This is an optimization exercise on Yosys and OpenROAD, whose aim is small area, not a production implementation. Where RTL was checked, it was by simulation tests only, not by an equivalence proof against the original. Some runs may be left out. An edit can pass the tests and still lose a function that they never use. For run 4, only the layout was checked, not whether the RTL still works.

--- design/flow/constraint.sdc ---
create_clock -name core_clock -period 12.0 [get_ports {clk}]
set_input_delay 2.4000 -clock core_clock [delete_from_list [all_inputs] [get_ports {clk}]]
set_output_delay 2.4000 -clock core_clock [all_outputs]
set_load 0.01 [all_outputs]
--- design/flow/config.mk ---
export PLATFORM = sky130hd
export DESIGN_NAME = mips_core
export DESIGN_NICKNAME = mips_core
export VERILOG_FILES = /design/flow/design.v
export SDC_FILE = /design/flow/constraint.sdc
export NUM_CORES = 4
export LEC_CHECK = 0
export CAP_MARGIN = 20
export CORE_MARGIN = 2
export CORE_UTILIZATION = 40
export PLACE_DENSITY = 0.6
export SLEW_MARGIN = 20
--- design/flow/run.sh ---
#!/bin/bash
# synth_recipe.tcl (not shown) runs the flow's synth.tcl, then flattens the netlist and writes it again
# the make line also repeats each setting of config.mk as NAME=value (left out here)
make -C /OpenROAD-flow-scripts/flow DESIGN_CONFIG=/design/flow/config.mk WORK_HOME=/design/flow/orfs CLKGATE_MAP_FILE= SYNTH_SCRIPT=/design/flow/synth_recipe.tcl finish
--- design/flow/design.v ---
module IF(
    input  wire        clk,
    input  wire        rst,
    input  wire [31:0] jpc,
    input  wire        if_pc_jump,
    input  wire        if_bubble,
    input  wire [31:0] im_data,      
    output reg  [31:0] pc,
    output wire [31:0] npc,
    output wire [31:0] ins
);
reg [31:0] data_hold;
reg if_data_hold;
assign npc = pc + 32'd4;
assign ins = if_data_hold ? data_hold : im_data;
always @(posedge clk or negedge rst) begin
    if (!rst) begin
        pc <= 32'h7ffffffc;
        if_data_hold <= 1'b0;
    end
    else if (!if_bubble) begin
        pc <= if_pc_jump ? jpc : npc;
        if_data_hold <= 1'b0;
    end
    else begin
        if_data_hold <= 1'b1;
    end
end
always @(posedge clk) begin
    data_hold <= ins;
end
endmodule
module ID(
    input  wire        clk,
    input  wire        rst,
    input  wire [31:0] ins,
    input  wire        reg_write,
    input  wire [4:0]  write_reg,
    input  wire [31:0] write_data,
    output wire [31:0] data_a,
    output wire [31:0] data_b
);
wire [31:0] rf [0:31];
assign rf[0] = 32'h00000000;
wire [31:0] wd = write_data & {32{rst}};
genvar g;
generate for (g = 1; g < 32; g = g + 1) begin : regs
    reg [31:0] r;
    wire en = (reg_write && write_reg == g) | ~rst;
    always @(posedge clk) begin
        if (en) r <= wd;
    end
    assign rf[g] = r;
end endgenerate
wire [4:0] ra = ins[25:21];
wire [4:0] rb = ins[20:16];
assign data_a = (reg_write && write_reg == ra) ? write_data : rf[ra];
assign data_b = (reg_write && write_reg == rb) ? write_data : rf[rb];
endmodule
module EX(
    input  wire        clk,
    input  wire        rst,
    input  wire [5:0]  op,
    input  wire [25:0] jpc,         
    input  wire        ex_stop,
    input  wire [31:0] data_a,
    input  wire [31:0] data_b,
    input  wire [31:0] npc,
    input  wire        int_req,
    input  wire [2:0]  bubble_cnt_last,
    input  wire [2:0]  ex_stopcnt_last,
    output wire [2:0]  bubble_cnt,
    output wire [2:0]  ex_stopcnt,
    output wire        if_pc_jump,
    output wire        if_b_njump,
    output reg  [31:0] pc_jumpto,
    output wire        exception,
    output wire        if_forward_reg_write,
    output reg  [31:0] result,
    output wire [4:0]  write_reg,
    output wire [31:0] sl_addr,
    output wire [4:0]  load_byte,
    output wire        mem_read,
    output wire        mem_write
);
wire [5:0] func = jpc[5:0];
wire [4:0] f_rs = jpc[25:21];
wire [4:0] f_rt = jpc[20:16];
wire [4:0] f_rd = jpc[15:11];
wire sa0 = (jpc[10:6] == 5'd0);
wire [31:0] simm = {{16{jpc[15]}}, jpc[15:0]};
reg intq;
reg last_ds;
reg k_ri, k_ovf, k_sys, k_brk, k_jump, k_br, k_wr, k_ld, k_st;
reg [2:0] k_res;    
localparam R_SUM = 3'd0, R_LOG = 3'd1, R_SLT = 3'd2, R_SH = 3'd3,
           R_LNK = 3'd4, R_MV = 3'd5, R_CL = 3'd6, R_LUI = 3'd7;
reg [1:0] k_mv;     
wire b_zero = (data_b == 32'h00000000);
always @(*) begin
    k_ri = 1'b0; k_ovf = 1'b0; k_sys = 1'b0; k_brk = 1'b0;
    k_jump = 1'b0; k_br = 1'b0; k_wr = 1'b0; k_ld = 1'b0; k_st = 1'b0;
    k_res = R_SUM; k_mv = 2'd0;
    case (op)
    6'b000000: case (func)
        6'b100000, 6'b100010: begin k_ri = ~sa0; k_ovf = 1'b1; k_wr = 1'b1; end    
        6'b100001, 6'b100011: begin k_ri = ~sa0; k_wr = 1'b1; end                  
        6'b100100, 6'b100101, 6'b100110, 6'b100111: begin k_ri = ~sa0; k_wr = 1'b1; k_res = R_LOG; end
        6'b101010, 6'b101011: begin k_ri = ~sa0; k_wr = 1'b1; k_res = R_SLT; end
        6'b000000, 6'b000010, 6'b000011: begin k_ri = (f_rs != 5'd0); k_wr = 1'b1; k_res = R_SH; end
        6'b000100, 6'b000110, 6'b000111: begin k_ri = ~sa0; k_wr = 1'b1; k_res = R_SH; end
        6'b001000: begin k_ri = (jpc[20:11] != 10'd0); k_jump = 1'b1; end                
        6'b001001: begin k_ri = (f_rt != 5'd0); k_jump = 1'b1; k_wr = 1'b1; k_res = R_LNK; end  
        6'b010000: begin k_ri = ~sa0 | (jpc[25:16] != 10'd0); k_wr = 1'b1; k_res = R_MV; k_mv = 2'd0; end
        6'b010010: begin k_ri = ~sa0 | (jpc[25:16] != 10'd0); k_wr = 1'b1; k_res = R_MV; k_mv = 2'd1; end
        6'b010011, 6'b010001: k_ri = (jpc[20:6] != 15'd0);                                
        6'b001100: k_sys = 1'b1;
        6'b001101: k_brk = 1'b1;
        6'b001010: begin k_ri = ~sa0; k_wr = b_zero; k_res = R_MV; k_mv = 2'd3; end        
        default: k_ri = 1'b1;
        endcase
    6'b011100: case (func)
        6'b100000, 6'b100001: begin k_ri = ~sa0; k_wr = 1'b1; k_res = R_CL; end
        default: k_ri = 1'b1;
        endcase
    6'b010000: case (f_rs)
        5'b00100: k_ri = (jpc[10:3] != 8'd0);                                             
        5'b00000: begin k_ri = (jpc[10:3] != 8'd0); k_wr = 1'b1; k_res = R_MV; k_mv = 2'd2; end  
        5'b10000: begin k_ri = (jpc != 26'b10000000000000000000011000); k_jump = 1'b1; end  
        default: k_ri = 1'b1;
        endcase
    6'b001000: begin k_ovf = 1'b1; k_wr = 1'b1; end                                       
    6'b001001: k_wr = 1'b1;                                                               
    6'b001100, 6'b001101, 6'b001110: begin k_wr = 1'b1; k_res = R_LOG; end
    6'b001010, 6'b001011: begin k_wr = 1'b1; k_res = R_SLT; end
    6'b001111: begin k_ri = (f_rs != 5'd0); k_wr = 1'b1; k_res = R_LUI; end
    6'b000010: k_jump = 1'b1;                                                             
    6'b000011: begin k_jump = 1'b1; k_wr = 1'b1; k_res = R_LNK; end                       
    6'b000100, 6'b000101: k_br = 1'b1;
    6'b000111, 6'b000110: begin k_ri = (f_rt != 5'd0); k_br = 1'b1; end
    6'b000001: begin
        k_ri = (f_rt[3:1] != 3'd0);
        k_br = 1'b1; k_wr = f_rt[4]; k_res = R_LNK;
    end
    6'b100011, 6'b100001, 6'b100101, 6'b100000, 6'b100100: k_ld = 1'b1;
    6'b101011, 6'b101001, 6'b101000: k_st = 1'b1;
    default: k_ri = 1'b1;
    endcase
end
wire use_imm = op[5] | (op[5:3] == 3'b001);
wire do_sub  = (op == 6'b000000) ? func[1] :
               (op[5:3] == 3'b001) ? (op[2:1] == 2'b01) :
               (op[5:2] == 4'b0001);
wire [31:0] opb  = use_imm ? simm : data_b;
wire [31:0] opbx = opb ^ {32{do_sub}};
wire [32:0] sum  = {1'b0, data_a} + {1'b0, opbx} + {32'd0, do_sub};
wire ovf    = (data_a[31] == opbx[31]) & (sum[31] != data_a[31]);
wire lt_s   = sum[31] ^ ovf;
wire lt_u   = ~sum[32];
wire eq     = (sum[31:0] == 32'h00000000);
assign sl_addr = sum[31:0];
reg cond;
always @(*) begin
    case (op[2:0])
    3'b100: cond = eq;             
    3'b101: cond = ~eq;            
    3'b111: cond = ~lt_s & ~eq;    
    3'b110: cond = lt_s | eq;      
    default: cond = f_rt[0] ^ data_a[31];    
    endcase
end
wire a1 = sum[1], a0 = sum[0];
wire sz_word = (op[1:0] == 2'b11);
wire sz_half = (op[1:0] == 2'b01);
wire mis = sz_word ? (a1 | a0) : (sz_half ? a0 : 1'b0);
wire special = (sum[31:0] == 32'hBFD003F8) & (op[1:0] == (op[3] ? 2'b01 : 2'b00));
assign load_byte = sz_word ? 5'b01111 :
                   sz_half ? {op[2], a1, a1, ~a1, ~a1} :
                             {op[2], a1 & a0, a1 & ~a0, ~a1 & a0, ~a1 & ~a0};
wire go = ~ex_stop;
wire [2:0] bubble_cnt_dec = (bubble_cnt_last != 3'd0) ? bubble_cnt_last - 3'd1 : 3'd0;
wire [2:0] ex_stopcnt_dec = (ex_stopcnt_last != 3'd0) ? ex_stopcnt_last - 3'd1 : 3'd0;
wire e_ovf  = k_ovf & ovf;
wire e_mis  = (k_ld | k_st) & mis;
wire exc_any = intq | k_ri | e_ovf | k_sys | k_brk | e_mis;
wire taken  = ~intq & (k_jump | (k_br & cond));
wire mem_ok = ~intq & (k_ld | k_st) & ~mis;
wire [2:0] mem_cnt = special ? 3'b111 : 3'b001;
assign exception = go & exc_any;
assign if_pc_jump = go & (exc_any | taken);
assign if_b_njump = go & ~exc_any & k_br & ~cond;
assign if_forward_reg_write = go & ~exc_any & k_wr;
assign bubble_cnt = (go & mem_ok) ? mem_cnt : bubble_cnt_dec;
assign ex_stopcnt = if_pc_jump ? 3'b010 : (go & mem_ok) ? mem_cnt : ex_stopcnt_dec;
wire is_ld_op = (op == 6'b100011) | (op == 6'b100001) | (op == 6'b100101) |
                (op == 6'b100000) | (op == 6'b100100);
wire is_st_op = (op == 6'b101011) | (op == 6'b101001) | (op == 6'b101000);
assign mem_read  = go & is_ld_op;
assign mem_write = go & is_st_op;
assign write_reg = ((op == 6'b000000) | (op == 6'b011100)) ? f_rd :
                   ((op == 6'b000011) | (op == 6'b000001)) ? 5'b11111 : f_rt;
wire [5:0] ex_cause = intq ? 6'd0 : k_ri ? 6'd10 : e_ovf ? 6'd12 : k_sys ? 6'd8 :
                      k_brk ? 6'd9 : k_ld ? 6'd4 : 6'd5;
wire mtc0   = ~exception & (op == 6'b010000) & (f_rs == 5'b00100);
wire eret_w = ~exception & (op == 6'b010000) & (f_rs != 5'b00100) & (func == 6'b011000);
wire mthi   = ~exception & (op == 6'b000000) & (func == 6'b010001);
wire mtlo   = ~exception & (op == 6'b000000) & (func == 6'b010011);
wire nrst   = ~rst;
wire [31:0] a_g = data_a & {32{rst}};
wire [31:0] b_g = data_b & {32{rst}};
reg [31:0] hi, lo;
always @(posedge clk) begin
    if (mthi | nrst) hi <= a_g;
    if (mtlo | nrst) lo <= a_g;
end
wire [31:0] cp0 [0:31];
wire [31:0] status = cp0[12];
wire [31:0] epc    = cp0[14];
wire [31:0] ebase  = cp0[15];
wire exl = status[1];
wire exc_first = exception & ~exl;
wire exc_bva = exception & ((ex_cause == 6'd4) | (ex_cause == 6'd5));
wire [31:0] ex_addr = ebase + 32'h00000180;
wire [31:0] cp0_rd = cp0[f_rd];
genvar gc;
generate for (gc = 0; gc < 32; gc = gc + 1) begin : cp0_regs
    reg [31:0] r;
    wire wr = mtc0 && f_rd == gc;
    assign cp0[gc] = r;
    if (gc == 8) begin : bva
        always @(posedge clk)
            if (exc_bva | wr | nrst) r <= exc_bva ? sl_addr : b_g;
    end
    else if (gc == 12) begin : st
        always @(posedge clk) begin
            if (wr | nrst) {r[31:2], r[0]} <= {b_g[31:2], b_g[0]};
            if (exc_first | wr | eret_w | nrst) r[1] <= exc_first | (wr & data_b[1]);
        end
    end
    else if (gc == 13) begin : ca
        always @(posedge clk) begin
            if (wr | nrst) {r[30:16], r[9:7], r[1:0]} <= {b_g[30:16], b_g[9:7], b_g[1], b_g[0] | nrst};
            if (exception | wr | nrst) {r[15:10], r[6:2]} <= exception ? {3'b000, int_req, 2'b00, ex_cause[4:0]} : {b_g[15:10], b_g[6:2]};
            if (exc_first | wr | nrst) r[31] <= exc_first ? last_ds : b_g[31];
        end
    end
    else if (gc == 14) begin : ep
        always @(posedge clk)
            if (exc_first | wr | nrst) r <= exc_first ? npc - (last_ds ? 32'd8 : 32'd4) : b_g;
    end
    else if (gc == 15) begin : eb
        always @(posedge clk)
            if (wr | nrst) r <= {b_g[31] | nrst, b_g[30:13], b_g[12] | nrst, b_g[11:0]};
    end
    else begin : plain
        always @(posedge clk)
            if (wr | nrst) r <= b_g;
    end
end endgenerate
always @(posedge clk or negedge rst) begin
    if (!rst) last_ds <= 1'b0;
    else last_ds <= if_pc_jump | if_b_njump;
end
always @(posedge clk) begin
    intq <= rst & int_req & status[0] & status[12] & ~exl;
end
wire [31:0] opz = use_imm ? {16'h0000, jpc[15:0]} : data_b;
wire [1:0] lop = (op == 6'b000000) ? func[1:0] : op[1:0];
reg [31:0] logic_res;
always @(*) begin
    case (lop)
    2'b00: logic_res = data_a & opz;
    2'b01: logic_res = data_a | opz;
    2'b10: logic_res = data_a ^ opz;
    default: logic_res = ~(data_a | opz);
    endcase
end
wire [4:0] shamt = func[2] ? data_a[4:0] : jpc[10:6];
wire sh_right = func[1];
wire [31:0] sh_in;
genvar g;
generate for (g = 0; g < 32; g = g + 1) begin : rev_in
    assign sh_in[g] = sh_right ? data_b[g] : data_b[31 - g];
end endgenerate
wire sh_fill = sh_right & func[0] & data_b[31];
wire [32:0] sh_full = $signed({sh_fill, sh_in}) >>> shamt;
wire [31:0] sh_res;
generate for (g = 0; g < 32; g = g + 1) begin : rev_out
    assign sh_res[g] = sh_right ? sh_full[g] : sh_full[31 - g];
end endgenerate
wire[3:0] ffclo[0:15];
assign ffclo[0] = 0; assign ffclo[1] = 0; assign ffclo[2] = 0; assign ffclo[3] = 0;
assign ffclo[4] = 0; assign ffclo[5] = 0; assign ffclo[6] = 0; assign ffclo[7] = 0;
assign ffclo[8] = 1; assign ffclo[9] = 1; assign ffclo[10] = 1; assign ffclo[11] = 1;
assign ffclo[12] = 2; assign ffclo[13] = 2; assign ffclo[14] = 3; assign ffclo[15] = 4;
wire[3:0] ffclz[0:15];
assign ffclz[0] = 4; assign ffclz[1] = 3; assign ffclz[2] = 2; assign ffclz[3] = 2;
assign ffclz[4] = 1; assign ffclz[5] = 1; assign ffclz[6] = 1; assign ffclz[7] = 1;
assign ffclz[8] = 0; assign ffclz[9] = 0; assign ffclz[10] = 0; assign ffclz[11] = 0;
assign ffclz[12] = 0; assign ffclz[13] = 0; assign ffclz[14] = 0; assign ffclz[15] = 0;
wire [31:0] clz_res = ((data_a[31:16] == 16'h0000)
                ? (5'd16 + ((data_a[15:8] == 8'h00)
                    ? (4'd8 + (data_a[7:4] == 4'h0)
                        ? 3'd4 + ffclz[data_a[3:0]]
                        : ffclz[data_a[7:4]])
                    : ((data_a[15:12] == 4'h0)
                        ? 3'd4 + ffclz[data_a[11:8]]
                        : ffclz[data_a[15:12]])))
                : ((data_a[31:24] == 8'h00)
                    ? (4'd8 + ((data_a[23:20] == 4'h0)
                        ? 3'd4 + ffclz[data_a[19:16]]
                        : ffclz[data_a[23:20]]))
                    : ((data_a[31:28] == 4'h0)
                        ? 3'd4 + ffclz[data_a[27:24]]
                        : ffclz[data_a[31:28]])));
wire [31:0] clo_res = ((data_a[31:16] == 16'hFFFF)
                ? (5'd16 + ((data_a[15:8] == 8'hFF)
                    ? (4'd8 + (data_a[7:4] == 4'hF)
                        ? 3'd4 + ffclo[data_a[3:0]]
                        : ffclo[data_a[7:4]])
                    : ((data_a[15:12] == 4'hF)
                        ? 3'd4 + ffclo[data_a[11:8]]
                        : ffclo[data_a[15:12]])))
                : ((data_a[31:24] == 8'hFF)
                    ? (4'd8 + ((data_a[23:20] == 4'hF)
                        ? 3'd4 + ffclo[data_a[19:16]]
                        : ffclo[data_a[23:20]]))
                    : ((data_a[31:28] == 4'hF)
                        ? 3'd4 + ffclo[data_a[27:24]]
                        : ffclo[data_a[31:28]])));
always @(*) begin
    case (k_res)
    R_SUM: result = sum[31:0];
    R_LOG: result = logic_res;
    R_SLT: result = {31'd0, (op == 6'b000000 ? func[0] : op[0]) ? lt_u : lt_s};
    R_SH:  result = sh_res;
    R_LNK: result = npc + 32'd4;
    R_MV: case (k_mv)
        2'd0: result = hi;
        2'd1: result = lo;
        2'd2: result = cp0_rd;
        default: result = data_a;
        endcase
    R_CL:  result = func[0] ? clo_res : clz_res;
    default: result = {jpc[15:0], 16'h0000};
    endcase
end
always @(*) begin
    if (exc_any) pc_jumpto = ex_addr;
    else if (op == 6'b000000) pc_jumpto = data_a;                           
    else if (op[5:1] == 5'b00001) pc_jumpto = {npc[31:28], jpc, 2'b00};     
    else if (op == 6'b010000) pc_jumpto = {epc[31:2], 2'b00};               
    else pc_jumpto = npc + {simm[29:0], 2'b00};                             
end
endmodule
module MEM(
    input  wire [4:0]  bytemode,
    input  wire [31:0] rdata,
    input  wire [31:0] wdata_i,
    output reg  [31:0] load_data,
    output reg  [31:0] store_data
);
always @(*) begin
    case (bytemode)
        5'b01000: load_data = {{24{rdata[31]}}, rdata[31:24]};
        5'b11000: load_data = {24'h000000, rdata[31:24]};
        5'b00100: load_data = {{24{rdata[23]}}, rdata[23:16]};
        5'b10100: load_data = {24'h000000, rdata[23:16]};
        5'b00010: load_data = {{24{rdata[15]}}, rdata[15:8]};
        5'b10010: load_data = {24'h000000, rdata[15:8]};
        5'b00001: load_data = {{24{rdata[7]}}, rdata[7:0]};
        5'b10001: load_data = {24'h000000, rdata[7:0]};
        5'b01100: load_data = {{16{rdata[31]}}, rdata[31:16]};
        5'b11100: load_data = {16'h0000, rdata[31:16]};
        5'b00011: load_data = {{16{rdata[15]}}, rdata[15:0]};
        5'b10011: load_data = {16'h0000, rdata[15:0]};
        default:  load_data = rdata;
    endcase
    case (bytemode[3:0])
        4'b1000: store_data = {wdata_i[7:0], 24'h000000};
        4'b0100: store_data = {8'h00, wdata_i[7:0], 16'h0000};
        4'b0010: store_data = {16'h0000, wdata_i[7:0], 8'h00};
        4'b0001: store_data = {24'h000000, wdata_i[7:0]};
        4'b1100: store_data = {wdata_i[15:0], 16'h0000};
        4'b0011: store_data = {16'h0000, wdata_i[15:0]};
        default: store_data = wdata_i;
    endcase
end
endmodule
`default_nettype none
module mips_core(
    input  wire        clk,
    input  wire        rst_n,       
    input  wire        int_req,     
    output wire [31:0] mem_addr,    
    output wire        mem_rd,      
    output wire        mem_wr,      
    output wire [3:0]  mem_be,      
    output wire [31:0] mem_wdata,   
    input  wire [31:0] mem_rdata    
);
wire rst = rst_n;
wire [2:0] ex_bubblecnt, ex_stopcnt;
reg  [2:0] ex_o_bubblecnt, ex_o_stopcnt;
reg  ex_o_exc;
wire ex_pc_jump, ex_b_njump, ex_exception;
wire [31:0] ex_pc_jumpto;
wire bubble = (ex_bubblecnt != 3'd0);
wire [31:0] if_pc, if_npc, if_ins;
IF if_instance(
    .clk(clk),
    .rst(rst),
    .jpc(ex_pc_jumpto),
    .if_pc_jump(ex_pc_jump),
    .if_bubble(bubble),
    .im_data(mem_rdata),
    .pc(if_pc),
    .npc(if_npc),
    .ins(if_ins)
);
reg [31:0] if_id_npc, if_id_ins;
always @(posedge clk) begin
    if (!bubble) begin
        if_id_npc <= if_npc;
        if_id_ins <= if_ins;
    end
end
wire reg_write;
wire [4:0] write_reg;
wire [31:0] write_data;
wire [31:0] id_data_a, id_data_b;
ID id_instance(
    .clk(clk),
    .rst(rst),
    .ins(if_id_ins),
    .reg_write(reg_write),
    .write_reg(write_reg),
    .write_data(write_data),
    .data_a(id_data_a),
    .data_b(id_data_b)
);
reg id_ex_stop;
reg [5:0] id_ex_op;
reg [5:0] id_ex_func;
reg [25:6] id_ex_ins;
reg [31:0] id_ex_npc, id_ex_data_a, id_ex_data_b;
always @(posedge clk or negedge rst) begin
    if (!rst) begin
        id_ex_stop <= 1'b1;
        id_ex_op <= 6'b000000;
        id_ex_func <= 6'b000000;
        ex_o_bubblecnt <= 3'b000;
        ex_o_stopcnt <= 3'b011;
        ex_o_exc <= 1'b0;
    end
    else begin
        ex_o_bubblecnt <= ex_bubblecnt;
        ex_o_stopcnt <= ex_stopcnt;
        ex_o_exc <= ex_exception;
        if (!bubble) begin
            id_ex_stop <= (~ex_pc_jump | ex_exception) & (ex_stopcnt != 3'd0);
            id_ex_op <= if_id_ins[31:26];
            id_ex_func <= if_id_ins[5:0];
        end
        else begin
            id_ex_stop <= 1'b1;
        end
    end
end
always @(posedge clk) begin
    if (!bubble) begin
        id_ex_npc <= if_id_npc;
        id_ex_data_a <= id_data_a;
        id_ex_data_b <= id_data_b;
        id_ex_ins <= if_id_ins[25:6];
    end
end
wire ex_fwd_write, ex_mem_read, ex_mem_write;
wire [31:0] ex_result, ex_sl_addr;
wire [4:0] ex_load_byte;
EX ex_instance(
    .clk(clk),
    .rst(rst),
    .op(id_ex_op),
    .jpc({id_ex_ins, id_ex_func}),
    .ex_stop(id_ex_stop),
    .data_a(id_ex_data_a),
    .data_b(id_ex_data_b),
    .npc(id_ex_npc),
    .int_req(int_req),
    .bubble_cnt_last(ex_o_bubblecnt),
    .ex_stopcnt_last(ex_o_stopcnt),
    .bubble_cnt(ex_bubblecnt),
    .ex_stopcnt(ex_stopcnt),
    .if_pc_jump(ex_pc_jump),
    .if_b_njump(ex_b_njump),
    .pc_jumpto(ex_pc_jumpto),
    .exception(ex_exception),
    .if_forward_reg_write(ex_fwd_write),
    .result(ex_result),
    .write_reg(write_reg),
    .sl_addr(ex_sl_addr),
    .load_byte(ex_load_byte),
    .mem_read(ex_mem_read),
    .mem_write(ex_mem_write)
);
reg ex_mem_read_q, ex_mem_write_q;
always @(posedge clk or negedge rst) begin
    if (!rst) begin
        ex_mem_read_q <= 1'b0;
        ex_mem_write_q <= 1'b0;
    end
    else begin
        ex_mem_read_q <= ex_mem_read;
        ex_mem_write_q <= ex_mem_write;
    end
end
wire [31:0] load_data, store_data;
MEM mem_instance(
    .bytemode(ex_load_byte),
    .rdata(mem_rdata),
    .wdata_i(id_ex_data_b),
    .load_data(load_data),
    .store_data(store_data)
);
assign reg_write = (ex_mem_read_q & ~ex_o_exc) | ex_fwd_write;
assign write_data = ex_mem_read_q ? load_data : ex_result;
wire mem_op = (ex_mem_read_q | ex_mem_write_q) & ~ex_o_exc;
assign mem_addr  = mem_op ? ex_sl_addr : if_pc;
assign mem_rd    = ~(mem_op & ~ex_mem_read_q);
assign mem_wr    = mem_op & ex_mem_write_q;
assign mem_be    = ex_load_byte[3:0];
assign mem_wdata = store_data;
endmodule
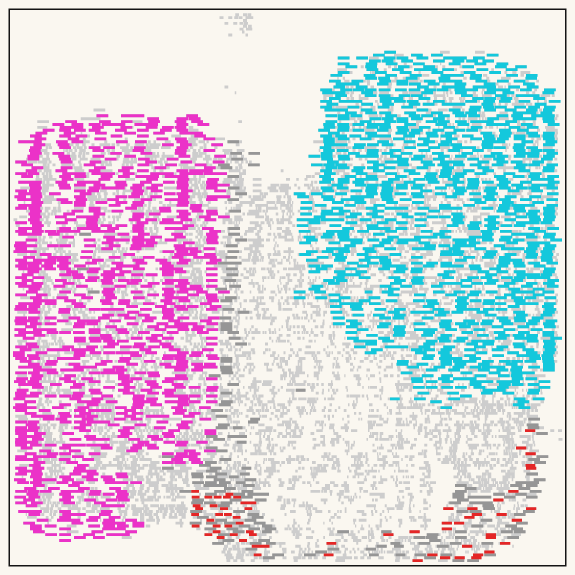
Figure 1: run 1, hierarchy map of the flops.
Other sequential cells in the stronger gray, the rest of the logic in the fainter gray.
ex_instance: shown in cyan, sequential cells 1090. id_instance: shown in magenta, sequential cells 992. if_instance: shown in red, sequential cells 65.
Another 202 sequential cells are not colored.
die area: 273100 µm²
final cell count without fillers: 12150

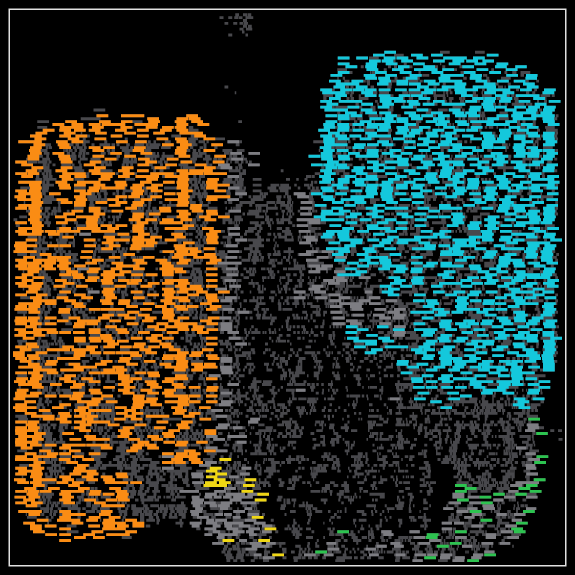
Figure 2: run 1, sequential cells grouped by signal name.
Other sequential cells in the stronger gray, the rest of the logic in the fainter gray.
ex_instance.cp0_regs.r: shown in cyan, sequential cells 1024. id_instance.regs.r: shown in orange, sequential cells 992. id_ex_ins: shown in yellow, sequential cells 20, where bottom center. id_ex_npc: shown in green, sequential cells 32, where lower right.
Reg area: 69970 µm²
Seq area share: 0.5678
fin util: 0.4603

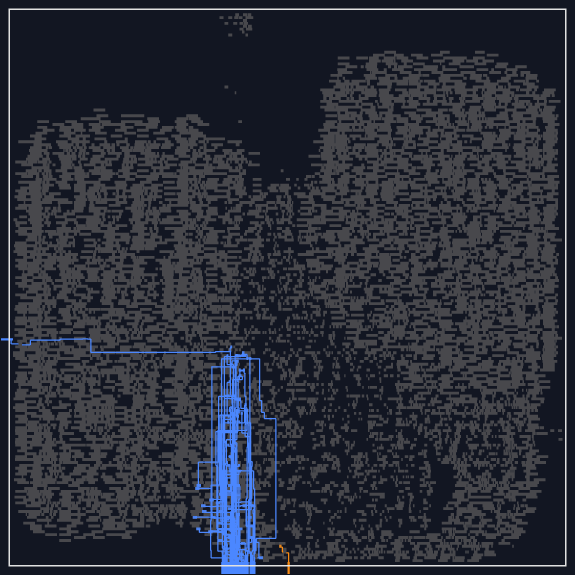
Figure 3: run 1, nets reached from selected ports.
mem_rdata: shown in blue, direction input, end cells 86, wire 6210 µm. mem_wr: shown in orange, direction output, end cells 1, wire 19.1 µm.
Port Buffers: 104
io pins: 105

## run 1: cells by family after synthesis
kind of cell             share of synthesized area
AO/OA/AOI/OAI                               0.1716
XOR/XNOR                                   0.01726
adder cells (fa/ha/maj)                    0.01696
buffers and inverters                      0.02523
flip-flops                                  0.6504
multiplexers                               0.02726
AND/OR/NAND/NOR                            0.09128
## run 1: stage by stage
step	cells	area, µm²
after floorplan	8231	107600
after global placement	11660	115200
after detailed placement	11660	115300
after CTS	12100	123000
after global routing	12110	123100
final	12150	123200
## run 1: registers in the layout (all words and copies together), names as in the netlist
signal / count
ex_o_stopcnt: 3
id_ex_npc: 32
ex_instance.lo: 32
id_ex_func: 6
ex_instance.last_ds: 1
if_instance.if_data_hold: 1
ex_o_exc: 1
id_ex_ins: 20
id_instance.regs.r: 992
if_id_npc: 32
if_instance.pc: 32
ex_mem_read_q: 1
id_ex_stop: 1
id_ex_data_a: 32
id_ex_op: 6
ex_o_bubblecnt: 3
ex_instance.hi: 32
ex_instance.intq: 1
ex_instance.cp0_regs.r: 1024
if_instance.data_hold: 32
if_id_ins: 32
ex_mem_write_q: 1
id_ex_data_b: 32
==> notes.md, run 1 <==
* Status: complete, no violations
* Sequential area share after synthesis at 0.6504
* Worst path bufs/invs at 2
* Area leader, netlist: edfxtp_1
* Nonclk inv count at around 120
* Final ANT Viol Nets at 0
* Yosys top cell area share at 0.6308
* Cts hold-fix bufs at 0
* Cells after synthesis at just over 8000
* CP Cell Sequence: nor2b_1 > nor2_4 > buf_4 > mux2i_1 > xor2_1 > ha_1 > a21oi_1 > o21a_1 > o21ai_0 > a31oi_1 > o21ai_1 > or3_1 > o211ai_1 > o21ai_0 > clkdlybuf4s50_1
* Area of the multi-input gates at around 37000 µm²
* Die Height at approximately 520 µm
* CTS sink count at approximately 2300
* Slowest CP cell: o211ai_1
* CTS tree: built
* Largest cells by area after synthesis: edfxtp_1 63%, a22oi_1 6.7%, nand2_1 2.0%
* Pin count of the biggest net entering global routing at 161
* Drt total wl at around 530 mm
* Highest Signal Layer: met5
* Main flop type after synthesis: edfxtp_1
* Post-CTS Setup Bufs at 0
* Place WS at between 2 and 3 ns
* # diodes at around 40
* DR iter-0 viols at ~17000
* Syn_area_per_cell at 13.07 µm²
* Crit. Startpoint: id_ex_op[3]
* Grt met2 use at 0.5652
* FMAX at around 0.10 GHz
* DRC at 0
* Flops & latches, synth at roughly 2300
* Remaining global-route overflow at 0
* GRT busiest layer: met2
* Clk buf depth at 4
* Worst min-delay path class: flip-flop to flip-flop
* Clock buffer count from CTS at 240
* Reg2reg start: id_ex_op[3]
* CTS root buffer: clkbuf_16
* Hold_ws at ~0.4 ns
* Post-synth EDFFs at 2260
* Fraction of area in multi-input gates at 0.2974
* Critical Path RT at between 9 and 10 ns
* Final Worst Setup Slack at about 2.5 ns
Figure 4. Placed cells, one color a class (run 1).
Fill, decap, tap and diode cells in gray.
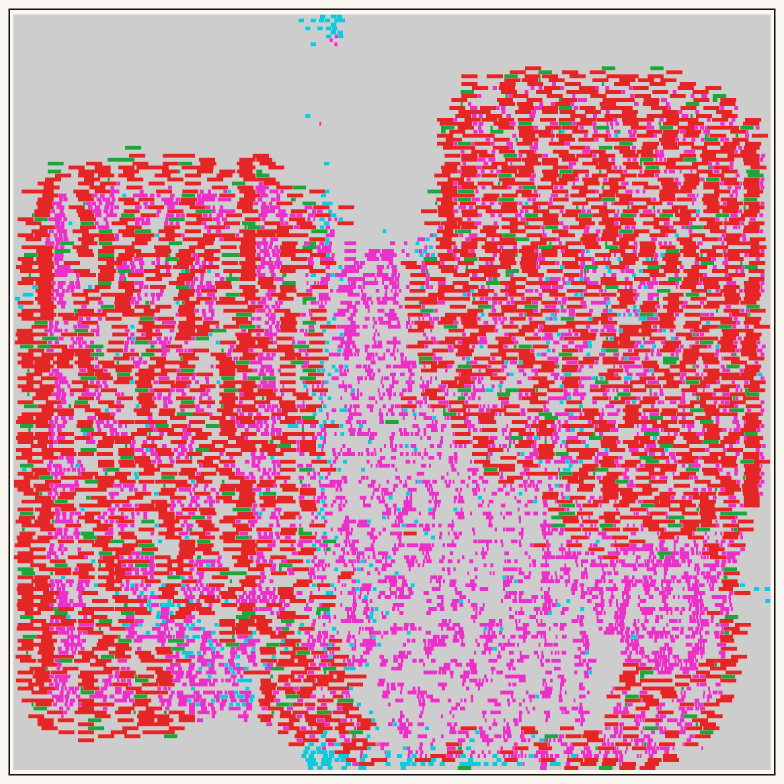

--- run 2 (changed files replaced; the others as in run 1) ---
==> design/flow/design.v <==
module c_aoi222(input a1, a2, b1, b2, c1, c2, output y);
assign y = ~((a1 & a2) | (b1 & b2) | (c1 & c2));
endmodule
module c_a21o(input a1, a2, b, output y);
assign y = (a1 & a2) | b;
endmodule
module c_a221o(input a1, a2, b1, b2, c, output y);
assign y = (a1 & a2) | (b1 & b2) | c;
endmodule
module c_nand2(input a, b, output y);
assign y = ~(a & b);
endmodule
module c_mux2i(input a0, a1, s, output y);
assign y = ~(s ? a1 : a0);
endmodule
module c_nand4(input a, b, c, d, output y);
assign y = ~(a & b & c & d);
endmodule
module c_nand3(input a, b, c, output y);
assign y = ~(a & b & c);
endmodule
module c_or3(input a, b, c, output y);
assign y = a | b | c;
endmodule
module c_lut2(input [3:0] t, input a, input b, output y);
assign y = t[{a, b}];
endmodule
module c_sel9(input [8:0] s, input [8:0] d, output y);
wire [2:0] t;
genvar k;
generate for (k = 0; k < 3; k = k + 1) begin : g
    c_aoi222 u(.a1(s[3*k]), .a2(d[3*k]), .b1(s[3*k+1]), .b2(d[3*k+1]), .c1(s[3*k+2]), .c2(d[3*k+2]), .y(t[k]));
end endgenerate
c_nand3 x(.a(t[0]), .b(t[1]), .c(t[2]), .y(y));
endmodule
module c_sel32(input [31:0] s, input [31:0] d, output y);
wire [9:0] t;
genvar k;
generate for (k = 0; k < 10; k = k + 1) begin : g
    c_aoi222 u(.a1(s[3*k]), .a2(d[3*k]), .b1(s[3*k+1]), .b2(d[3*k+1]), .c1(s[3*k+2]), .c2(d[3*k+2]), .y(t[k]));
end endgenerate
wire n0, n1, n2, o;
c_nand4 x0(.a(t[0]), .b(t[1]), .c(t[2]), .d(t[3]), .y(n0));
c_nand4 x1(.a(t[4]), .b(t[5]), .c(t[6]), .d(t[7]), .y(n1));
c_nand2 x2(.a(t[8]), .b(t[9]), .y(n2));
c_or3 x3(.a(n0), .b(n1), .c(n2), .y(o));
c_a221o x4(.a1(s[30]), .a2(d[30]), .b1(s[31]), .b2(d[31]), .c(o), .y(y));
endmodule
module c_sel8(input [7:0] s, input [7:0] d, output y);
wire [1:0] t;
wire n;
c_aoi222 u0(.a1(s[0]), .a2(d[0]), .b1(s[1]), .b2(d[1]), .c1(s[2]), .c2(d[2]), .y(t[0]));
c_aoi222 u1(.a1(s[3]), .a2(d[3]), .b1(s[4]), .b2(d[4]), .c1(s[5]), .c2(d[5]), .y(t[1]));
c_nand2 x0(.a(t[0]), .b(t[1]), .y(n));
c_a221o x1(.a1(s[6]), .a2(d[6]), .b1(s[7]), .b2(d[7]), .c(n), .y(y));
endmodule
module c_sel10(input [9:0] s, input [9:0] d, output y);
wire n;
c_sel9 u(.s(s[8:0]), .d(d[8:0]), .y(n));
c_a21o x(.a1(s[9]), .a2(d[9]), .b(n), .y(y));
endmodule
module c_sel11(input [10:0] s, input [10:0] d, output y);
wire n;
c_sel9 u(.s(s[8:0]), .d(d[8:0]), .y(n));
c_a221o x(.a1(s[9]), .a2(d[9]), .b1(s[10]), .b2(d[10]), .c(n), .y(y));
endmodule
module sel32x32(input [31:0] s, input [32*32-1:0] d, output [31:0] y);
genvar i, b;
generate for (b = 0; b < 32; b = b + 1) begin : bits
    wire [31:0] col;
    for (i = 0; i < 32; i = i + 1) begin : c
        assign col[i] = d[i*32 + b];
    end
    c_sel32 u(.s(s), .d(col), .y(y[b]));
end endgenerate
endmodule
module add_bk #(parameter W = 32, parameter L = 5) (input [W-1:0] a, input [W-1:0] b, input ci, output [W-1:0] s, output co);
wire [W-1:0] p0 = a ^ b;
wire [W-1:0] gl [0:2*L];
wire [W-1:0] pl [0:2*L];
assign gl[0] = (a & b) | ({{(W-1){1'b0}}, ci} & p0);
assign pl[0] = p0;
genvar l, m, i;
generate
    for (l = 0; l < L; l = l + 1) begin : up
        for (i = 0; i < W; i = i + 1) begin : b
            if (((i + 1) % (1 << (l + 1))) == 0) begin : n
                assign gl[l+1][i] = gl[l][i] | (pl[l][i] & gl[l][i - (1 << l)]);
                assign pl[l+1][i] = pl[l][i] & pl[l][i - (1 << l)];
            end
            else begin : t
                assign gl[l+1][i] = gl[l][i];
                assign pl[l+1][i] = pl[l][i];
            end
        end
    end
    for (m = 0; m < L - 1; m = m + 1) begin : dn
        localparam integer l = L - 2 - m;
        for (i = 0; i < W; i = i + 1) begin : b
            if (((i + 1) % (1 << (l + 1))) == (1 << l) && i >= (1 << (l + 1))) begin : n
                assign gl[2*L-1-l][i] = gl[2*L-2-l][i] | (pl[2*L-2-l][i] & gl[2*L-2-l][i - (1 << l)]);
                assign pl[2*L-1-l][i] = pl[2*L-2-l][i];
            end
            else begin : t
                assign gl[2*L-1-l][i] = gl[2*L-2-l][i];
                assign pl[2*L-1-l][i] = pl[2*L-2-l][i];
            end
        end
    end
endgenerate
wire [W-1:0] c = gl[2*L-1];
assign s = p0 ^ {c[W-2:0], ci};
assign co = c[W-1];
endmodule
module add_br(input [31:2] npc, input [15:0] off, output [31:2] t);
wire [16:0] c;
assign c[0] = 1'b0;
genvar i;
generate for (i = 0; i < 16; i = i + 1) begin : lo
    assign t[i+2] = npc[i+2] ^ off[i] ^ c[i];
    assign c[i+1] = (npc[i+2] & off[i]) | (c[i] & (npc[i+2] ^ off[i]));
end endgenerate
wire [13:0] hi = npc[31:18];
wire [14:0] ic, dc;           
wire [13:0] inc, dec;
assign ic[0] = 1'b1;
assign dc[0] = 1'b1;
generate for (i = 0; i < 14; i = i + 1) begin : h
    assign inc[i] = hi[i] ^ ic[i];
    assign ic[i+1] = hi[i] & ic[i];
    assign dec[i] = hi[i] ^ dc[i];
    assign dc[i+1] = ~hi[i] & dc[i];
end endgenerate
wire neg = off[15];
assign t[31:18] = (neg == c[16]) ? hi : (c[16] ? inc : dec);
endmodule
`default_nettype none
module mips_core(
    input  wire        clk,
    input  wire        rst_n,       
    input  wire        int_req,     
    output wire [31:0] mem_addr,    
    output wire        mem_rd,      
    output wire        mem_wr,      
    output wire [3:0]  mem_be,      
    output wire [31:0] mem_wdata,   
    input  wire [31:0] mem_rdata    
);
wire rst = rst_n;
genvar gc;
genvar g;
wire [2:0] bubble_cnt, ex_stopcnt;
reg  [2:0] bubble_cnt_last, ex_stopcnt_last;
reg  ex_o_exc;
wire if_pc_jump, if_b_njump, exception;
reg  [31:0] pc_jumpto;
wire bubble = (bubble_cnt != 3'd0);
reg [31:0] pc;
reg [31:0] data_hold;
reg if_data_hold;
wire [31:0] if_npc;
wire [32:2] pc_c;
assign pc_c[2] = 1'b1;
generate for (gc = 2; gc < 32; gc = gc + 1) begin : pc_inc
    assign if_npc[gc] = pc[gc] ^ pc_c[gc];
    assign pc_c[gc+1] = pc[gc] & pc_c[gc];
end endgenerate
assign if_npc[1:0] = pc[1:0];
wire [31:0] if_ins = if_data_hold ? data_hold : mem_rdata;
always @(posedge clk or negedge rst) begin
    if (!rst) begin
        pc <= 32'h7ffffffc;
        if_data_hold <= 1'b0;
    end
    else if (!bubble) begin
        pc <= if_pc_jump ? pc_jumpto : if_npc;
        if_data_hold <= 1'b0;
    end
    else begin
        if_data_hold <= 1'b1;
    end
end
always @(posedge clk) begin
    data_hold <= if_ins;
end
reg [31:0] if_id_npc, if_id_ins;
always @(posedge clk) begin
    if (!bubble) begin
        if_id_npc <= if_npc;
        if_id_ins <= if_ins;
    end
end
wire reg_write;
wire [4:0] write_reg;
wire [31:0] write_data;
wire [31:0] wd_g = write_data & {32{rst}};
wire [32*32-1:0] rf_flat;
assign rf_flat[31:0] = write_data;
generate for (gc = 1; gc < 32; gc = gc + 1) begin : regs
    reg [31:0] r;
    wire en = (reg_write && write_reg == gc) | ~rst;
    always @(posedge clk) begin
        if (en) r <= wd_g;
    end
    assign rf_flat[gc*32 +: 32] = r;
end endgenerate
wire [4:0] ra = if_id_ins[25:21];
wire [4:0] rb = if_id_ins[20:16];
wire fwd_a = reg_write && write_reg == ra;
wire fwd_b = reg_write && write_reg == rb;
wire [31:0] sel_a, sel_b;
assign sel_a[0] = fwd_a;
assign sel_b[0] = fwd_b;
generate for (gc = 1; gc < 32; gc = gc + 1) begin : rf_dec
    assign sel_a[gc] = ~fwd_a & (ra == gc);
    assign sel_b[gc] = ~fwd_b & (rb == gc);
end endgenerate
wire [31:0] id_data_a, id_data_b;
sel32x32 rf_port_a(.s(sel_a), .d(rf_flat), .y(id_data_a));
sel32x32 rf_port_b(.s(sel_b), .d(rf_flat), .y(id_data_b));
reg ex_stop;
reg [5:0] op;
reg [5:0] id_ex_func;
reg [25:6] id_ex_ins;
reg [31:0] npc, data_a, data_b;
wire [25:0] jpc = {id_ex_ins, id_ex_func};
always @(posedge clk or negedge rst) begin
    if (!rst) begin
        ex_stop <= 1'b1;
        op <= 6'b000000;
        id_ex_func <= 6'b000000;
        bubble_cnt_last <= 3'b000;
        ex_stopcnt_last <= 3'b011;
        ex_o_exc <= 1'b0;
    end
    else begin
        bubble_cnt_last <= bubble_cnt;
        ex_stopcnt_last <= ex_stopcnt;
        ex_o_exc <= exception;
        if (!bubble) begin
            ex_stop <= (~if_pc_jump | exception) & (ex_stopcnt != 3'd0);
            op <= if_id_ins[31:26];
            id_ex_func <= if_id_ins[5:0];
        end
        else begin
            ex_stop <= 1'b1;
        end
    end
end
always @(posedge clk) begin
    if (!bubble) begin
        npc <= if_id_npc;
        data_a <= id_data_a;
        data_b <= id_data_b;
        id_ex_ins <= if_id_ins[25:6];
    end
end
wire if_forward_reg_write, mem_read, mem_write;
wire [31:0] sl_addr;
wire [4:0] load_byte;
wire [5:0] func = jpc[5:0];
wire [4:0] f_rs = jpc[25:21];
wire [4:0] f_rt = jpc[20:16];
wire [4:0] f_rd = jpc[15:11];
wire sa0 = (jpc[10:6] == 5'd0);
wire [31:0] simm = {{16{jpc[15]}}, jpc[15:0]};
reg intq;
reg last_ds;
reg k_ri, k_ovf, k_sys, k_brk, k_jump, k_br, k_wr, k_ld, k_st;
reg [2:0] k_res;    
localparam R_SUM = 3'd0, R_LOG = 3'd1, R_SLT = 3'd2, R_SH = 3'd3,
           R_LNK = 3'd4, R_MV = 3'd5, R_CL = 3'd6, R_LUI = 3'd7;
reg [1:0] k_mv;     
wire b_zero = (data_b == 32'h00000000);
always @(*) begin
    k_ri = 1'b0; k_ovf = 1'b0; k_sys = 1'b0; k_brk = 1'b0;
    k_jump = 1'b0; k_br = 1'b0; k_wr = 1'b0; k_ld = 1'b0; k_st = 1'b0;
    k_res = R_SUM; k_mv = 2'd0;
    case (op)
    6'b000000: case (func)
        6'b100000, 6'b100010: begin k_ri = ~sa0; k_ovf = 1'b1; k_wr = 1'b1; end    
        6'b100001, 6'b100011: begin k_ri = ~sa0; k_wr = 1'b1; end                  
        6'b100100, 6'b100101, 6'b100110, 6'b100111: begin k_ri = ~sa0; k_wr = 1'b1; k_res = R_LOG; end
        6'b101010, 6'b101011: begin k_ri = ~sa0; k_wr = 1'b1; k_res = R_SLT; end
        6'b000000, 6'b000010, 6'b000011: begin k_ri = (f_rs != 5'd0); k_wr = 1'b1; k_res = R_SH; end
        6'b000100, 6'b000110, 6'b000111: begin k_ri = ~sa0; k_wr = 1'b1; k_res = R_SH; end
        6'b001000: begin k_ri = (jpc[20:11] != 10'd0); k_jump = 1'b1; end                
        6'b001001: begin k_ri = (f_rt != 5'd0); k_jump = 1'b1; k_wr = 1'b1; k_res = R_LNK; end  
        6'b010000: begin k_ri = ~sa0 | (jpc[25:16] != 10'd0); k_wr = 1'b1; k_res = R_MV; k_mv = 2'd0; end
        6'b010010: begin k_ri = ~sa0 | (jpc[25:16] != 10'd0); k_wr = 1'b1; k_res = R_MV; k_mv = 2'd1; end
        6'b010011, 6'b010001: k_ri = (jpc[20:6] != 15'd0);                                
        6'b001100: k_sys = 1'b1;
        6'b001101: k_brk = 1'b1;
        6'b001010: begin k_ri = ~sa0; k_wr = b_zero; k_res = R_MV; k_mv = 2'd3; end        
        default: k_ri = 1'b1;
        endcase
    6'b011100: case (func)
        6'b100000, 6'b100001: begin k_ri = ~sa0; k_wr = 1'b1; k_res = R_CL; end
        default: k_ri = 1'b1;
        endcase
    6'b010000: case (f_rs)
        5'b00100: k_ri = (jpc[10:3] != 8'd0);                                             
        5'b00000: begin k_ri = (jpc[10:3] != 8'd0); k_wr = 1'b1; k_res = R_MV; k_mv = 2'd2; end  
        5'b10000: begin k_ri = (jpc != 26'b10000000000000000000011000); k_jump = 1'b1; end  
        default: k_ri = 1'b1;
        endcase
    6'b001000: begin k_ovf = 1'b1; k_wr = 1'b1; end                                       
    6'b001001: k_wr = 1'b1;                                                               
    6'b001100, 6'b001101, 6'b001110: begin k_wr = 1'b1; k_res = R_LOG; end
    6'b001010, 6'b001011: begin k_wr = 1'b1; k_res = R_SLT; end
    6'b001111: begin k_ri = (f_rs != 5'd0); k_wr = 1'b1; k_res = R_LUI; end
    6'b000010: k_jump = 1'b1;                                                             
    6'b000011: begin k_jump = 1'b1; k_wr = 1'b1; k_res = R_LNK; end                       
    6'b000100, 6'b000101: k_br = 1'b1;
    6'b000111, 6'b000110: begin k_ri = (f_rt != 5'd0); k_br = 1'b1; end
    6'b000001: begin
        k_ri = (f_rt[3:1] != 3'd0);
        k_br = 1'b1; k_wr = f_rt[4]; k_res = R_LNK;
    end
    6'b100011, 6'b100001, 6'b100101, 6'b100000, 6'b100100: k_ld = 1'b1;
    6'b101011, 6'b101001, 6'b101000: k_st = 1'b1;
    default: k_ri = 1'b1;
    endcase
end
wire use_imm = op[5] | (op[5:3] == 3'b001);
wire do_sub  = (op == 6'b000000) ? func[1] :
               (op[5:3] == 3'b001) ? (op[2:1] == 2'b01) :
               (op[5:2] == 4'b0001);
wire log_imm = (op[5:2] == 4'b0011) & (op[1:0] != 2'b11);
wire link    = (k_res == R_LNK);
wire [31:0] opa  = link ? npc : data_a;
wire [31:0] opb  = link ? 32'd4 : use_imm ? {{16{jpc[15] & ~log_imm}}, jpc[15:0]} : data_b;
wire [31:0] opbx = opb ^ {32{do_sub}};
wire [32:0] sum;
add_bk #(32) add_main(.a(opa), .b(opbx), .ci(do_sub), .s(sum[31:0]), .co(sum[32]));
wire ovf    = (opa[31] == opbx[31]) & (sum[31] != opa[31]);
wire lt_s   = sum[31] ^ ovf;
wire lt_u   = ~sum[32];
wire eq     = (sum[31:0] == 32'h00000000);
assign sl_addr = sum[31:0];
reg cond;
always @(*) begin
    case (op[2:0])
    3'b100: cond = eq;             
    3'b101: cond = ~eq;            
    3'b111: cond = ~lt_s & ~eq;    
    3'b110: cond = lt_s | eq;      
    default: cond = f_rt[0] ^ data_a[31];    
    endcase
end
wire a1 = sum[1], a0 = sum[0];
wire sz_word = (op[1:0] == 2'b11);
wire sz_half = (op[1:0] == 2'b01);
wire mis = sz_word ? (a1 | a0) : (sz_half ? a0 : 1'b0);
wire special = (sum[31:0] == 32'hBFD003F8) & (op[1:0] == (op[3] ? 2'b01 : 2'b00));
assign load_byte = sz_word ? 5'b01111 :
                   sz_half ? {op[2], a1, a1, ~a1, ~a1} :
                             {op[2], a1 & a0, a1 & ~a0, ~a1 & a0, ~a1 & ~a0};
wire go = ~ex_stop;
wire [2:0] bubble_cnt_dec = (bubble_cnt_last != 3'd0) ? bubble_cnt_last - 3'd1 : 3'd0;
wire [2:0] ex_stopcnt_dec = (ex_stopcnt_last != 3'd0) ? ex_stopcnt_last - 3'd1 : 3'd0;
wire e_ovf  = k_ovf & ovf;
wire e_mis  = (k_ld | k_st) & mis;
wire exc_any = intq | k_ri | e_ovf | k_sys | k_brk | e_mis;
wire taken  = ~intq & (k_jump | (k_br & cond));
wire mem_ok = ~intq & (k_ld | k_st) & ~mis;
wire [2:0] mem_cnt = special ? 3'b111 : 3'b001;
assign exception = go & exc_any;
assign if_pc_jump = go & (exc_any | taken);
assign if_b_njump = go & ~exc_any & k_br & ~cond;
assign if_forward_reg_write = go & ~exc_any & k_wr;
assign bubble_cnt = (go & mem_ok) ? mem_cnt : bubble_cnt_dec;
assign ex_stopcnt = if_pc_jump ? 3'b010 : (go & mem_ok) ? mem_cnt : ex_stopcnt_dec;
wire is_ld_op = (op == 6'b100011) | (op == 6'b100001) | (op == 6'b100101) |
                (op == 6'b100000) | (op == 6'b100100);
wire is_st_op = (op == 6'b101011) | (op == 6'b101001) | (op == 6'b101000);
assign mem_read  = go & is_ld_op;
assign mem_write = go & is_st_op;
assign write_reg = ((op == 6'b000000) | (op == 6'b011100)) ? f_rd :
                   ((op == 6'b000011) | (op == 6'b000001)) ? 5'b11111 : f_rt;
wire [5:0] ex_cause = intq ? 6'd0 : k_ri ? 6'd10 : e_ovf ? 6'd12 : k_sys ? 6'd8 :
                      k_brk ? 6'd9 : k_ld ? 6'd4 : 6'd5;
wire mtc0   = ~exception & (op == 6'b010000) & (f_rs == 5'b00100);
wire eret_w = ~exception & (op == 6'b010000) & (f_rs != 5'b00100) & (func == 6'b011000);
wire mthi   = ~exception & (op == 6'b000000) & (func == 6'b010001);
wire mtlo   = ~exception & (op == 6'b000000) & (func == 6'b010011);
wire nrst   = ~rst;
wire [31:0] a_g = data_a & {32{rst}};
wire [31:0] b_g = data_b & {32{rst}};
reg [31:0] hi, lo;
always @(posedge clk) begin
    if (mthi | nrst) hi <= a_g;
    if (mtlo | nrst) lo <= a_g;
end
wire [31:0] cp0 [0:31];
wire [31:0] status = cp0[12];
wire [31:0] epc    = cp0[14];
wire [31:0] ebase  = cp0[15];
wire exl = status[1];
wire exc_first = exception & ~exl;
wire exc_bva = exception & ((ex_cause == 6'd4) | (ex_cause == 6'd5));
wire [31:0] ex_addr;
wire [32:7] ea_c;
assign ea_c[7] = 1'b0;
generate for (gc = 7; gc < 32; gc = gc + 1) begin : ea_add
    if (gc == 7 || gc == 8) begin : one
        assign ex_addr[gc] = ~(ebase[gc] ^ ea_c[gc]);
        assign ea_c[gc+1] = ebase[gc] | ea_c[gc];
    end
    else begin : zero
        assign ex_addr[gc] = ebase[gc] ^ ea_c[gc];
        assign ea_c[gc+1] = ebase[gc] & ea_c[gc];
    end
end endgenerate
assign ex_addr[6:0] = ebase[6:0];
wire [31:0] epc_new;
wire [31:0] epc_k = {28'hFFFFFFF, 1'b1, ~last_ds, 2'b00};
wire [32:2] ep_c;
assign ep_c[2] = 1'b0;
generate for (gc = 2; gc < 32; gc = gc + 1) begin : ep_add
    assign epc_new[gc] = npc[gc] ^ epc_k[gc] ^ ep_c[gc];
    assign ep_c[gc+1] = (npc[gc] & epc_k[gc]) | (ep_c[gc] & (npc[gc] ^ epc_k[gc]));
end endgenerate
assign epc_new[1:0] = npc[1:0];
wire [31:0] cp0_sel;
generate for (gc = 0; gc < 32; gc = gc + 1) begin : cp0_dec
    assign cp0_sel[gc] = (f_rd == gc);
end endgenerate
wire [32*32-1:0] cp0_flat;
wire [31:0] cp0_rd;
sel32x32 cp0_rdport(.s(cp0_sel), .d(cp0_flat), .y(cp0_rd));
generate for (gc = 0; gc < 32; gc = gc + 1) begin : cp0_regs
    reg [31:0] r;
    wire wr = mtc0 && f_rd == gc;
    assign cp0[gc] = r;
    assign cp0_flat[gc*32 +: 32] = r;
    if (gc == 8) begin : bva
        always @(posedge clk)
            if (exc_bva | wr | nrst) r <= exc_bva ? sl_addr : b_g;
    end
    else if (gc == 12) begin : st
        always @(posedge clk) begin
            if (wr | nrst) {r[31:2], r[0]} <= {b_g[31:2], b_g[0]};
            if (exc_first | wr | eret_w | nrst) r[1] <= exc_first | (wr & data_b[1]);
        end
    end
    else if (gc == 13) begin : ca
        always @(posedge clk) begin
            if (wr | nrst) {r[30:16], r[9:7], r[1:0]} <= {b_g[30:16], b_g[9:7], b_g[1], b_g[0] | nrst};
            if (exception | wr | nrst) {r[15:10], r[6:2]} <= exception ? {3'b000, int_req, 2'b00, ex_cause[4:0]} : {b_g[15:10], b_g[6:2]};
            if (exc_first | wr | nrst) r[31] <= exc_first ? last_ds : b_g[31];
        end
    end
    else if (gc == 14) begin : ep
        always @(posedge clk)
            if (exc_first | wr | nrst) r <= exc_first ? epc_new : b_g;
    end
    else if (gc == 15) begin : eb
        always @(posedge clk)
            if (wr | nrst) r <= {b_g[31] | nrst, b_g[30:13], b_g[12] | nrst, b_g[11:0]};
    end
    else begin : plain
        always @(posedge clk)
            if (wr | nrst) r <= b_g;
    end
end endgenerate
always @(posedge clk or negedge rst) begin
    if (!rst) last_ds <= 1'b0;
    else last_ds <= if_pc_jump | if_b_njump;
end
always @(posedge clk) begin
    intq <= rst & int_req & status[0] & status[12] & ~exl;
end
wire [31:0] opz = opb;
wire [1:0] lop = (op == 6'b000000) ? func[1:0] : op[1:0];
wire [3:0] lut = {lop == 2'b00 || lop == 2'b01,           
                  lop == 2'b01 || lop == 2'b10,           
                  lop == 2'b01 || lop == 2'b10,           
                  lop == 2'b11};                          
wire [31:0] logic_res;
generate for (g = 0; g < 32; g = g + 1) begin : log_unit
    c_lut2 u(.t(lut), .a(data_a[g]), .b(opz[g]), .y(logic_res[g]));
end endgenerate
wire [4:0] shamt = func[2] ? data_a[4:0] : jpc[10:6];
wire sh_right = func[1];
wire [31:0] sh_l [0:5];
wire [5:0] sh_f;
assign sh_f[0] = ~(sh_right & func[0] & data_b[31]);
generate for (g = 0; g < 32; g = g + 1) begin : sh_rev
    c_mux2i u(.a0(data_b[31 - g]), .a1(data_b[g]), .s(sh_right), .y(sh_l[0][g]));
end endgenerate
genvar k;
generate for (k = 0; k < 5; k = k + 1) begin : sh_lvl
    assign sh_f[k+1] = ~sh_f[k];
    for (g = 0; g < 32; g = g + 1) begin : b
        if (g + (1 << k) < 32) begin : in
            c_mux2i u(.a0(sh_l[k][g]), .a1(sh_l[k][g + (1 << k)]), .s(shamt[k]), .y(sh_l[k+1][g]));
        end
        else begin : fill
            c_mux2i u(.a0(sh_l[k][g]), .a1(sh_f[k]), .s(shamt[k]), .y(sh_l[k+1][g]));
        end
    end
end endgenerate
wire [31:0] sh_full = sh_l[5];
wire [5:0] cl_z;                          
generate for (g = 0; g < 6; g = g + 1) begin : cl_nz
    wire [3:0] nb = data_a[31 - 4*g -: 4];
    assign cl_z[g] = func[0] ? (nb == 4'hF) : (nb == 4'h0);
end endgenerate
reg [3:0] cl_nib;
reg [2:0] cl_base;
always @(*) begin
    casez (cl_z)
    6'b?????0: begin cl_base = 3'd0; cl_nib = data_a[31:28]; end
    6'b????01: begin cl_base = 3'd1; cl_nib = data_a[27:24]; end
    6'b???011: begin cl_base = 3'd2; cl_nib = data_a[23:20]; end
    6'b??0111: begin cl_base = 3'd3; cl_nib = data_a[19:16]; end
    6'b?01111: begin cl_base = 3'd4; cl_nib = data_a[15:12]; end
    6'b011111: begin cl_base = 3'd5; cl_nib = data_a[11:8]; end
    default:   begin cl_base = 3'd5; cl_nib = data_a[3:0]; end
    endcase
end
wire [3:0] cl_x = cl_nib ^ {4{func[0]}};   
wire [2:0] cl_f = cl_x[3] ? 3'd0 : cl_x[2] ? 3'd1 : cl_x[1] ? 3'd2 : cl_x[0] ? 3'd3 : 3'd4;
wire [31:0] cl_res = {27'd0, {cl_base, 2'b00} + {2'b00, cl_f}};
wire r_sum = ~ex_mem_read_q & ((k_res == R_SUM) | (k_res == R_LNK));
wire r_log = ~ex_mem_read_q & (k_res == R_LOG);
wire r_slt = ~ex_mem_read_q & (k_res == R_SLT);
wire r_shr = ~ex_mem_read_q & (k_res == R_SH) & sh_right;
wire r_shl = ~ex_mem_read_q & (k_res == R_SH) & ~sh_right;
wire r_hi  = ~ex_mem_read_q & (k_res == R_MV) & (k_mv == 2'd0);
wire r_lo  = ~ex_mem_read_q & (k_res == R_MV) & (k_mv == 2'd1);
wire r_cp0 = ~ex_mem_read_q & (k_res == R_MV) & (k_mv == 2'd2);
wire r_a   = ~ex_mem_read_q & (k_res == R_MV) & (k_mv == 2'd3);
wire r_cl  = ~ex_mem_read_q & (k_res == R_CL);
wire r_lui = ~ex_mem_read_q & (k_res == R_LUI);
wire slt_bit = (op == 6'b000000 ? func[0] : op[0]) ? lt_u : lt_s;
generate for (g = 0; g < 32; g = g + 1) begin : res_mux
    wire [8:0] rs = {ex_mem_read_q, r_sum, r_log, r_shr, r_shl, r_hi, r_lo, r_cp0, r_a};
    wire [8:0] rd = {load_data[g], sum[g], logic_res[g], sh_full[g], sh_full[31 - g], hi[g], lo[g], cp0_rd[g], data_a[g]};
    if (g == 0) begin : b0
        c_sel11 u(.s({r_slt, r_cl, rs}), .d({slt_bit, cl_res[g], rd}), .y(write_data[g]));
    end
    else if (g < 5) begin : bl
        c_sel10 u(.s({r_cl, rs}), .d({cl_res[g], rd}), .y(write_data[g]));
    end
    else if (g >= 16) begin : bh
        c_sel10 u(.s({r_lui, rs}), .d({jpc[g - 16], rd}), .y(write_data[g]));
    end
    else begin : bm
        c_sel9 u(.s(rs), .d(rd), .y(write_data[g]));
    end
end endgenerate
wire [31:0] br_t;
add_br add_br(.npc(npc[31:2]), .off(jpc[15:0]), .t(br_t[31:2]));
assign br_t[1:0] = npc[1:0];
always @(*) begin
    if (exc_any) pc_jumpto = ex_addr;
    else if (op == 6'b000000) pc_jumpto = data_a;                           
    else if (op[5:1] == 5'b00001) pc_jumpto = {npc[31:28], jpc, 2'b00};     
    else if (op == 6'b010000) pc_jumpto = {epc[31:2], 2'b00};               
    else pc_jumpto = br_t;                                                  
end
reg ex_mem_read_q, ex_mem_write_q;
always @(posedge clk or negedge rst) begin
    if (!rst) begin
        ex_mem_read_q <= 1'b0;
        ex_mem_write_q <= 1'b0;
    end
    else begin
        ex_mem_read_q <= mem_read;
        ex_mem_write_q <= mem_write;
    end
end
reg [31:0] load_data, store_data;
always @(*) begin
    case (load_byte)
        5'b01000: load_data = {{24{mem_rdata[31]}}, mem_rdata[31:24]};
        5'b11000: load_data = {24'h000000, mem_rdata[31:24]};
        5'b00100: load_data = {{24{mem_rdata[23]}}, mem_rdata[23:16]};
        5'b10100: load_data = {24'h000000, mem_rdata[23:16]};
        5'b00010: load_data = {{24{mem_rdata[15]}}, mem_rdata[15:8]};
        5'b10010: load_data = {24'h000000, mem_rdata[15:8]};
        5'b00001: load_data = {{24{mem_rdata[7]}}, mem_rdata[7:0]};
        5'b10001: load_data = {24'h000000, mem_rdata[7:0]};
        5'b01100: load_data = {{16{mem_rdata[31]}}, mem_rdata[31:16]};
        5'b11100: load_data = {16'h0000, mem_rdata[31:16]};
        5'b00011: load_data = {{16{mem_rdata[15]}}, mem_rdata[15:0]};
        5'b10011: load_data = {16'h0000, mem_rdata[15:0]};
        default:  load_data = mem_rdata;
    endcase
    case (load_byte[3:0])
        4'b1000: store_data = {data_b[7:0], 24'h000000};
        4'b0100: store_data = {8'h00, data_b[7:0], 16'h0000};
        4'b0010: store_data = {16'h0000, data_b[7:0], 8'h00};
        4'b0001: store_data = {24'h000000, data_b[7:0]};
        4'b1100: store_data = {data_b[15:0], 16'h0000};
        4'b0011: store_data = {16'h0000, data_b[15:0]};
        default: store_data = data_b;
    endcase
end
assign reg_write = (ex_mem_read_q & ~ex_o_exc) | if_forward_reg_write;
wire mem_op = (ex_mem_read_q | ex_mem_write_q) & ~ex_o_exc;
assign mem_addr  = mem_op ? sl_addr : pc;
assign mem_rd    = ~(mem_op & ~ex_mem_read_q);
assign mem_wr    = mem_op & ex_mem_write_q;
assign mem_be    = load_byte[3:0];
assign mem_wdata = store_data;
endmodule
==> design/flow/config.mk <==
export PLATFORM = sky130hd
export DESIGN_NAME = mips_core
export DESIGN_NICKNAME = mips_core
export VERILOG_FILES = /design/flow/design.v
export SDC_FILE = /design/flow/constraint.sdc
export NUM_CORES = 4
export LEC_CHECK = 0
export CAP_MARGIN = 20
export CORE_MARGIN = 2
export CORE_UTILIZATION = 50
export CTS_CLUSTER_DIAMETER = 100
export CTS_CLUSTER_SIZE = 24
export PLACE_DENSITY = 0.65
export SLEW_MARGIN = 20
export SYNTH_HIERARCHICAL = 1
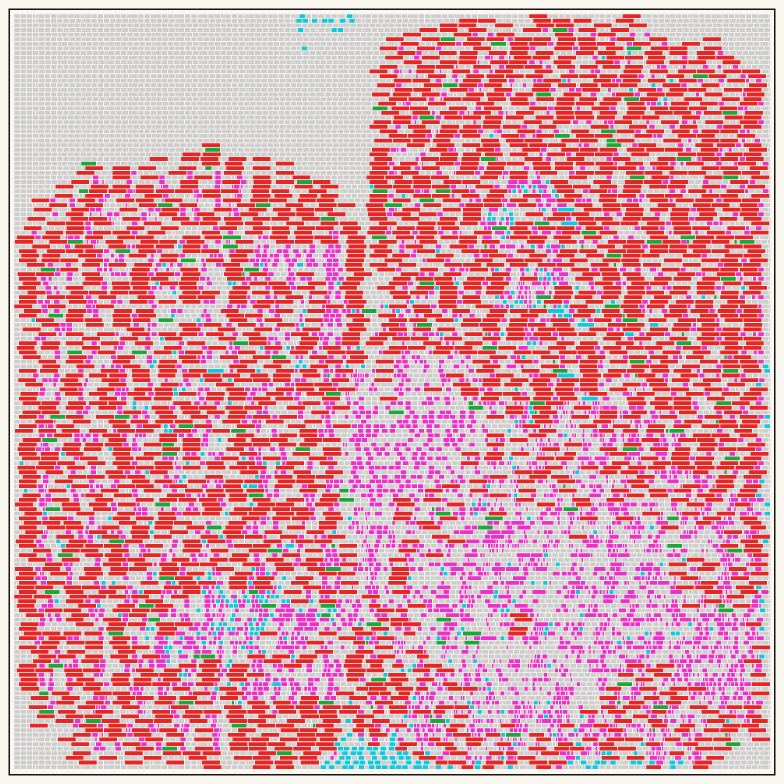
Figure 5: run 2, placed cells, one color a class.
Fill, decap, tap and diode cells in gray.
flops: shown in red, cells 2349. all other logic: shown in magenta, cells 3726. clock drivers and dummy loads: shown in green, cells 161. other buffers and delay cells: shown in cyan, cells 433.
post-route cell area: 110900 µm²
Seq area share: 0.6310
Rows: 164
fin util: 0.5565
CORE AREA: 199200 µm²

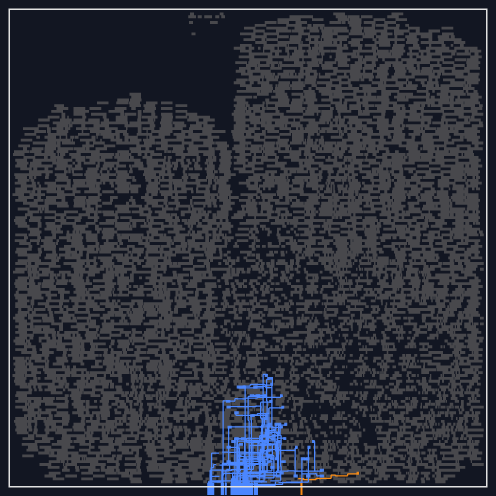
Figure 6: run 2, nets reached from selected ports.
mem_wr: shown in orange, direction output, end cells 1, wire 73.1 µm. mem_rdata: shown in blue, direction input, end cells 73, wire 3380 µm.

==> run 2 against run 1 <==
Still clean. Hold slack improved by 0.021 ns. Clock skew up 0.028 ns. Non-clock buffer count decreased by 34. Clock-buffer cell count is 147 lower. Final cell count down 23%. Sequential cell count did not move. Maximum frequency is 11% lower. Worst setup slack lost 1.2 ns. Highest routed layer unchanged.
==> notes.md, run 2 <==
* Status: complete, no violations
* Final ANT Viol Nets at 0 (unchanged)
* Worst min-delay path class: flip-flop to flip-flop
* Drt total wl at 393.5 mm (-26%)
* Die area at 203500 µm² (-25%)
* Reg2Reg Setup Slack at about 1.2 ns
* Grt met2 use at 0.5820 (+0.01684)
* Post-CTS Setup Bufs at 0 (unchanged)
* Most common cell in the netlist: edfxtp_1
* Port Buffers at 104 (unchanged)
* Post-Syn Nets at roughly 6400
* Post-Synth Simple-Gate Area at 0.06660 (-0.02467)
* DRC at 0 (unchanged)
* Vias/cell at 7.722
* Final Worst Setup Slack at 1.227 ns (-1.226 ns)
* Reg2reg start: op[1]
* Remaining global-route overflow at 0 (unchanged)
* Io pins at 105 (unchanged)
* Biggest regs: cp0_regs.r: 1024 flops, regs.r: 992 flops
* Resize count post-CTS at 0
* XOR/XNOR Fraction of Synth Area at 0.007099 (-0.01016)
* Place WS at 1.674 ns (-1.140 ns)
* Post-synth EDFFs at 2260 (unchanged)
* Yosys top cell area share at 0.6791 (+0.04823)
* Sequential area share after synthesis at 0.7001 (+0.04972)
* Max reg flops at 1024 (unchanged)
* Clock buffer count from CTS at 113 (-53%)
* Clk buf depth at 3 (-1)
* GRT busiest layer: met2
* Critical Path RT at 12.56 ns (+2.96 ns)
* Pin count of the biggest net entering global routing at 86 (-47%)
* FMAX at 0.09283 GHz (-11%)
* CTS tree: built
* Hold_ws at 0.4209 ns (+0.02098 ns)
* CP arrival at roughly 11 ns
* Crit. Startpoint: op[1]
* Placed Area at 107300 µm² (-6.9%)
* Worst path bufs/invs at 5 (+3)
* Syn_area_per_cell at 16.01 µm² (+23%)
* DP Cell Count at 9153 (-22%)
* DR iter-0 viols at 18110 (+3.8%)
* Area leader, netlist: edfxtp_1
* Complex-gate fraction of the synthesized area at 0.1522 (-0.01944)
* Largest family of logic cells by synthesized area: compound AO/OA/AOI/OAI gates
* Final cell count without fillers at 9352 (-23%)
* Cts hold-fix bufs at 0 (unchanged)
* Post-synthesis mux area share at 0.04170 (+0.01444)
* Highest Signal Layer: met5
* Adder-cell share of the synthesized area at 0.02103 (+0.004076)
* Top reg by flops: cp0_regs.r
* Flops & latches, synth at 2349 (unchanged)
* Largest cells by area after synthesis: edfxtp_1 68%, a222oi_1 11%, mux2i_1 2.4%
* CTS sink count at 2349 (unchanged)
* Cells after synthesis at 6242 (-24%)
* CTS root buffer: clkbuf_16
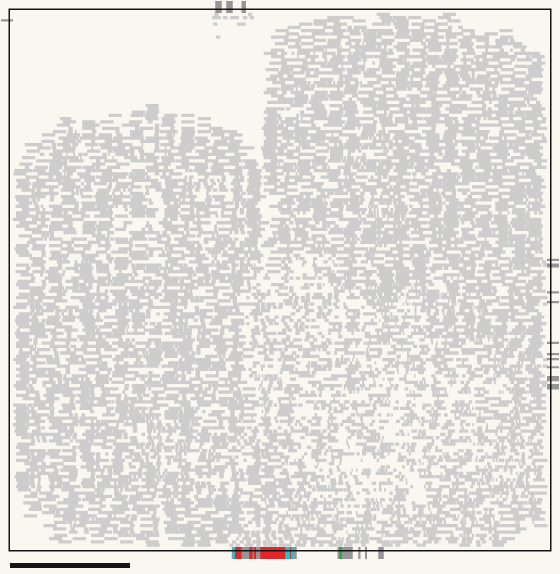
Figure 7: run 2, ports around the boundary.
Scale bar: 100 µm. Pins as bars across the die edge, other pins in gray.
mem_rdata: shown in red, pins 32, direction input, edge bottom. mem_be: shown in cyan, pins 4, direction output, edge bottom. mem_wr: shown in green, pins 1, direction output, edge bottom.
All pins by edge: 76 bottom, 15 right, 13 top, 1 left.
die extent in x: 451.1 µm
Die Height: 451.1 µm

run 2: cell count changes after synthesis, sizes merged, moves of 220 or more:
cell    change
clkbuf    -347
a21oi     -272
a22oi     -940
a221oi    -220
nor2      -254
a222oi    +976
run 2: metrics by stage:
stage,util
after global routing,0.5562
after detailed placement,0.5383
final,0.5565
after global placement,0.5380
after floorplan,-
after CTS,0.5548
run 2: cell type report:
| class | instances | area, µm² |
|---|---|---|
| Multi-Input combinational cell | 3600 | 30060 |
| Clock inverter | 22 | 360.3 |
| Fill cell | 15660 | 88360 |
| Inverter | 126 | 473.0 |
| Sequential cell | 2349 | 69970 |
| Antenna cell | 27 | 67.56 |
| Timing Repair Buffer | 433 | 3705 |
| Clock buffer | 139 | 2925 |
| Tap cell | 2656 | 3323 |
Figure 8. Sequential cells grouped by signal name (run 2).
Other sequential cells in the stronger gray, the rest of the logic in the fainter gray.
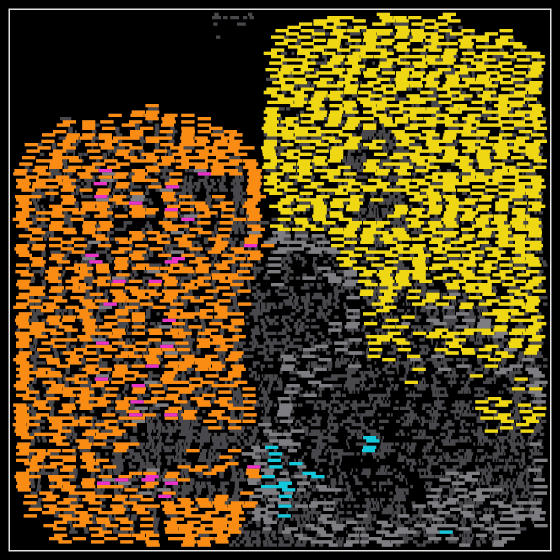

==> inputs of run 3 (changes only) <==
--- a/design/flow/config.mk
+++ b/design/flow/config.mk
@@ -7,9 +7,9 @@
 export LEC_CHECK = 0
 export CAP_MARGIN = 20
 export CORE_MARGIN = 2
-export CORE_UTILIZATION = 50
+export CORE_UTILIZATION = 40
 export CTS_CLUSTER_DIAMETER = 100
 export CTS_CLUSTER_SIZE = 24
-export PLACE_DENSITY = 0.65
+export PLACE_DENSITY = 0.6
 export SLEW_MARGIN = 20
 export SYNTH_HIERARCHICAL = 1
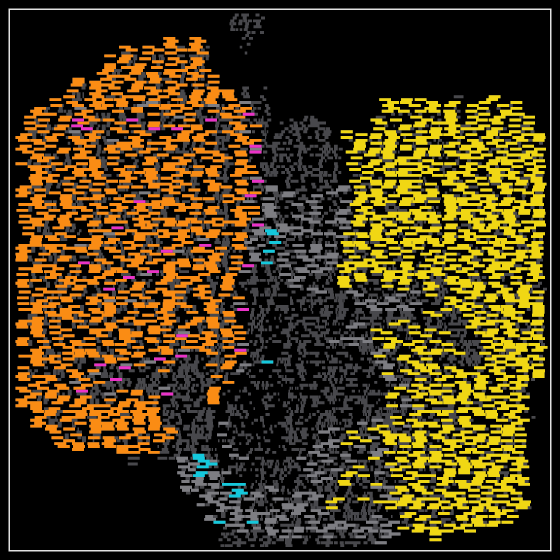
Figure 9: run 3, sequential cells grouped by signal name.
Other sequential cells in the stronger gray, the rest of the logic in the fainter gray.
id_ex_ins: shown in cyan, sequential cells 20. cp0_regs.r: shown in yellow, sequential cells 1024. data_a: shown in magenta, sequential cells 32. regs.r: shown in orange, sequential cells 992.
Another 281 sequential cells are not colored.
fin util: 0.4497
Reg area: 69970 µm²
Seq area share: 0.6263

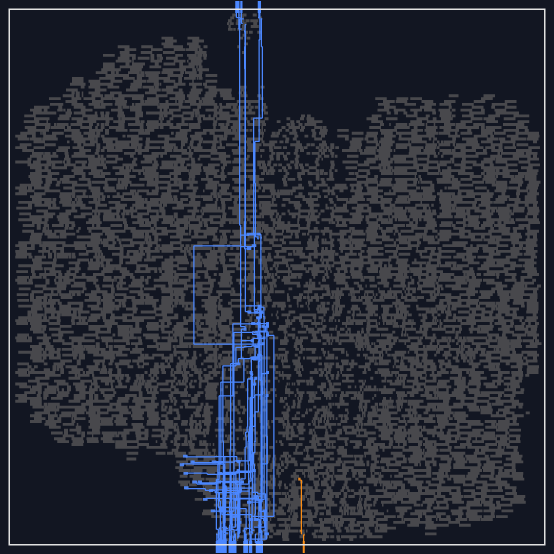
Figure 10: run 3, nets reached from selected ports.
mem_rdata: shown in blue, direction input, end cells 73, wire 6810 µm. mem_wr: shown in orange, direction output, end cells 1, wire 62.2 µm.

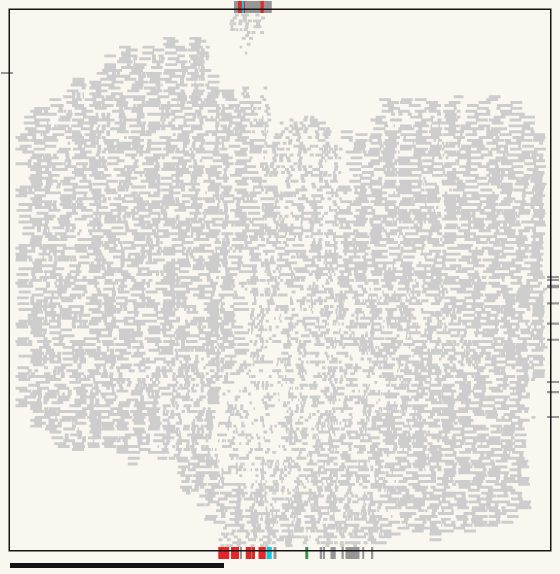
Figure 11: run 3, ports around the boundary.
Scale bar: 200 µm. Pins as bars across the die edge, other pins in gray.
mem_rdata: shown in red, pins 32, direction input, edge 27 bottom, 5 top. mem_be: shown in cyan, pins 4, direction output, edge 3 bottom, 1 top. mem_wr: shown in green, pins 1, direction output, edge bottom.
die extent in x: 503.8 µm
Die Height: 503.8 µm

==> run 3 against run 2 <==
Still clean. Sequential share of layout area down 0.47 points. Register-to-register slack worse by 0.15 ns. Die area up 25%. Synthesized cell count unchanged. Global-route usage down 6.4 points. Non-clock buffer count up 2. Clock-buffer cell count up 9. Area after synthesis unchanged. Critical path type unchanged. Largest cell class unchanged.
==> notes.md, run 3 <==
* Critical Path RT at 12.57 ns (about the same)
* HP Start: if_id_npc[30]
* CORE AREA at 248400 µm² (+25%)
* Highest Signal Layer: met5
* Mapped cell area at ~100000 µm²
* Slowest CP cell: xor2_1
* Most frequent CP cell: buf_4
* CP arrival at 11.49 ns (+0.15 ns)
* Cts hold-fix bufs at 0 (unchanged)
* Cells after synthesis at 6242 (unchanged)
* Post-Syn Nets at 6425 (unchanged)
* Syn_area_per_cell at 16.01 µm² (unchanged)
* Slew Viols, Final at 0
* Share of cells above drive strength 1 at 0.1304
* Biggest regs: cp0_regs.r: 1024 flops, regs.r: 992 flops
* DRC at 0 (unchanged)
* Worst min-delay path class: flip-flop to flip-flop
* Clock buffer count from CTS at 112 (-0.88%)
* Worst path bufs/invs at 4 (-1)
* Yosys top cell area share at 0.6791 (unchanged)
* Rows at 183 (+12%)
* Final hold violation count at 0
* All-Layer GR Usage at 0.3114
* Drt total wl at 411.2 mm (+4.5%)
* Flops & latches, synth at 2349 (unchanged)
* XOR/XNOR Fraction of Synth Area at 0.007099 (unchanged)
* CTS sink count at 2349 (unchanged)
* Top cells by count, synth: 2260 x edfxtp_1, 1059 x a222oi_1, 389 x nand2_1
* Layout Skew at about 0.064 ns
* Remaining global-route overflow at 0 (unchanged)
* Post-Synth Simple-Gate Area at 0.06660 (unchanged)
* DP Cell Count at 9833 (+7.4%)
* GRT busiest layer: met2
* Grt met2 use at 0.4790 (-0.1031)
* Reg2reg start: op[1]
* Clk buf depth at 3 (unchanged)
* Most common cell in the netlist: edfxtp_1
* Io pins at 105 (unchanged)
* Max_cap viols at 0
* FMAX at 0.09157 GHz (-1.4%)
* Complex-gate fraction of the synthesized area at 0.1522 (unchanged)
* Filler Cell Count at 21710 (+39%)
* Vias/cell at 7.241 (-6.2%)
* Largest family of logic cells by synthesized area: compound AO/OA/AOI/OAI gates
* Status: complete, no violations
* Adder-cell share of the synthesized area at 0.02103 (unchanged)
* Sequential area share after synthesis at 0.7001 (unchanged)
* Crit. Startpoint: op[1]
* CTS tree: built
* Synth Warn # at 8
* Max reg flops at 1024 (unchanged)
* Port Buffers at 104 (unchanged)
* Post-synthesis mux area share at 0.04170 (unchanged)
* Largest cells by area after synthesis: edfxtp_1 68%, a222oi_1 11%, mux2i_1 2.4%
* Area leader, netlist: edfxtp_1
* Reg2Reg Setup Slack at 1.08 ns (-0.15 ns)
* Top reg by flops: cp0_regs.r
* CTS root buffer: clkbuf_16
* Die area at 253900 µm² (+25%)
* Final ANT Viol Nets at 0 (unchanged)
* Pin count of the biggest net entering global routing at 134 (+56%)
* Final cell count without fillers at 10040 (+7.3%)
[run 3: per-stage QoR]
step	worst slack [ns]	instance area, µm²	util
floorplan	0.9356	99940	-
global placement	1.314	108100	0.4352
detailed placement	1.515	108200	0.4357
CTS	1.451	111500	0.4487
global route	0.8265	111700	0.4495
finish	1.079	111700	0.4497
[run 3: Yosys stat by module (local to each module, per instance), a selection]
module | flops+latches | copies in the design
c_aoi222 | 0 | 1056
c_lut2 | 0 | 32
c_or3 | 0 | 96
c_mux2i | 0 | 192
c_nand4 | 0 | 192
add_br | 0 | 1
c_nand3 | 0 | 32
mips_core | 2349 | 1
c_nand2 | 0 | 96
c_a21o | 0 | 20
c_a221o | 0 | 97
[run 3: layout make-up]
type,count,area (µm²),area share
inverter,126,473.0,0.004234
clock buffer,148,2949,0.02640
multi-input combinational,3600,30080,0.2693
sequential,2349,69970,0.6263
timing repair buffer,435,3717,0.03328
tap,3330,4167,0.03730
antenna,30,75.07,0.0006720
clock inverter,19,282.8,0.002531
Figure 12. Routing congestion (run 3).
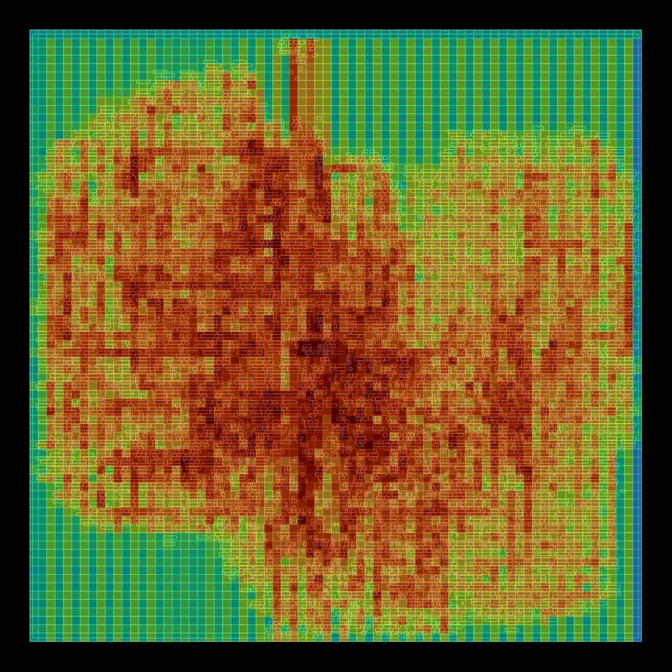

==> run 4: too many edits to list; what changed since run 3 <==
design/flow/design.v: 609 -> 1146 lines; modules unchanged: 0
  IF: new, 43 lines
  ID: new, 117 lines
  EX: new, 727 lines
  MEM: new, 18 lines
  mips_core: edited, 472 -> 240 lines
  removed: c_aoi222, c_a21o, c_a221o, c_nand2, c_mux2i, c_nand4, c_nand3, c_or3, c_lut2, c_sel9, c_sel32, c_sel8, c_sel10, c_sel11, sel32x32, add_bk, add_br
==> module mips_core as of run 4 <==
module mips_core(
    input  wire        clk,
    input  wire        rst_n,       
    input  wire        int_req,     
    output wire [31:0] mem_addr,    
    output wire        mem_rd,      
    output wire        mem_wr,      
    output wire [3:0]  mem_be,      
    output wire [31:0] mem_wdata,   
    input  wire [31:0] mem_rdata    
);
wire rst = rst_n;
wire mmu_read_wire, mmu_write_wire;
wire[31:0] mmu_addr_wire, mmu_out_data, mmu_in_data;
wire ex_if_bubble, ex_reg_bubble, ex_if_ifpcjump;
wire ex_ex_i_delayslot;
wire ex_ex_i_exc;
reg  ex_ex_o_exc;
wire[2:0] ex_ex_i_bubblecnt, ex_ex_i_stopcnt;
reg [2:0] ex_ex_o_bubblecnt, ex_ex_o_stopcnt;  
wire[31:0] ex_if_pcjumpto;
wire ex_id_f_ifregwrite;
wire id_ifregwrite;
wire[4:0] id_regwrite;
wire[31:0] id_regdata;
wire[31:0] if_id_i_ins, if_id_i_npc;
reg [31:0] if_id_o_ins, if_id_o_npc;
wire[31:0] if_imdata, if_imaddr;
IF if_instance(
    .clk(clk),
    .rst(rst),
    .jpc(ex_if_pcjumpto),
    .if_pc_jump(ex_if_ifpcjump),
    .if_bubble(ex_if_bubble),
    .im_data(if_imdata),
    .im_addr(if_imaddr),
    .npc(if_id_i_npc),
    .ins(if_id_i_ins)
);
always@(posedge clk) begin
    if (!ex_reg_bubble) begin
        if_id_o_npc <= if_id_i_npc;
        if_id_o_ins <= if_id_i_ins;
    end
end
wire id_ex_i_ifregwrite, id_ex_i_ifmemread, id_ex_i_ifmemwrite;
reg  id_ex_o_ifregwrite, id_ex_o_ifmemread, id_ex_o_ifmemwrite;
wire[5:0] id_ex_i_op, id_ex_i_func;
reg [5:0] id_ex_o_op, id_ex_o_func;
wire[4:0] id_ex_i_regwrite;
reg [4:0] id_ex_o_regwrite;
wire[25:0] id_ex_i_jpc;
reg [25:0] id_ex_o_jpc;
wire[31:0] id_ex_i_data1, id_ex_i_data2, id_ex_i_zeroimm, id_ex_i_signimm, id_ex_i_npc;
reg [31:0] id_ex_o_data1, id_ex_o_data2, id_ex_o_zeroimm, id_ex_o_signimm, id_ex_o_npc;
ID id_instance(
    .clk(clk),
    .rst(rst),
    .ins(if_id_o_ins),
    .reg_write(id_ifregwrite),
    .write_reg(id_regwrite),
    .write_data(id_regdata),
    .npc_i(if_id_o_npc),
    .if_reg_write(id_ex_i_ifregwrite),
    .if_mem_read(id_ex_i_ifmemread),
    .if_mem_write(id_ex_i_ifmemwrite),
    .op(id_ex_i_op),
    .func(id_ex_i_func),
    .data_a(id_ex_i_data1),
    .data_b(id_ex_i_data2),
    .data_write_reg(id_ex_i_regwrite),
    .simm(id_ex_i_signimm),
    .zimm(id_ex_i_zeroimm),
    .jpc(id_ex_i_jpc),
    .npc_o(id_ex_i_npc)
);
reg id_ex_exstop;
assign ex_if_bubble = (ex_ex_i_bubblecnt != 0);
assign ex_reg_bubble = (ex_ex_i_bubblecnt != 0);
always@(posedge clk or negedge rst) begin
    if (!rst) begin
        id_ex_exstop <= 1'b1;
        id_ex_o_ifregwrite <= 0;
        id_ex_o_ifmemread <= 0;
        id_ex_o_ifmemwrite <= 0;
        id_ex_o_op <= 6'b000000;
        id_ex_o_func <= 6'b000000;
        ex_ex_o_bubblecnt <= 3'b000;
        ex_ex_o_stopcnt <= 3'b011;
        ex_ex_o_exc <= 1'b0;
    end
    else begin
        ex_ex_o_bubblecnt <= ex_ex_i_bubblecnt;
        ex_ex_o_stopcnt <= ex_ex_i_stopcnt;
        ex_ex_o_exc <= ex_ex_i_exc;
        if (!ex_reg_bubble) begin
            id_ex_exstop <= (~ex_ex_i_delayslot | ex_ex_i_exc) & (ex_ex_i_stopcnt != 0);
            id_ex_o_ifregwrite <= id_ex_i_ifregwrite;
            id_ex_o_ifmemread <= id_ex_i_ifmemread;
            id_ex_o_ifmemwrite <= id_ex_i_ifmemwrite;
            id_ex_o_op <= id_ex_i_op;
            id_ex_o_func <= id_ex_i_func;
        end
        else begin
            id_ex_exstop <= 1'b1;
        end
    end
end
always@(posedge clk) begin
    if (rst && !ex_reg_bubble) begin
        id_ex_o_npc <= id_ex_i_npc;
        id_ex_o_regwrite <= id_ex_i_regwrite;
        id_ex_o_data1 <= id_ex_i_data1;
        id_ex_o_data2 <= id_ex_i_data2;
        id_ex_o_zeroimm <= id_ex_i_zeroimm;
        id_ex_o_signimm <= id_ex_i_signimm;
        id_ex_o_jpc <= id_ex_i_jpc;
    end
end
wire ex_mem_i_ifregwrite, ex_mem_i_ifmemread, ex_mem_i_ifmemwrite;
reg  ex_mem_o_ifregwrite, ex_mem_o_ifmemread, ex_mem_o_ifmemwrite;
wire[4:0] ex_mem_i_regwrite, ex_mem_i_loadbyte;
reg [4:0] ex_mem_o_regwrite, ex_mem_o_loadbyte;
wire[31:0] ex_mem_i_res, ex_mem_i_memwrite;
reg [31:0] ex_mem_o_res, ex_mem_o_memwrite;
wire[5:0] ex_ip = {3'b000, int_req, 2'b00};
EX ex_instance(
    .clk(clk),
    .rst(rst),
    .op(id_ex_o_op),
    .func(id_ex_o_func),
    .ex_stop(id_ex_exstop),
    .data_a(id_ex_o_data1),
    .data_b(id_ex_o_data2),
    .simm(id_ex_o_signimm),
    .zimm(id_ex_o_zeroimm),
    .npc(id_ex_o_npc),
    .jpc(id_ex_o_jpc),
    .if_reg_write_i(id_ex_o_ifregwrite),
    .if_mem_read_i(id_ex_o_ifmemread),
    .if_mem_write_i(id_ex_o_ifmemwrite),
    .data_write_reg_i(id_ex_o_regwrite),
    .if_dealing_ex(ex_ex_o_exc),
    .ip_7_2(ex_ip),
    .bubble_cnt_last(ex_ex_o_bubblecnt),
    .ex_stopcnt_last(ex_ex_o_stopcnt),
    .bubble_cnt(ex_ex_i_bubblecnt),
    .ex_stopcnt(ex_ex_i_stopcnt),
    .delay_slot(ex_ex_i_delayslot),
    .exception(ex_ex_i_exc),
    .if_forward_reg_write(ex_id_f_ifregwrite),
    .result(ex_mem_i_res),
    .mem_data(ex_mem_i_memwrite),
    .if_pc_jump(ex_if_ifpcjump),
    .pc_jumpto(ex_if_pcjumpto),
    .load_byte(ex_mem_i_loadbyte),
    .if_reg_write_o(ex_mem_i_ifregwrite),
    .if_mem_read_o(ex_mem_i_ifmemread),
    .if_mem_write_o(ex_mem_i_ifmemwrite),
    .data_write_reg_o(ex_mem_i_regwrite)
);
always@(posedge clk or negedge rst) begin
    if (!rst) begin
        ex_mem_o_ifregwrite <= 0;
        ex_mem_o_ifmemread <= 0;
        ex_mem_o_ifmemwrite <= 0;
    end
    else begin
        ex_mem_o_ifregwrite <= ex_mem_i_ifregwrite;
        ex_mem_o_ifmemread <= ex_mem_i_ifmemread;
        ex_mem_o_ifmemwrite <= ex_mem_i_ifmemwrite;
    end
end
always@(posedge clk) begin
    if (rst) begin
        ex_mem_o_regwrite <= ex_mem_i_regwrite;
        ex_mem_o_res <= ex_mem_i_res;
        ex_mem_o_loadbyte <= ex_mem_i_loadbyte;
        ex_mem_o_memwrite <= ex_mem_i_memwrite;
    end
end
wire mem_wb_i_ifregwrite, mem_wb_i_ifmemread;
wire[4:0] mem_wb_i_regwrite;
wire[31:0] mem_wb_i_res, mem_wb_i_memread;
assign id_ifregwrite = (mem_wb_i_ifregwrite & ~ex_ex_o_exc) | ex_id_f_ifregwrite;
assign id_regwrite = mem_wb_i_ifregwrite ? mem_wb_i_regwrite : ex_mem_i_regwrite;
assign id_regdata = mem_wb_i_ifregwrite ? (mem_wb_i_ifmemread ? mem_wb_i_memread : mem_wb_i_res) : ex_mem_i_res;
MEM mem_instance(
    .mem_read(ex_mem_o_ifmemread),
    .mem_write(ex_mem_o_ifmemwrite),
    .ex_res_i(ex_mem_o_res),
    .if_reg_write_i(ex_mem_o_ifregwrite),
    .data_write_reg_i(ex_mem_o_regwrite),
    .mem_read_o(mem_wb_i_ifmemread),
    .ex_res_o(mem_wb_i_res),
    .if_reg_write_o(mem_wb_i_ifregwrite),
    .data_write_reg_o(mem_wb_i_regwrite)
);
wire mmu_ifmem = (ex_mem_o_ifmemread | ex_mem_o_ifmemwrite) & ~ex_ex_o_exc;
wire[4:0] mmu_bytemode = mmu_ifmem ? ex_mem_o_loadbyte : 5'b01111;
assign mmu_read_wire = mmu_ifmem ? ex_mem_o_ifmemread : 1'b1;
assign mmu_write_wire = mmu_ifmem ? ex_mem_o_ifmemwrite : 1'b0;
assign mmu_addr_wire = mmu_ifmem ? ex_mem_o_res : if_imaddr;
assign if_imdata = mmu_out_data;
assign mem_wb_i_memread = mmu_out_data;
assign mmu_in_data = ex_mem_o_memwrite;
reg[31:0] load_data, store_data;
always @(*) begin
    case (mmu_bytemode)
        5'b01000: load_data = {{24{mem_rdata[31]}}, mem_rdata[31:24]};
        5'b11000: load_data = {24'h000000, mem_rdata[31:24]};
        5'b00100: load_data = {{24{mem_rdata[23]}}, mem_rdata[23:16]};
        5'b10100: load_data = {24'h000000, mem_rdata[23:16]};
        5'b00010: load_data = {{24{mem_rdata[15]}}, mem_rdata[15:8]};
        5'b10010: load_data = {24'h000000, mem_rdata[15:8]};
        5'b00001: load_data = {{24{mem_rdata[7]}}, mem_rdata[7:0]};
        5'b10001: load_data = {24'h000000, mem_rdata[7:0]};
        5'b01100: load_data = {{16{mem_rdata[31]}}, mem_rdata[31:16]};
        5'b11100: load_data = {16'h0000, mem_rdata[31:16]};
        5'b00011: load_data = {{16{mem_rdata[15]}}, mem_rdata[15:0]};
        5'b10011: load_data = {16'h0000, mem_rdata[15:0]};
        default: load_data = mem_rdata;
    endcase
    case (mmu_bytemode[3:0])
        4'b1000: store_data = {mmu_in_data[7:0], 24'h000000};
        4'b0100: store_data = {8'h00, mmu_in_data[7:0], 16'h0000};
        4'b0010: store_data = {16'h0000, mmu_in_data[7:0], 8'h00};
        4'b0001: store_data = {24'h000000, mmu_in_data[7:0]};
        4'b1100: store_data = {mmu_in_data[15:0], 16'h0000};
        4'b0011: store_data = {16'h0000, mmu_in_data[15:0]};
        default: store_data = mmu_in_data;
    endcase
end
assign mmu_out_data = mmu_read_wire ? load_data : 32'h00000000;
assign mem_addr  = mmu_addr_wire;
assign mem_rd    = mmu_read_wire;
assign mem_wr    = mmu_write_wire;
assign mem_be    = mmu_bytemode[3:0];
assign mem_wdata = store_data;
endmodule
==> module IF as of run 4 <==
module IF(
    input wire clk,
    input wire rst,
    input wire[31:0] jpc,
    input wire if_pc_jump,
    input wire if_bubble,
    input wire[31:0] im_data,
    output reg[31:0] im_addr,
    output reg[31:0] npc,  
    output reg[31:0] ins
    );
reg[31:0] data_hold;
reg if_data_hold;
parameter IM_ADDR_INIT = 32'h80000000;
always @(*) begin
    ins <= if_data_hold ? data_hold : im_data;
end
always @(posedge clk or negedge rst) begin
    if (!rst) begin
        npc <= IM_ADDR_INIT;
        im_addr <= IM_ADDR_INIT - 32'd4;
        if_data_hold <= 1'b0;
    end
    else if (!if_bubble) begin
        if (if_pc_jump) begin
            im_addr <= jpc;
            npc <= jpc + 32'd4;
            if_data_hold <= 1'b0;
        end
        else begin
            im_addr <= npc;
            npc <= npc + 32'd4;
            if_data_hold <= 1'b0;
        end
    end
    else begin
        if_data_hold <= 1'b1;
    end
end
always @(posedge clk) begin
    data_hold <= ins;
end
endmodule
==> module MEM as of run 4 <==
    module MEM(
    input wire mem_read,
    input wire mem_write,
    output reg mem_read_o,
    input wire if_reg_write_i,
    output reg if_reg_write_o,
    input wire[31:0] ex_res_i,
    output reg[31:0] ex_res_o,
    input wire[4:0] data_write_reg_i,
    output reg[4:0] data_write_reg_o
    );
always @(*) begin
    mem_read_o <= mem_read;
    if_reg_write_o <= if_reg_write_i;
    ex_res_o <= ex_res_i;
    data_write_reg_o <= data_write_reg_i;
end
endmodule
--- a/design/flow/config.mk
+++ b/design/flow/config.mk
@@ -9,7 +9,4 @@
 export CORE_MARGIN = 2
 export CORE_UTILIZATION = 40
-export CTS_CLUSTER_DIAMETER = 100
-export CTS_CLUSTER_SIZE = 24
 export PLACE_DENSITY = 0.6
 export SLEW_MARGIN = 20
-export SYNTH_HIERARCHICAL = 1
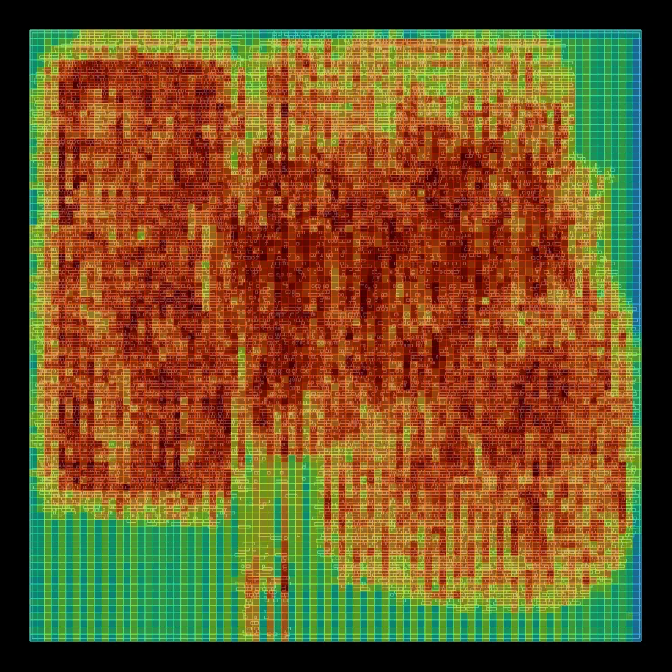
Figure 13: run 4, routing congestion.
All-Layer GR Usage: 0.4082
M1 GR Usage: 0.5044
GRT busiest layer: met2
DR WL/cell: 40.99 µm

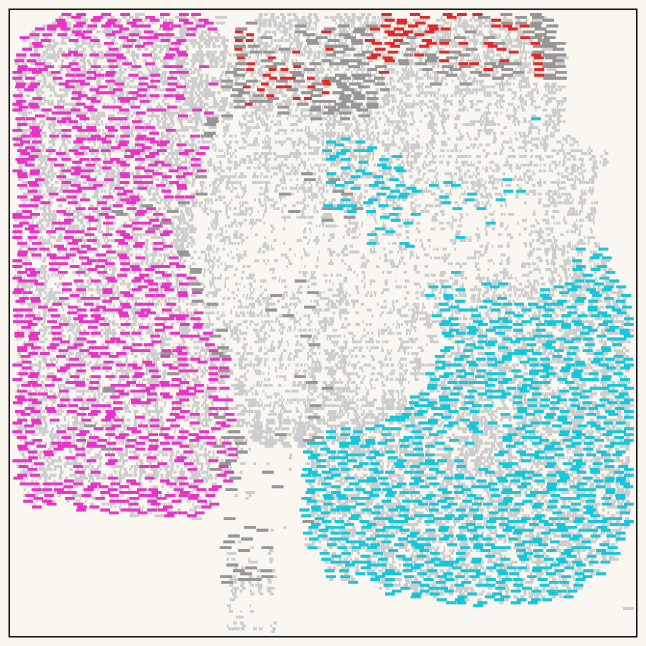
Figure 14: run 4, hierarchy map of the flops.
Other sequential cells in the stronger gray, the rest of the logic in the fainter gray.
ex_instance: shown in cyan, sequential cells 1090. if_instance: shown in red, sequential cells 97. id_instance: shown in magenta, sequential cells 992, where a column on the left.
die area: 345300 µm²
final cell count without fillers: 17750
fin util: 0.4509

==> run 4 against run 3 <==
Sequential cell count grew 119. Hold slack got worse by 0.0047 ns. Critical endpoint is now ex_instance.cp0[17][15]. Clock skew rose by 0.0055 ns. Worst setup slack better by 1.5 ns. Die area is 36% higher. Still clean on timing, DRC and antenna. Area after synthesis rose by 36%. Design area increased by 37%. Wire length rose by 77%.
==> notes.md, run 4 <==
* Status: complete, no violations
* Vias/cell at 7.092 (-2.0%)
* Final Setup Violations at 0
* Placed Area at 143500 µm² (+33%)
* Yosys top cell area share at 0.3920 (-0.2871)
* DRC at 0 (unchanged)
* Cts hold-fix bufs at 0 (unchanged)
* Die Height at 587.6 µm (+17%)
* Synth Warn # at 7 (-1)
* Max_cap viols at 0 (unchanged)
* Drt total wl at 727.6 mm (+77%)
* Max reg flops at 1024 (unchanged)
* Critical path class: flip-flop to flip-flop
* Post-synth EDFFs at roughly 270
* Reg2reg start: id_ex_o_data2[5]
* Share of cells above drive strength 1 at 0.2175 (+0.08702)
* Area of the multi-input gates at 68810 µm² (+130%)
* Pin count of the biggest net entering global routing at 180 (+34%)
* CP Max Fanout at roughly 50
* Clk Latency, worst-skew pair at between 0.9 and 1 ns
* Main flop type after synthesis: dfrtp_1
* Critical Path RT at 12.78 ns (+0.21 ns)
* DP Cell Count at 17200 (+75%)
* Clk buf depth at 4 (+1)
* Top cells by count, synth: 2134 x dfrtp_1, 1330 x nand2_1, 1303 x mux2_2
* Resize count post-CTS at 0
* Port Buffers at 104 (unchanged)
* Remaining global-route overflow at 0 (unchanged)
* Cells after synthesis at 13250 (+110%)
* Place WS at 3.008 ns (+1.494 ns)
* CORE AREA at 339500 µm² (+37%)
* Most common cell in the netlist: dfrtp_1
* Period utilization at 0.7825
* Post-synth cell types at 127
* Reg area at 62970 µm² (-10%)
* Io pins at 105 (unchanged)
* Most common cell after layout, fill and taps aside: dfrtp_1
* Top reg by flops: ex_instance.cp0
* Post-Syn Nets at 13510 (+110%)
* Max incr delay on CP at roughly 0.8 ns
* Worst min-delay path class: flip-flop to flip-flop
* Layout Skew at 0.06916 ns (+0.005467 ns)
* Final ANT Viol Nets at 0 (unchanged)
* Largest cells by area after synthesis: dfrtp_1 39%, mux2_2 11%, edfxtp_1 5.8%
* Final hold violation count at 0 (unchanged)
* CTS root buffer: clkbuf_16
* Placer Congestion at 1.077
* Syn_area_per_cell at 10.28 µm² (-36%)
* Final Critical Period at around 9.4 ns
* Sequential area share after synthesis at 0.4622 (-0.2379)
* FF-to-FF path depth at 25
* Clock slew at reported path FFs at 0.07 ns
* Reg2Reg Setup Slack at 2.61 ns (+1.53 ns)
* Final HPWL from detailed placement at roughly 480 mm
* Mapped cell area at 136200 µm² (+36%)
* CTS tree: built
* Top cell family by delay on the critical path: compound AO/OA/AOI/OAI gates
* Area leader, netlist: dfrtp_1
* Filler Cell Count at 32480 (+50%)
* FMAX at 0.1065 GHz (+16%)
* CTS H-tree depth at 5
* CTS sink count at 2468 (+5.1%)
* Slowest CP cell: and2_2
* Flops & latches, synth at 2468 (+5.1%)
* Final Worst Setup Slack at 2.610 ns (+1.531 ns)
* Die extent in x at 587.6 µm (+17%)
* Setup TNS at 0 ns
* Crit. Startpoint: id_ex_o_data2[5]
* Path length in cells of the critical path at 25
* HP Start: if_id_o_npc[21]
* Worst path bufs/invs at 4 (unchanged)
* Slew Viols, Final at 0 (unchanged)
* Biggest regs: ex_instance.cp0: 1024 flops, id_instance.registers: 992 flops
* Slew Limit Headroom at 0.08353
* Clock buffer count from CTS at 282 (+150%)
* CP arrival at 10.17 ns (-1.32 ns)
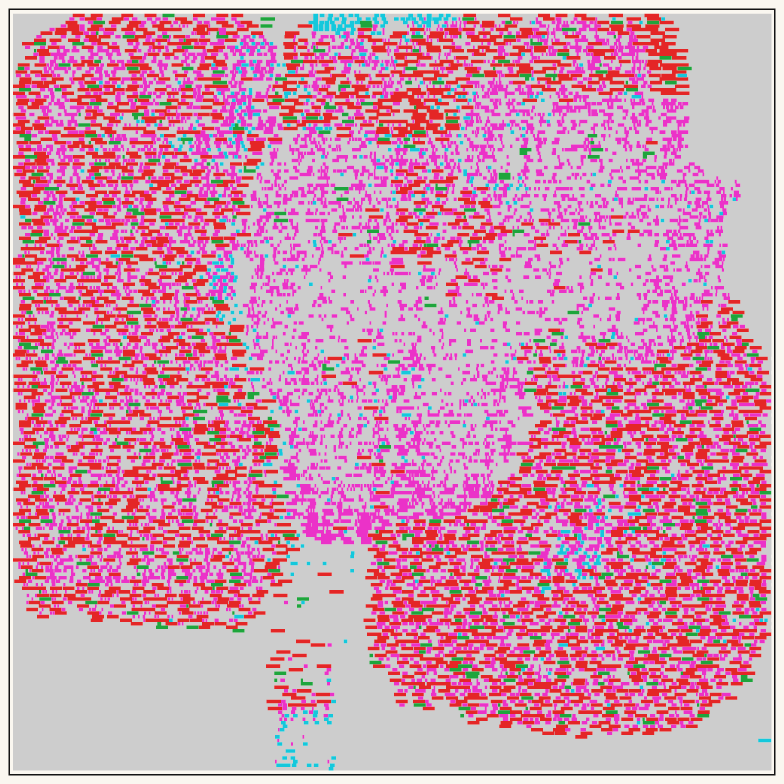
Figure 15: run 4, placed cells, one color a class.
Fill, decap, tap and diode cells in gray.
other buffers and delay cells: shown in cyan, cells 642. flops: shown in red, cells 2468. all other logic: shown in magenta, cells 9555. clock drivers and dummy loads: shown in green, cells 505.
post-route cell area: 153100 µm²
Seq area share: 0.4114
Rows: 214

[run 4: routing by layer]
layer / vias up / share of wire / GRT usage
met5: - / 0.00031 / 0.001368
met4: 24 / 0.10 / 0.3357
met3: 3217 / 0.12 / 0.1254
met2: 10330 / 0.41 / 0.5854
met1: 63000 / 0.36 / 0.5044
li1: 49340 / - / -
[run 4: final cells by class]
| class | count | area share |
|---|---|---|
| tap | 4536 | 0.03708 |
| inverter | 189 | 0.004643 |
| clock inverter | 105 | 0.007683 |
| multi-input combinational | 9366 | 0.4495 |
| clock buffer | 400 | 0.05404 |
| antenna | 47 | 0.0007683 |
| sequential | 2468 | 0.4114 |
| timing repair buffer | 642 | 0.03489 |
[run 4: kinds of logic (layout without fill, tap and decap cells)]
group,after synthesis,after routing,synth area share
flip-flops,2468,2468,0.4622
AND/OR/NAND/NOR,3331,3331,0.1149
adder cells (fa/ha/maj),227,227,0.02112
buffers and inverters,1415,1336,0.04379
multiplexers,1630,1630,0.1439
XOR/XNOR,166,166,0.01067
AO/OA/AOI/OAI,4012,4012,0.2035
other,0,47,0

separate check: timing with driven ports:
No port has a modelled driver above. Below, the same layouts with a new extraction and two added sets of constraints.
Step 1 assumes that a clkbuf_16 drives the clock port and a buf_2 every other input.
Step 2 adds t to the input delays and takes it off the output delays; t is the mean of the earliest and latest rising clock arrival at the registers after step 1. Input paths then give back, and output paths get back, about the clock's delay inside the block.
a / b / c = ideal ports / drivers / drivers and shift; a / b = the first two.
run	t, ns	setup WS [ns]	worst register clock-pin slew, ns	worst slew at a driven data input, ns
run 1	1.007	2.453 / 2.356 / 2.717	0.08 / 0.08	0.05
run 2	0.919	1.227 / 1.227 / 1.227	0.11 / 0.11	0.05
run 3	0.917	1.079 / 1.079 / 1.079	0.11 / 0.11	0.18
run 4	1.032	2.610 / 2.610 / 2.610	0.07 / 0.07	0.08
After both steps every run listed still meets setup and hold.
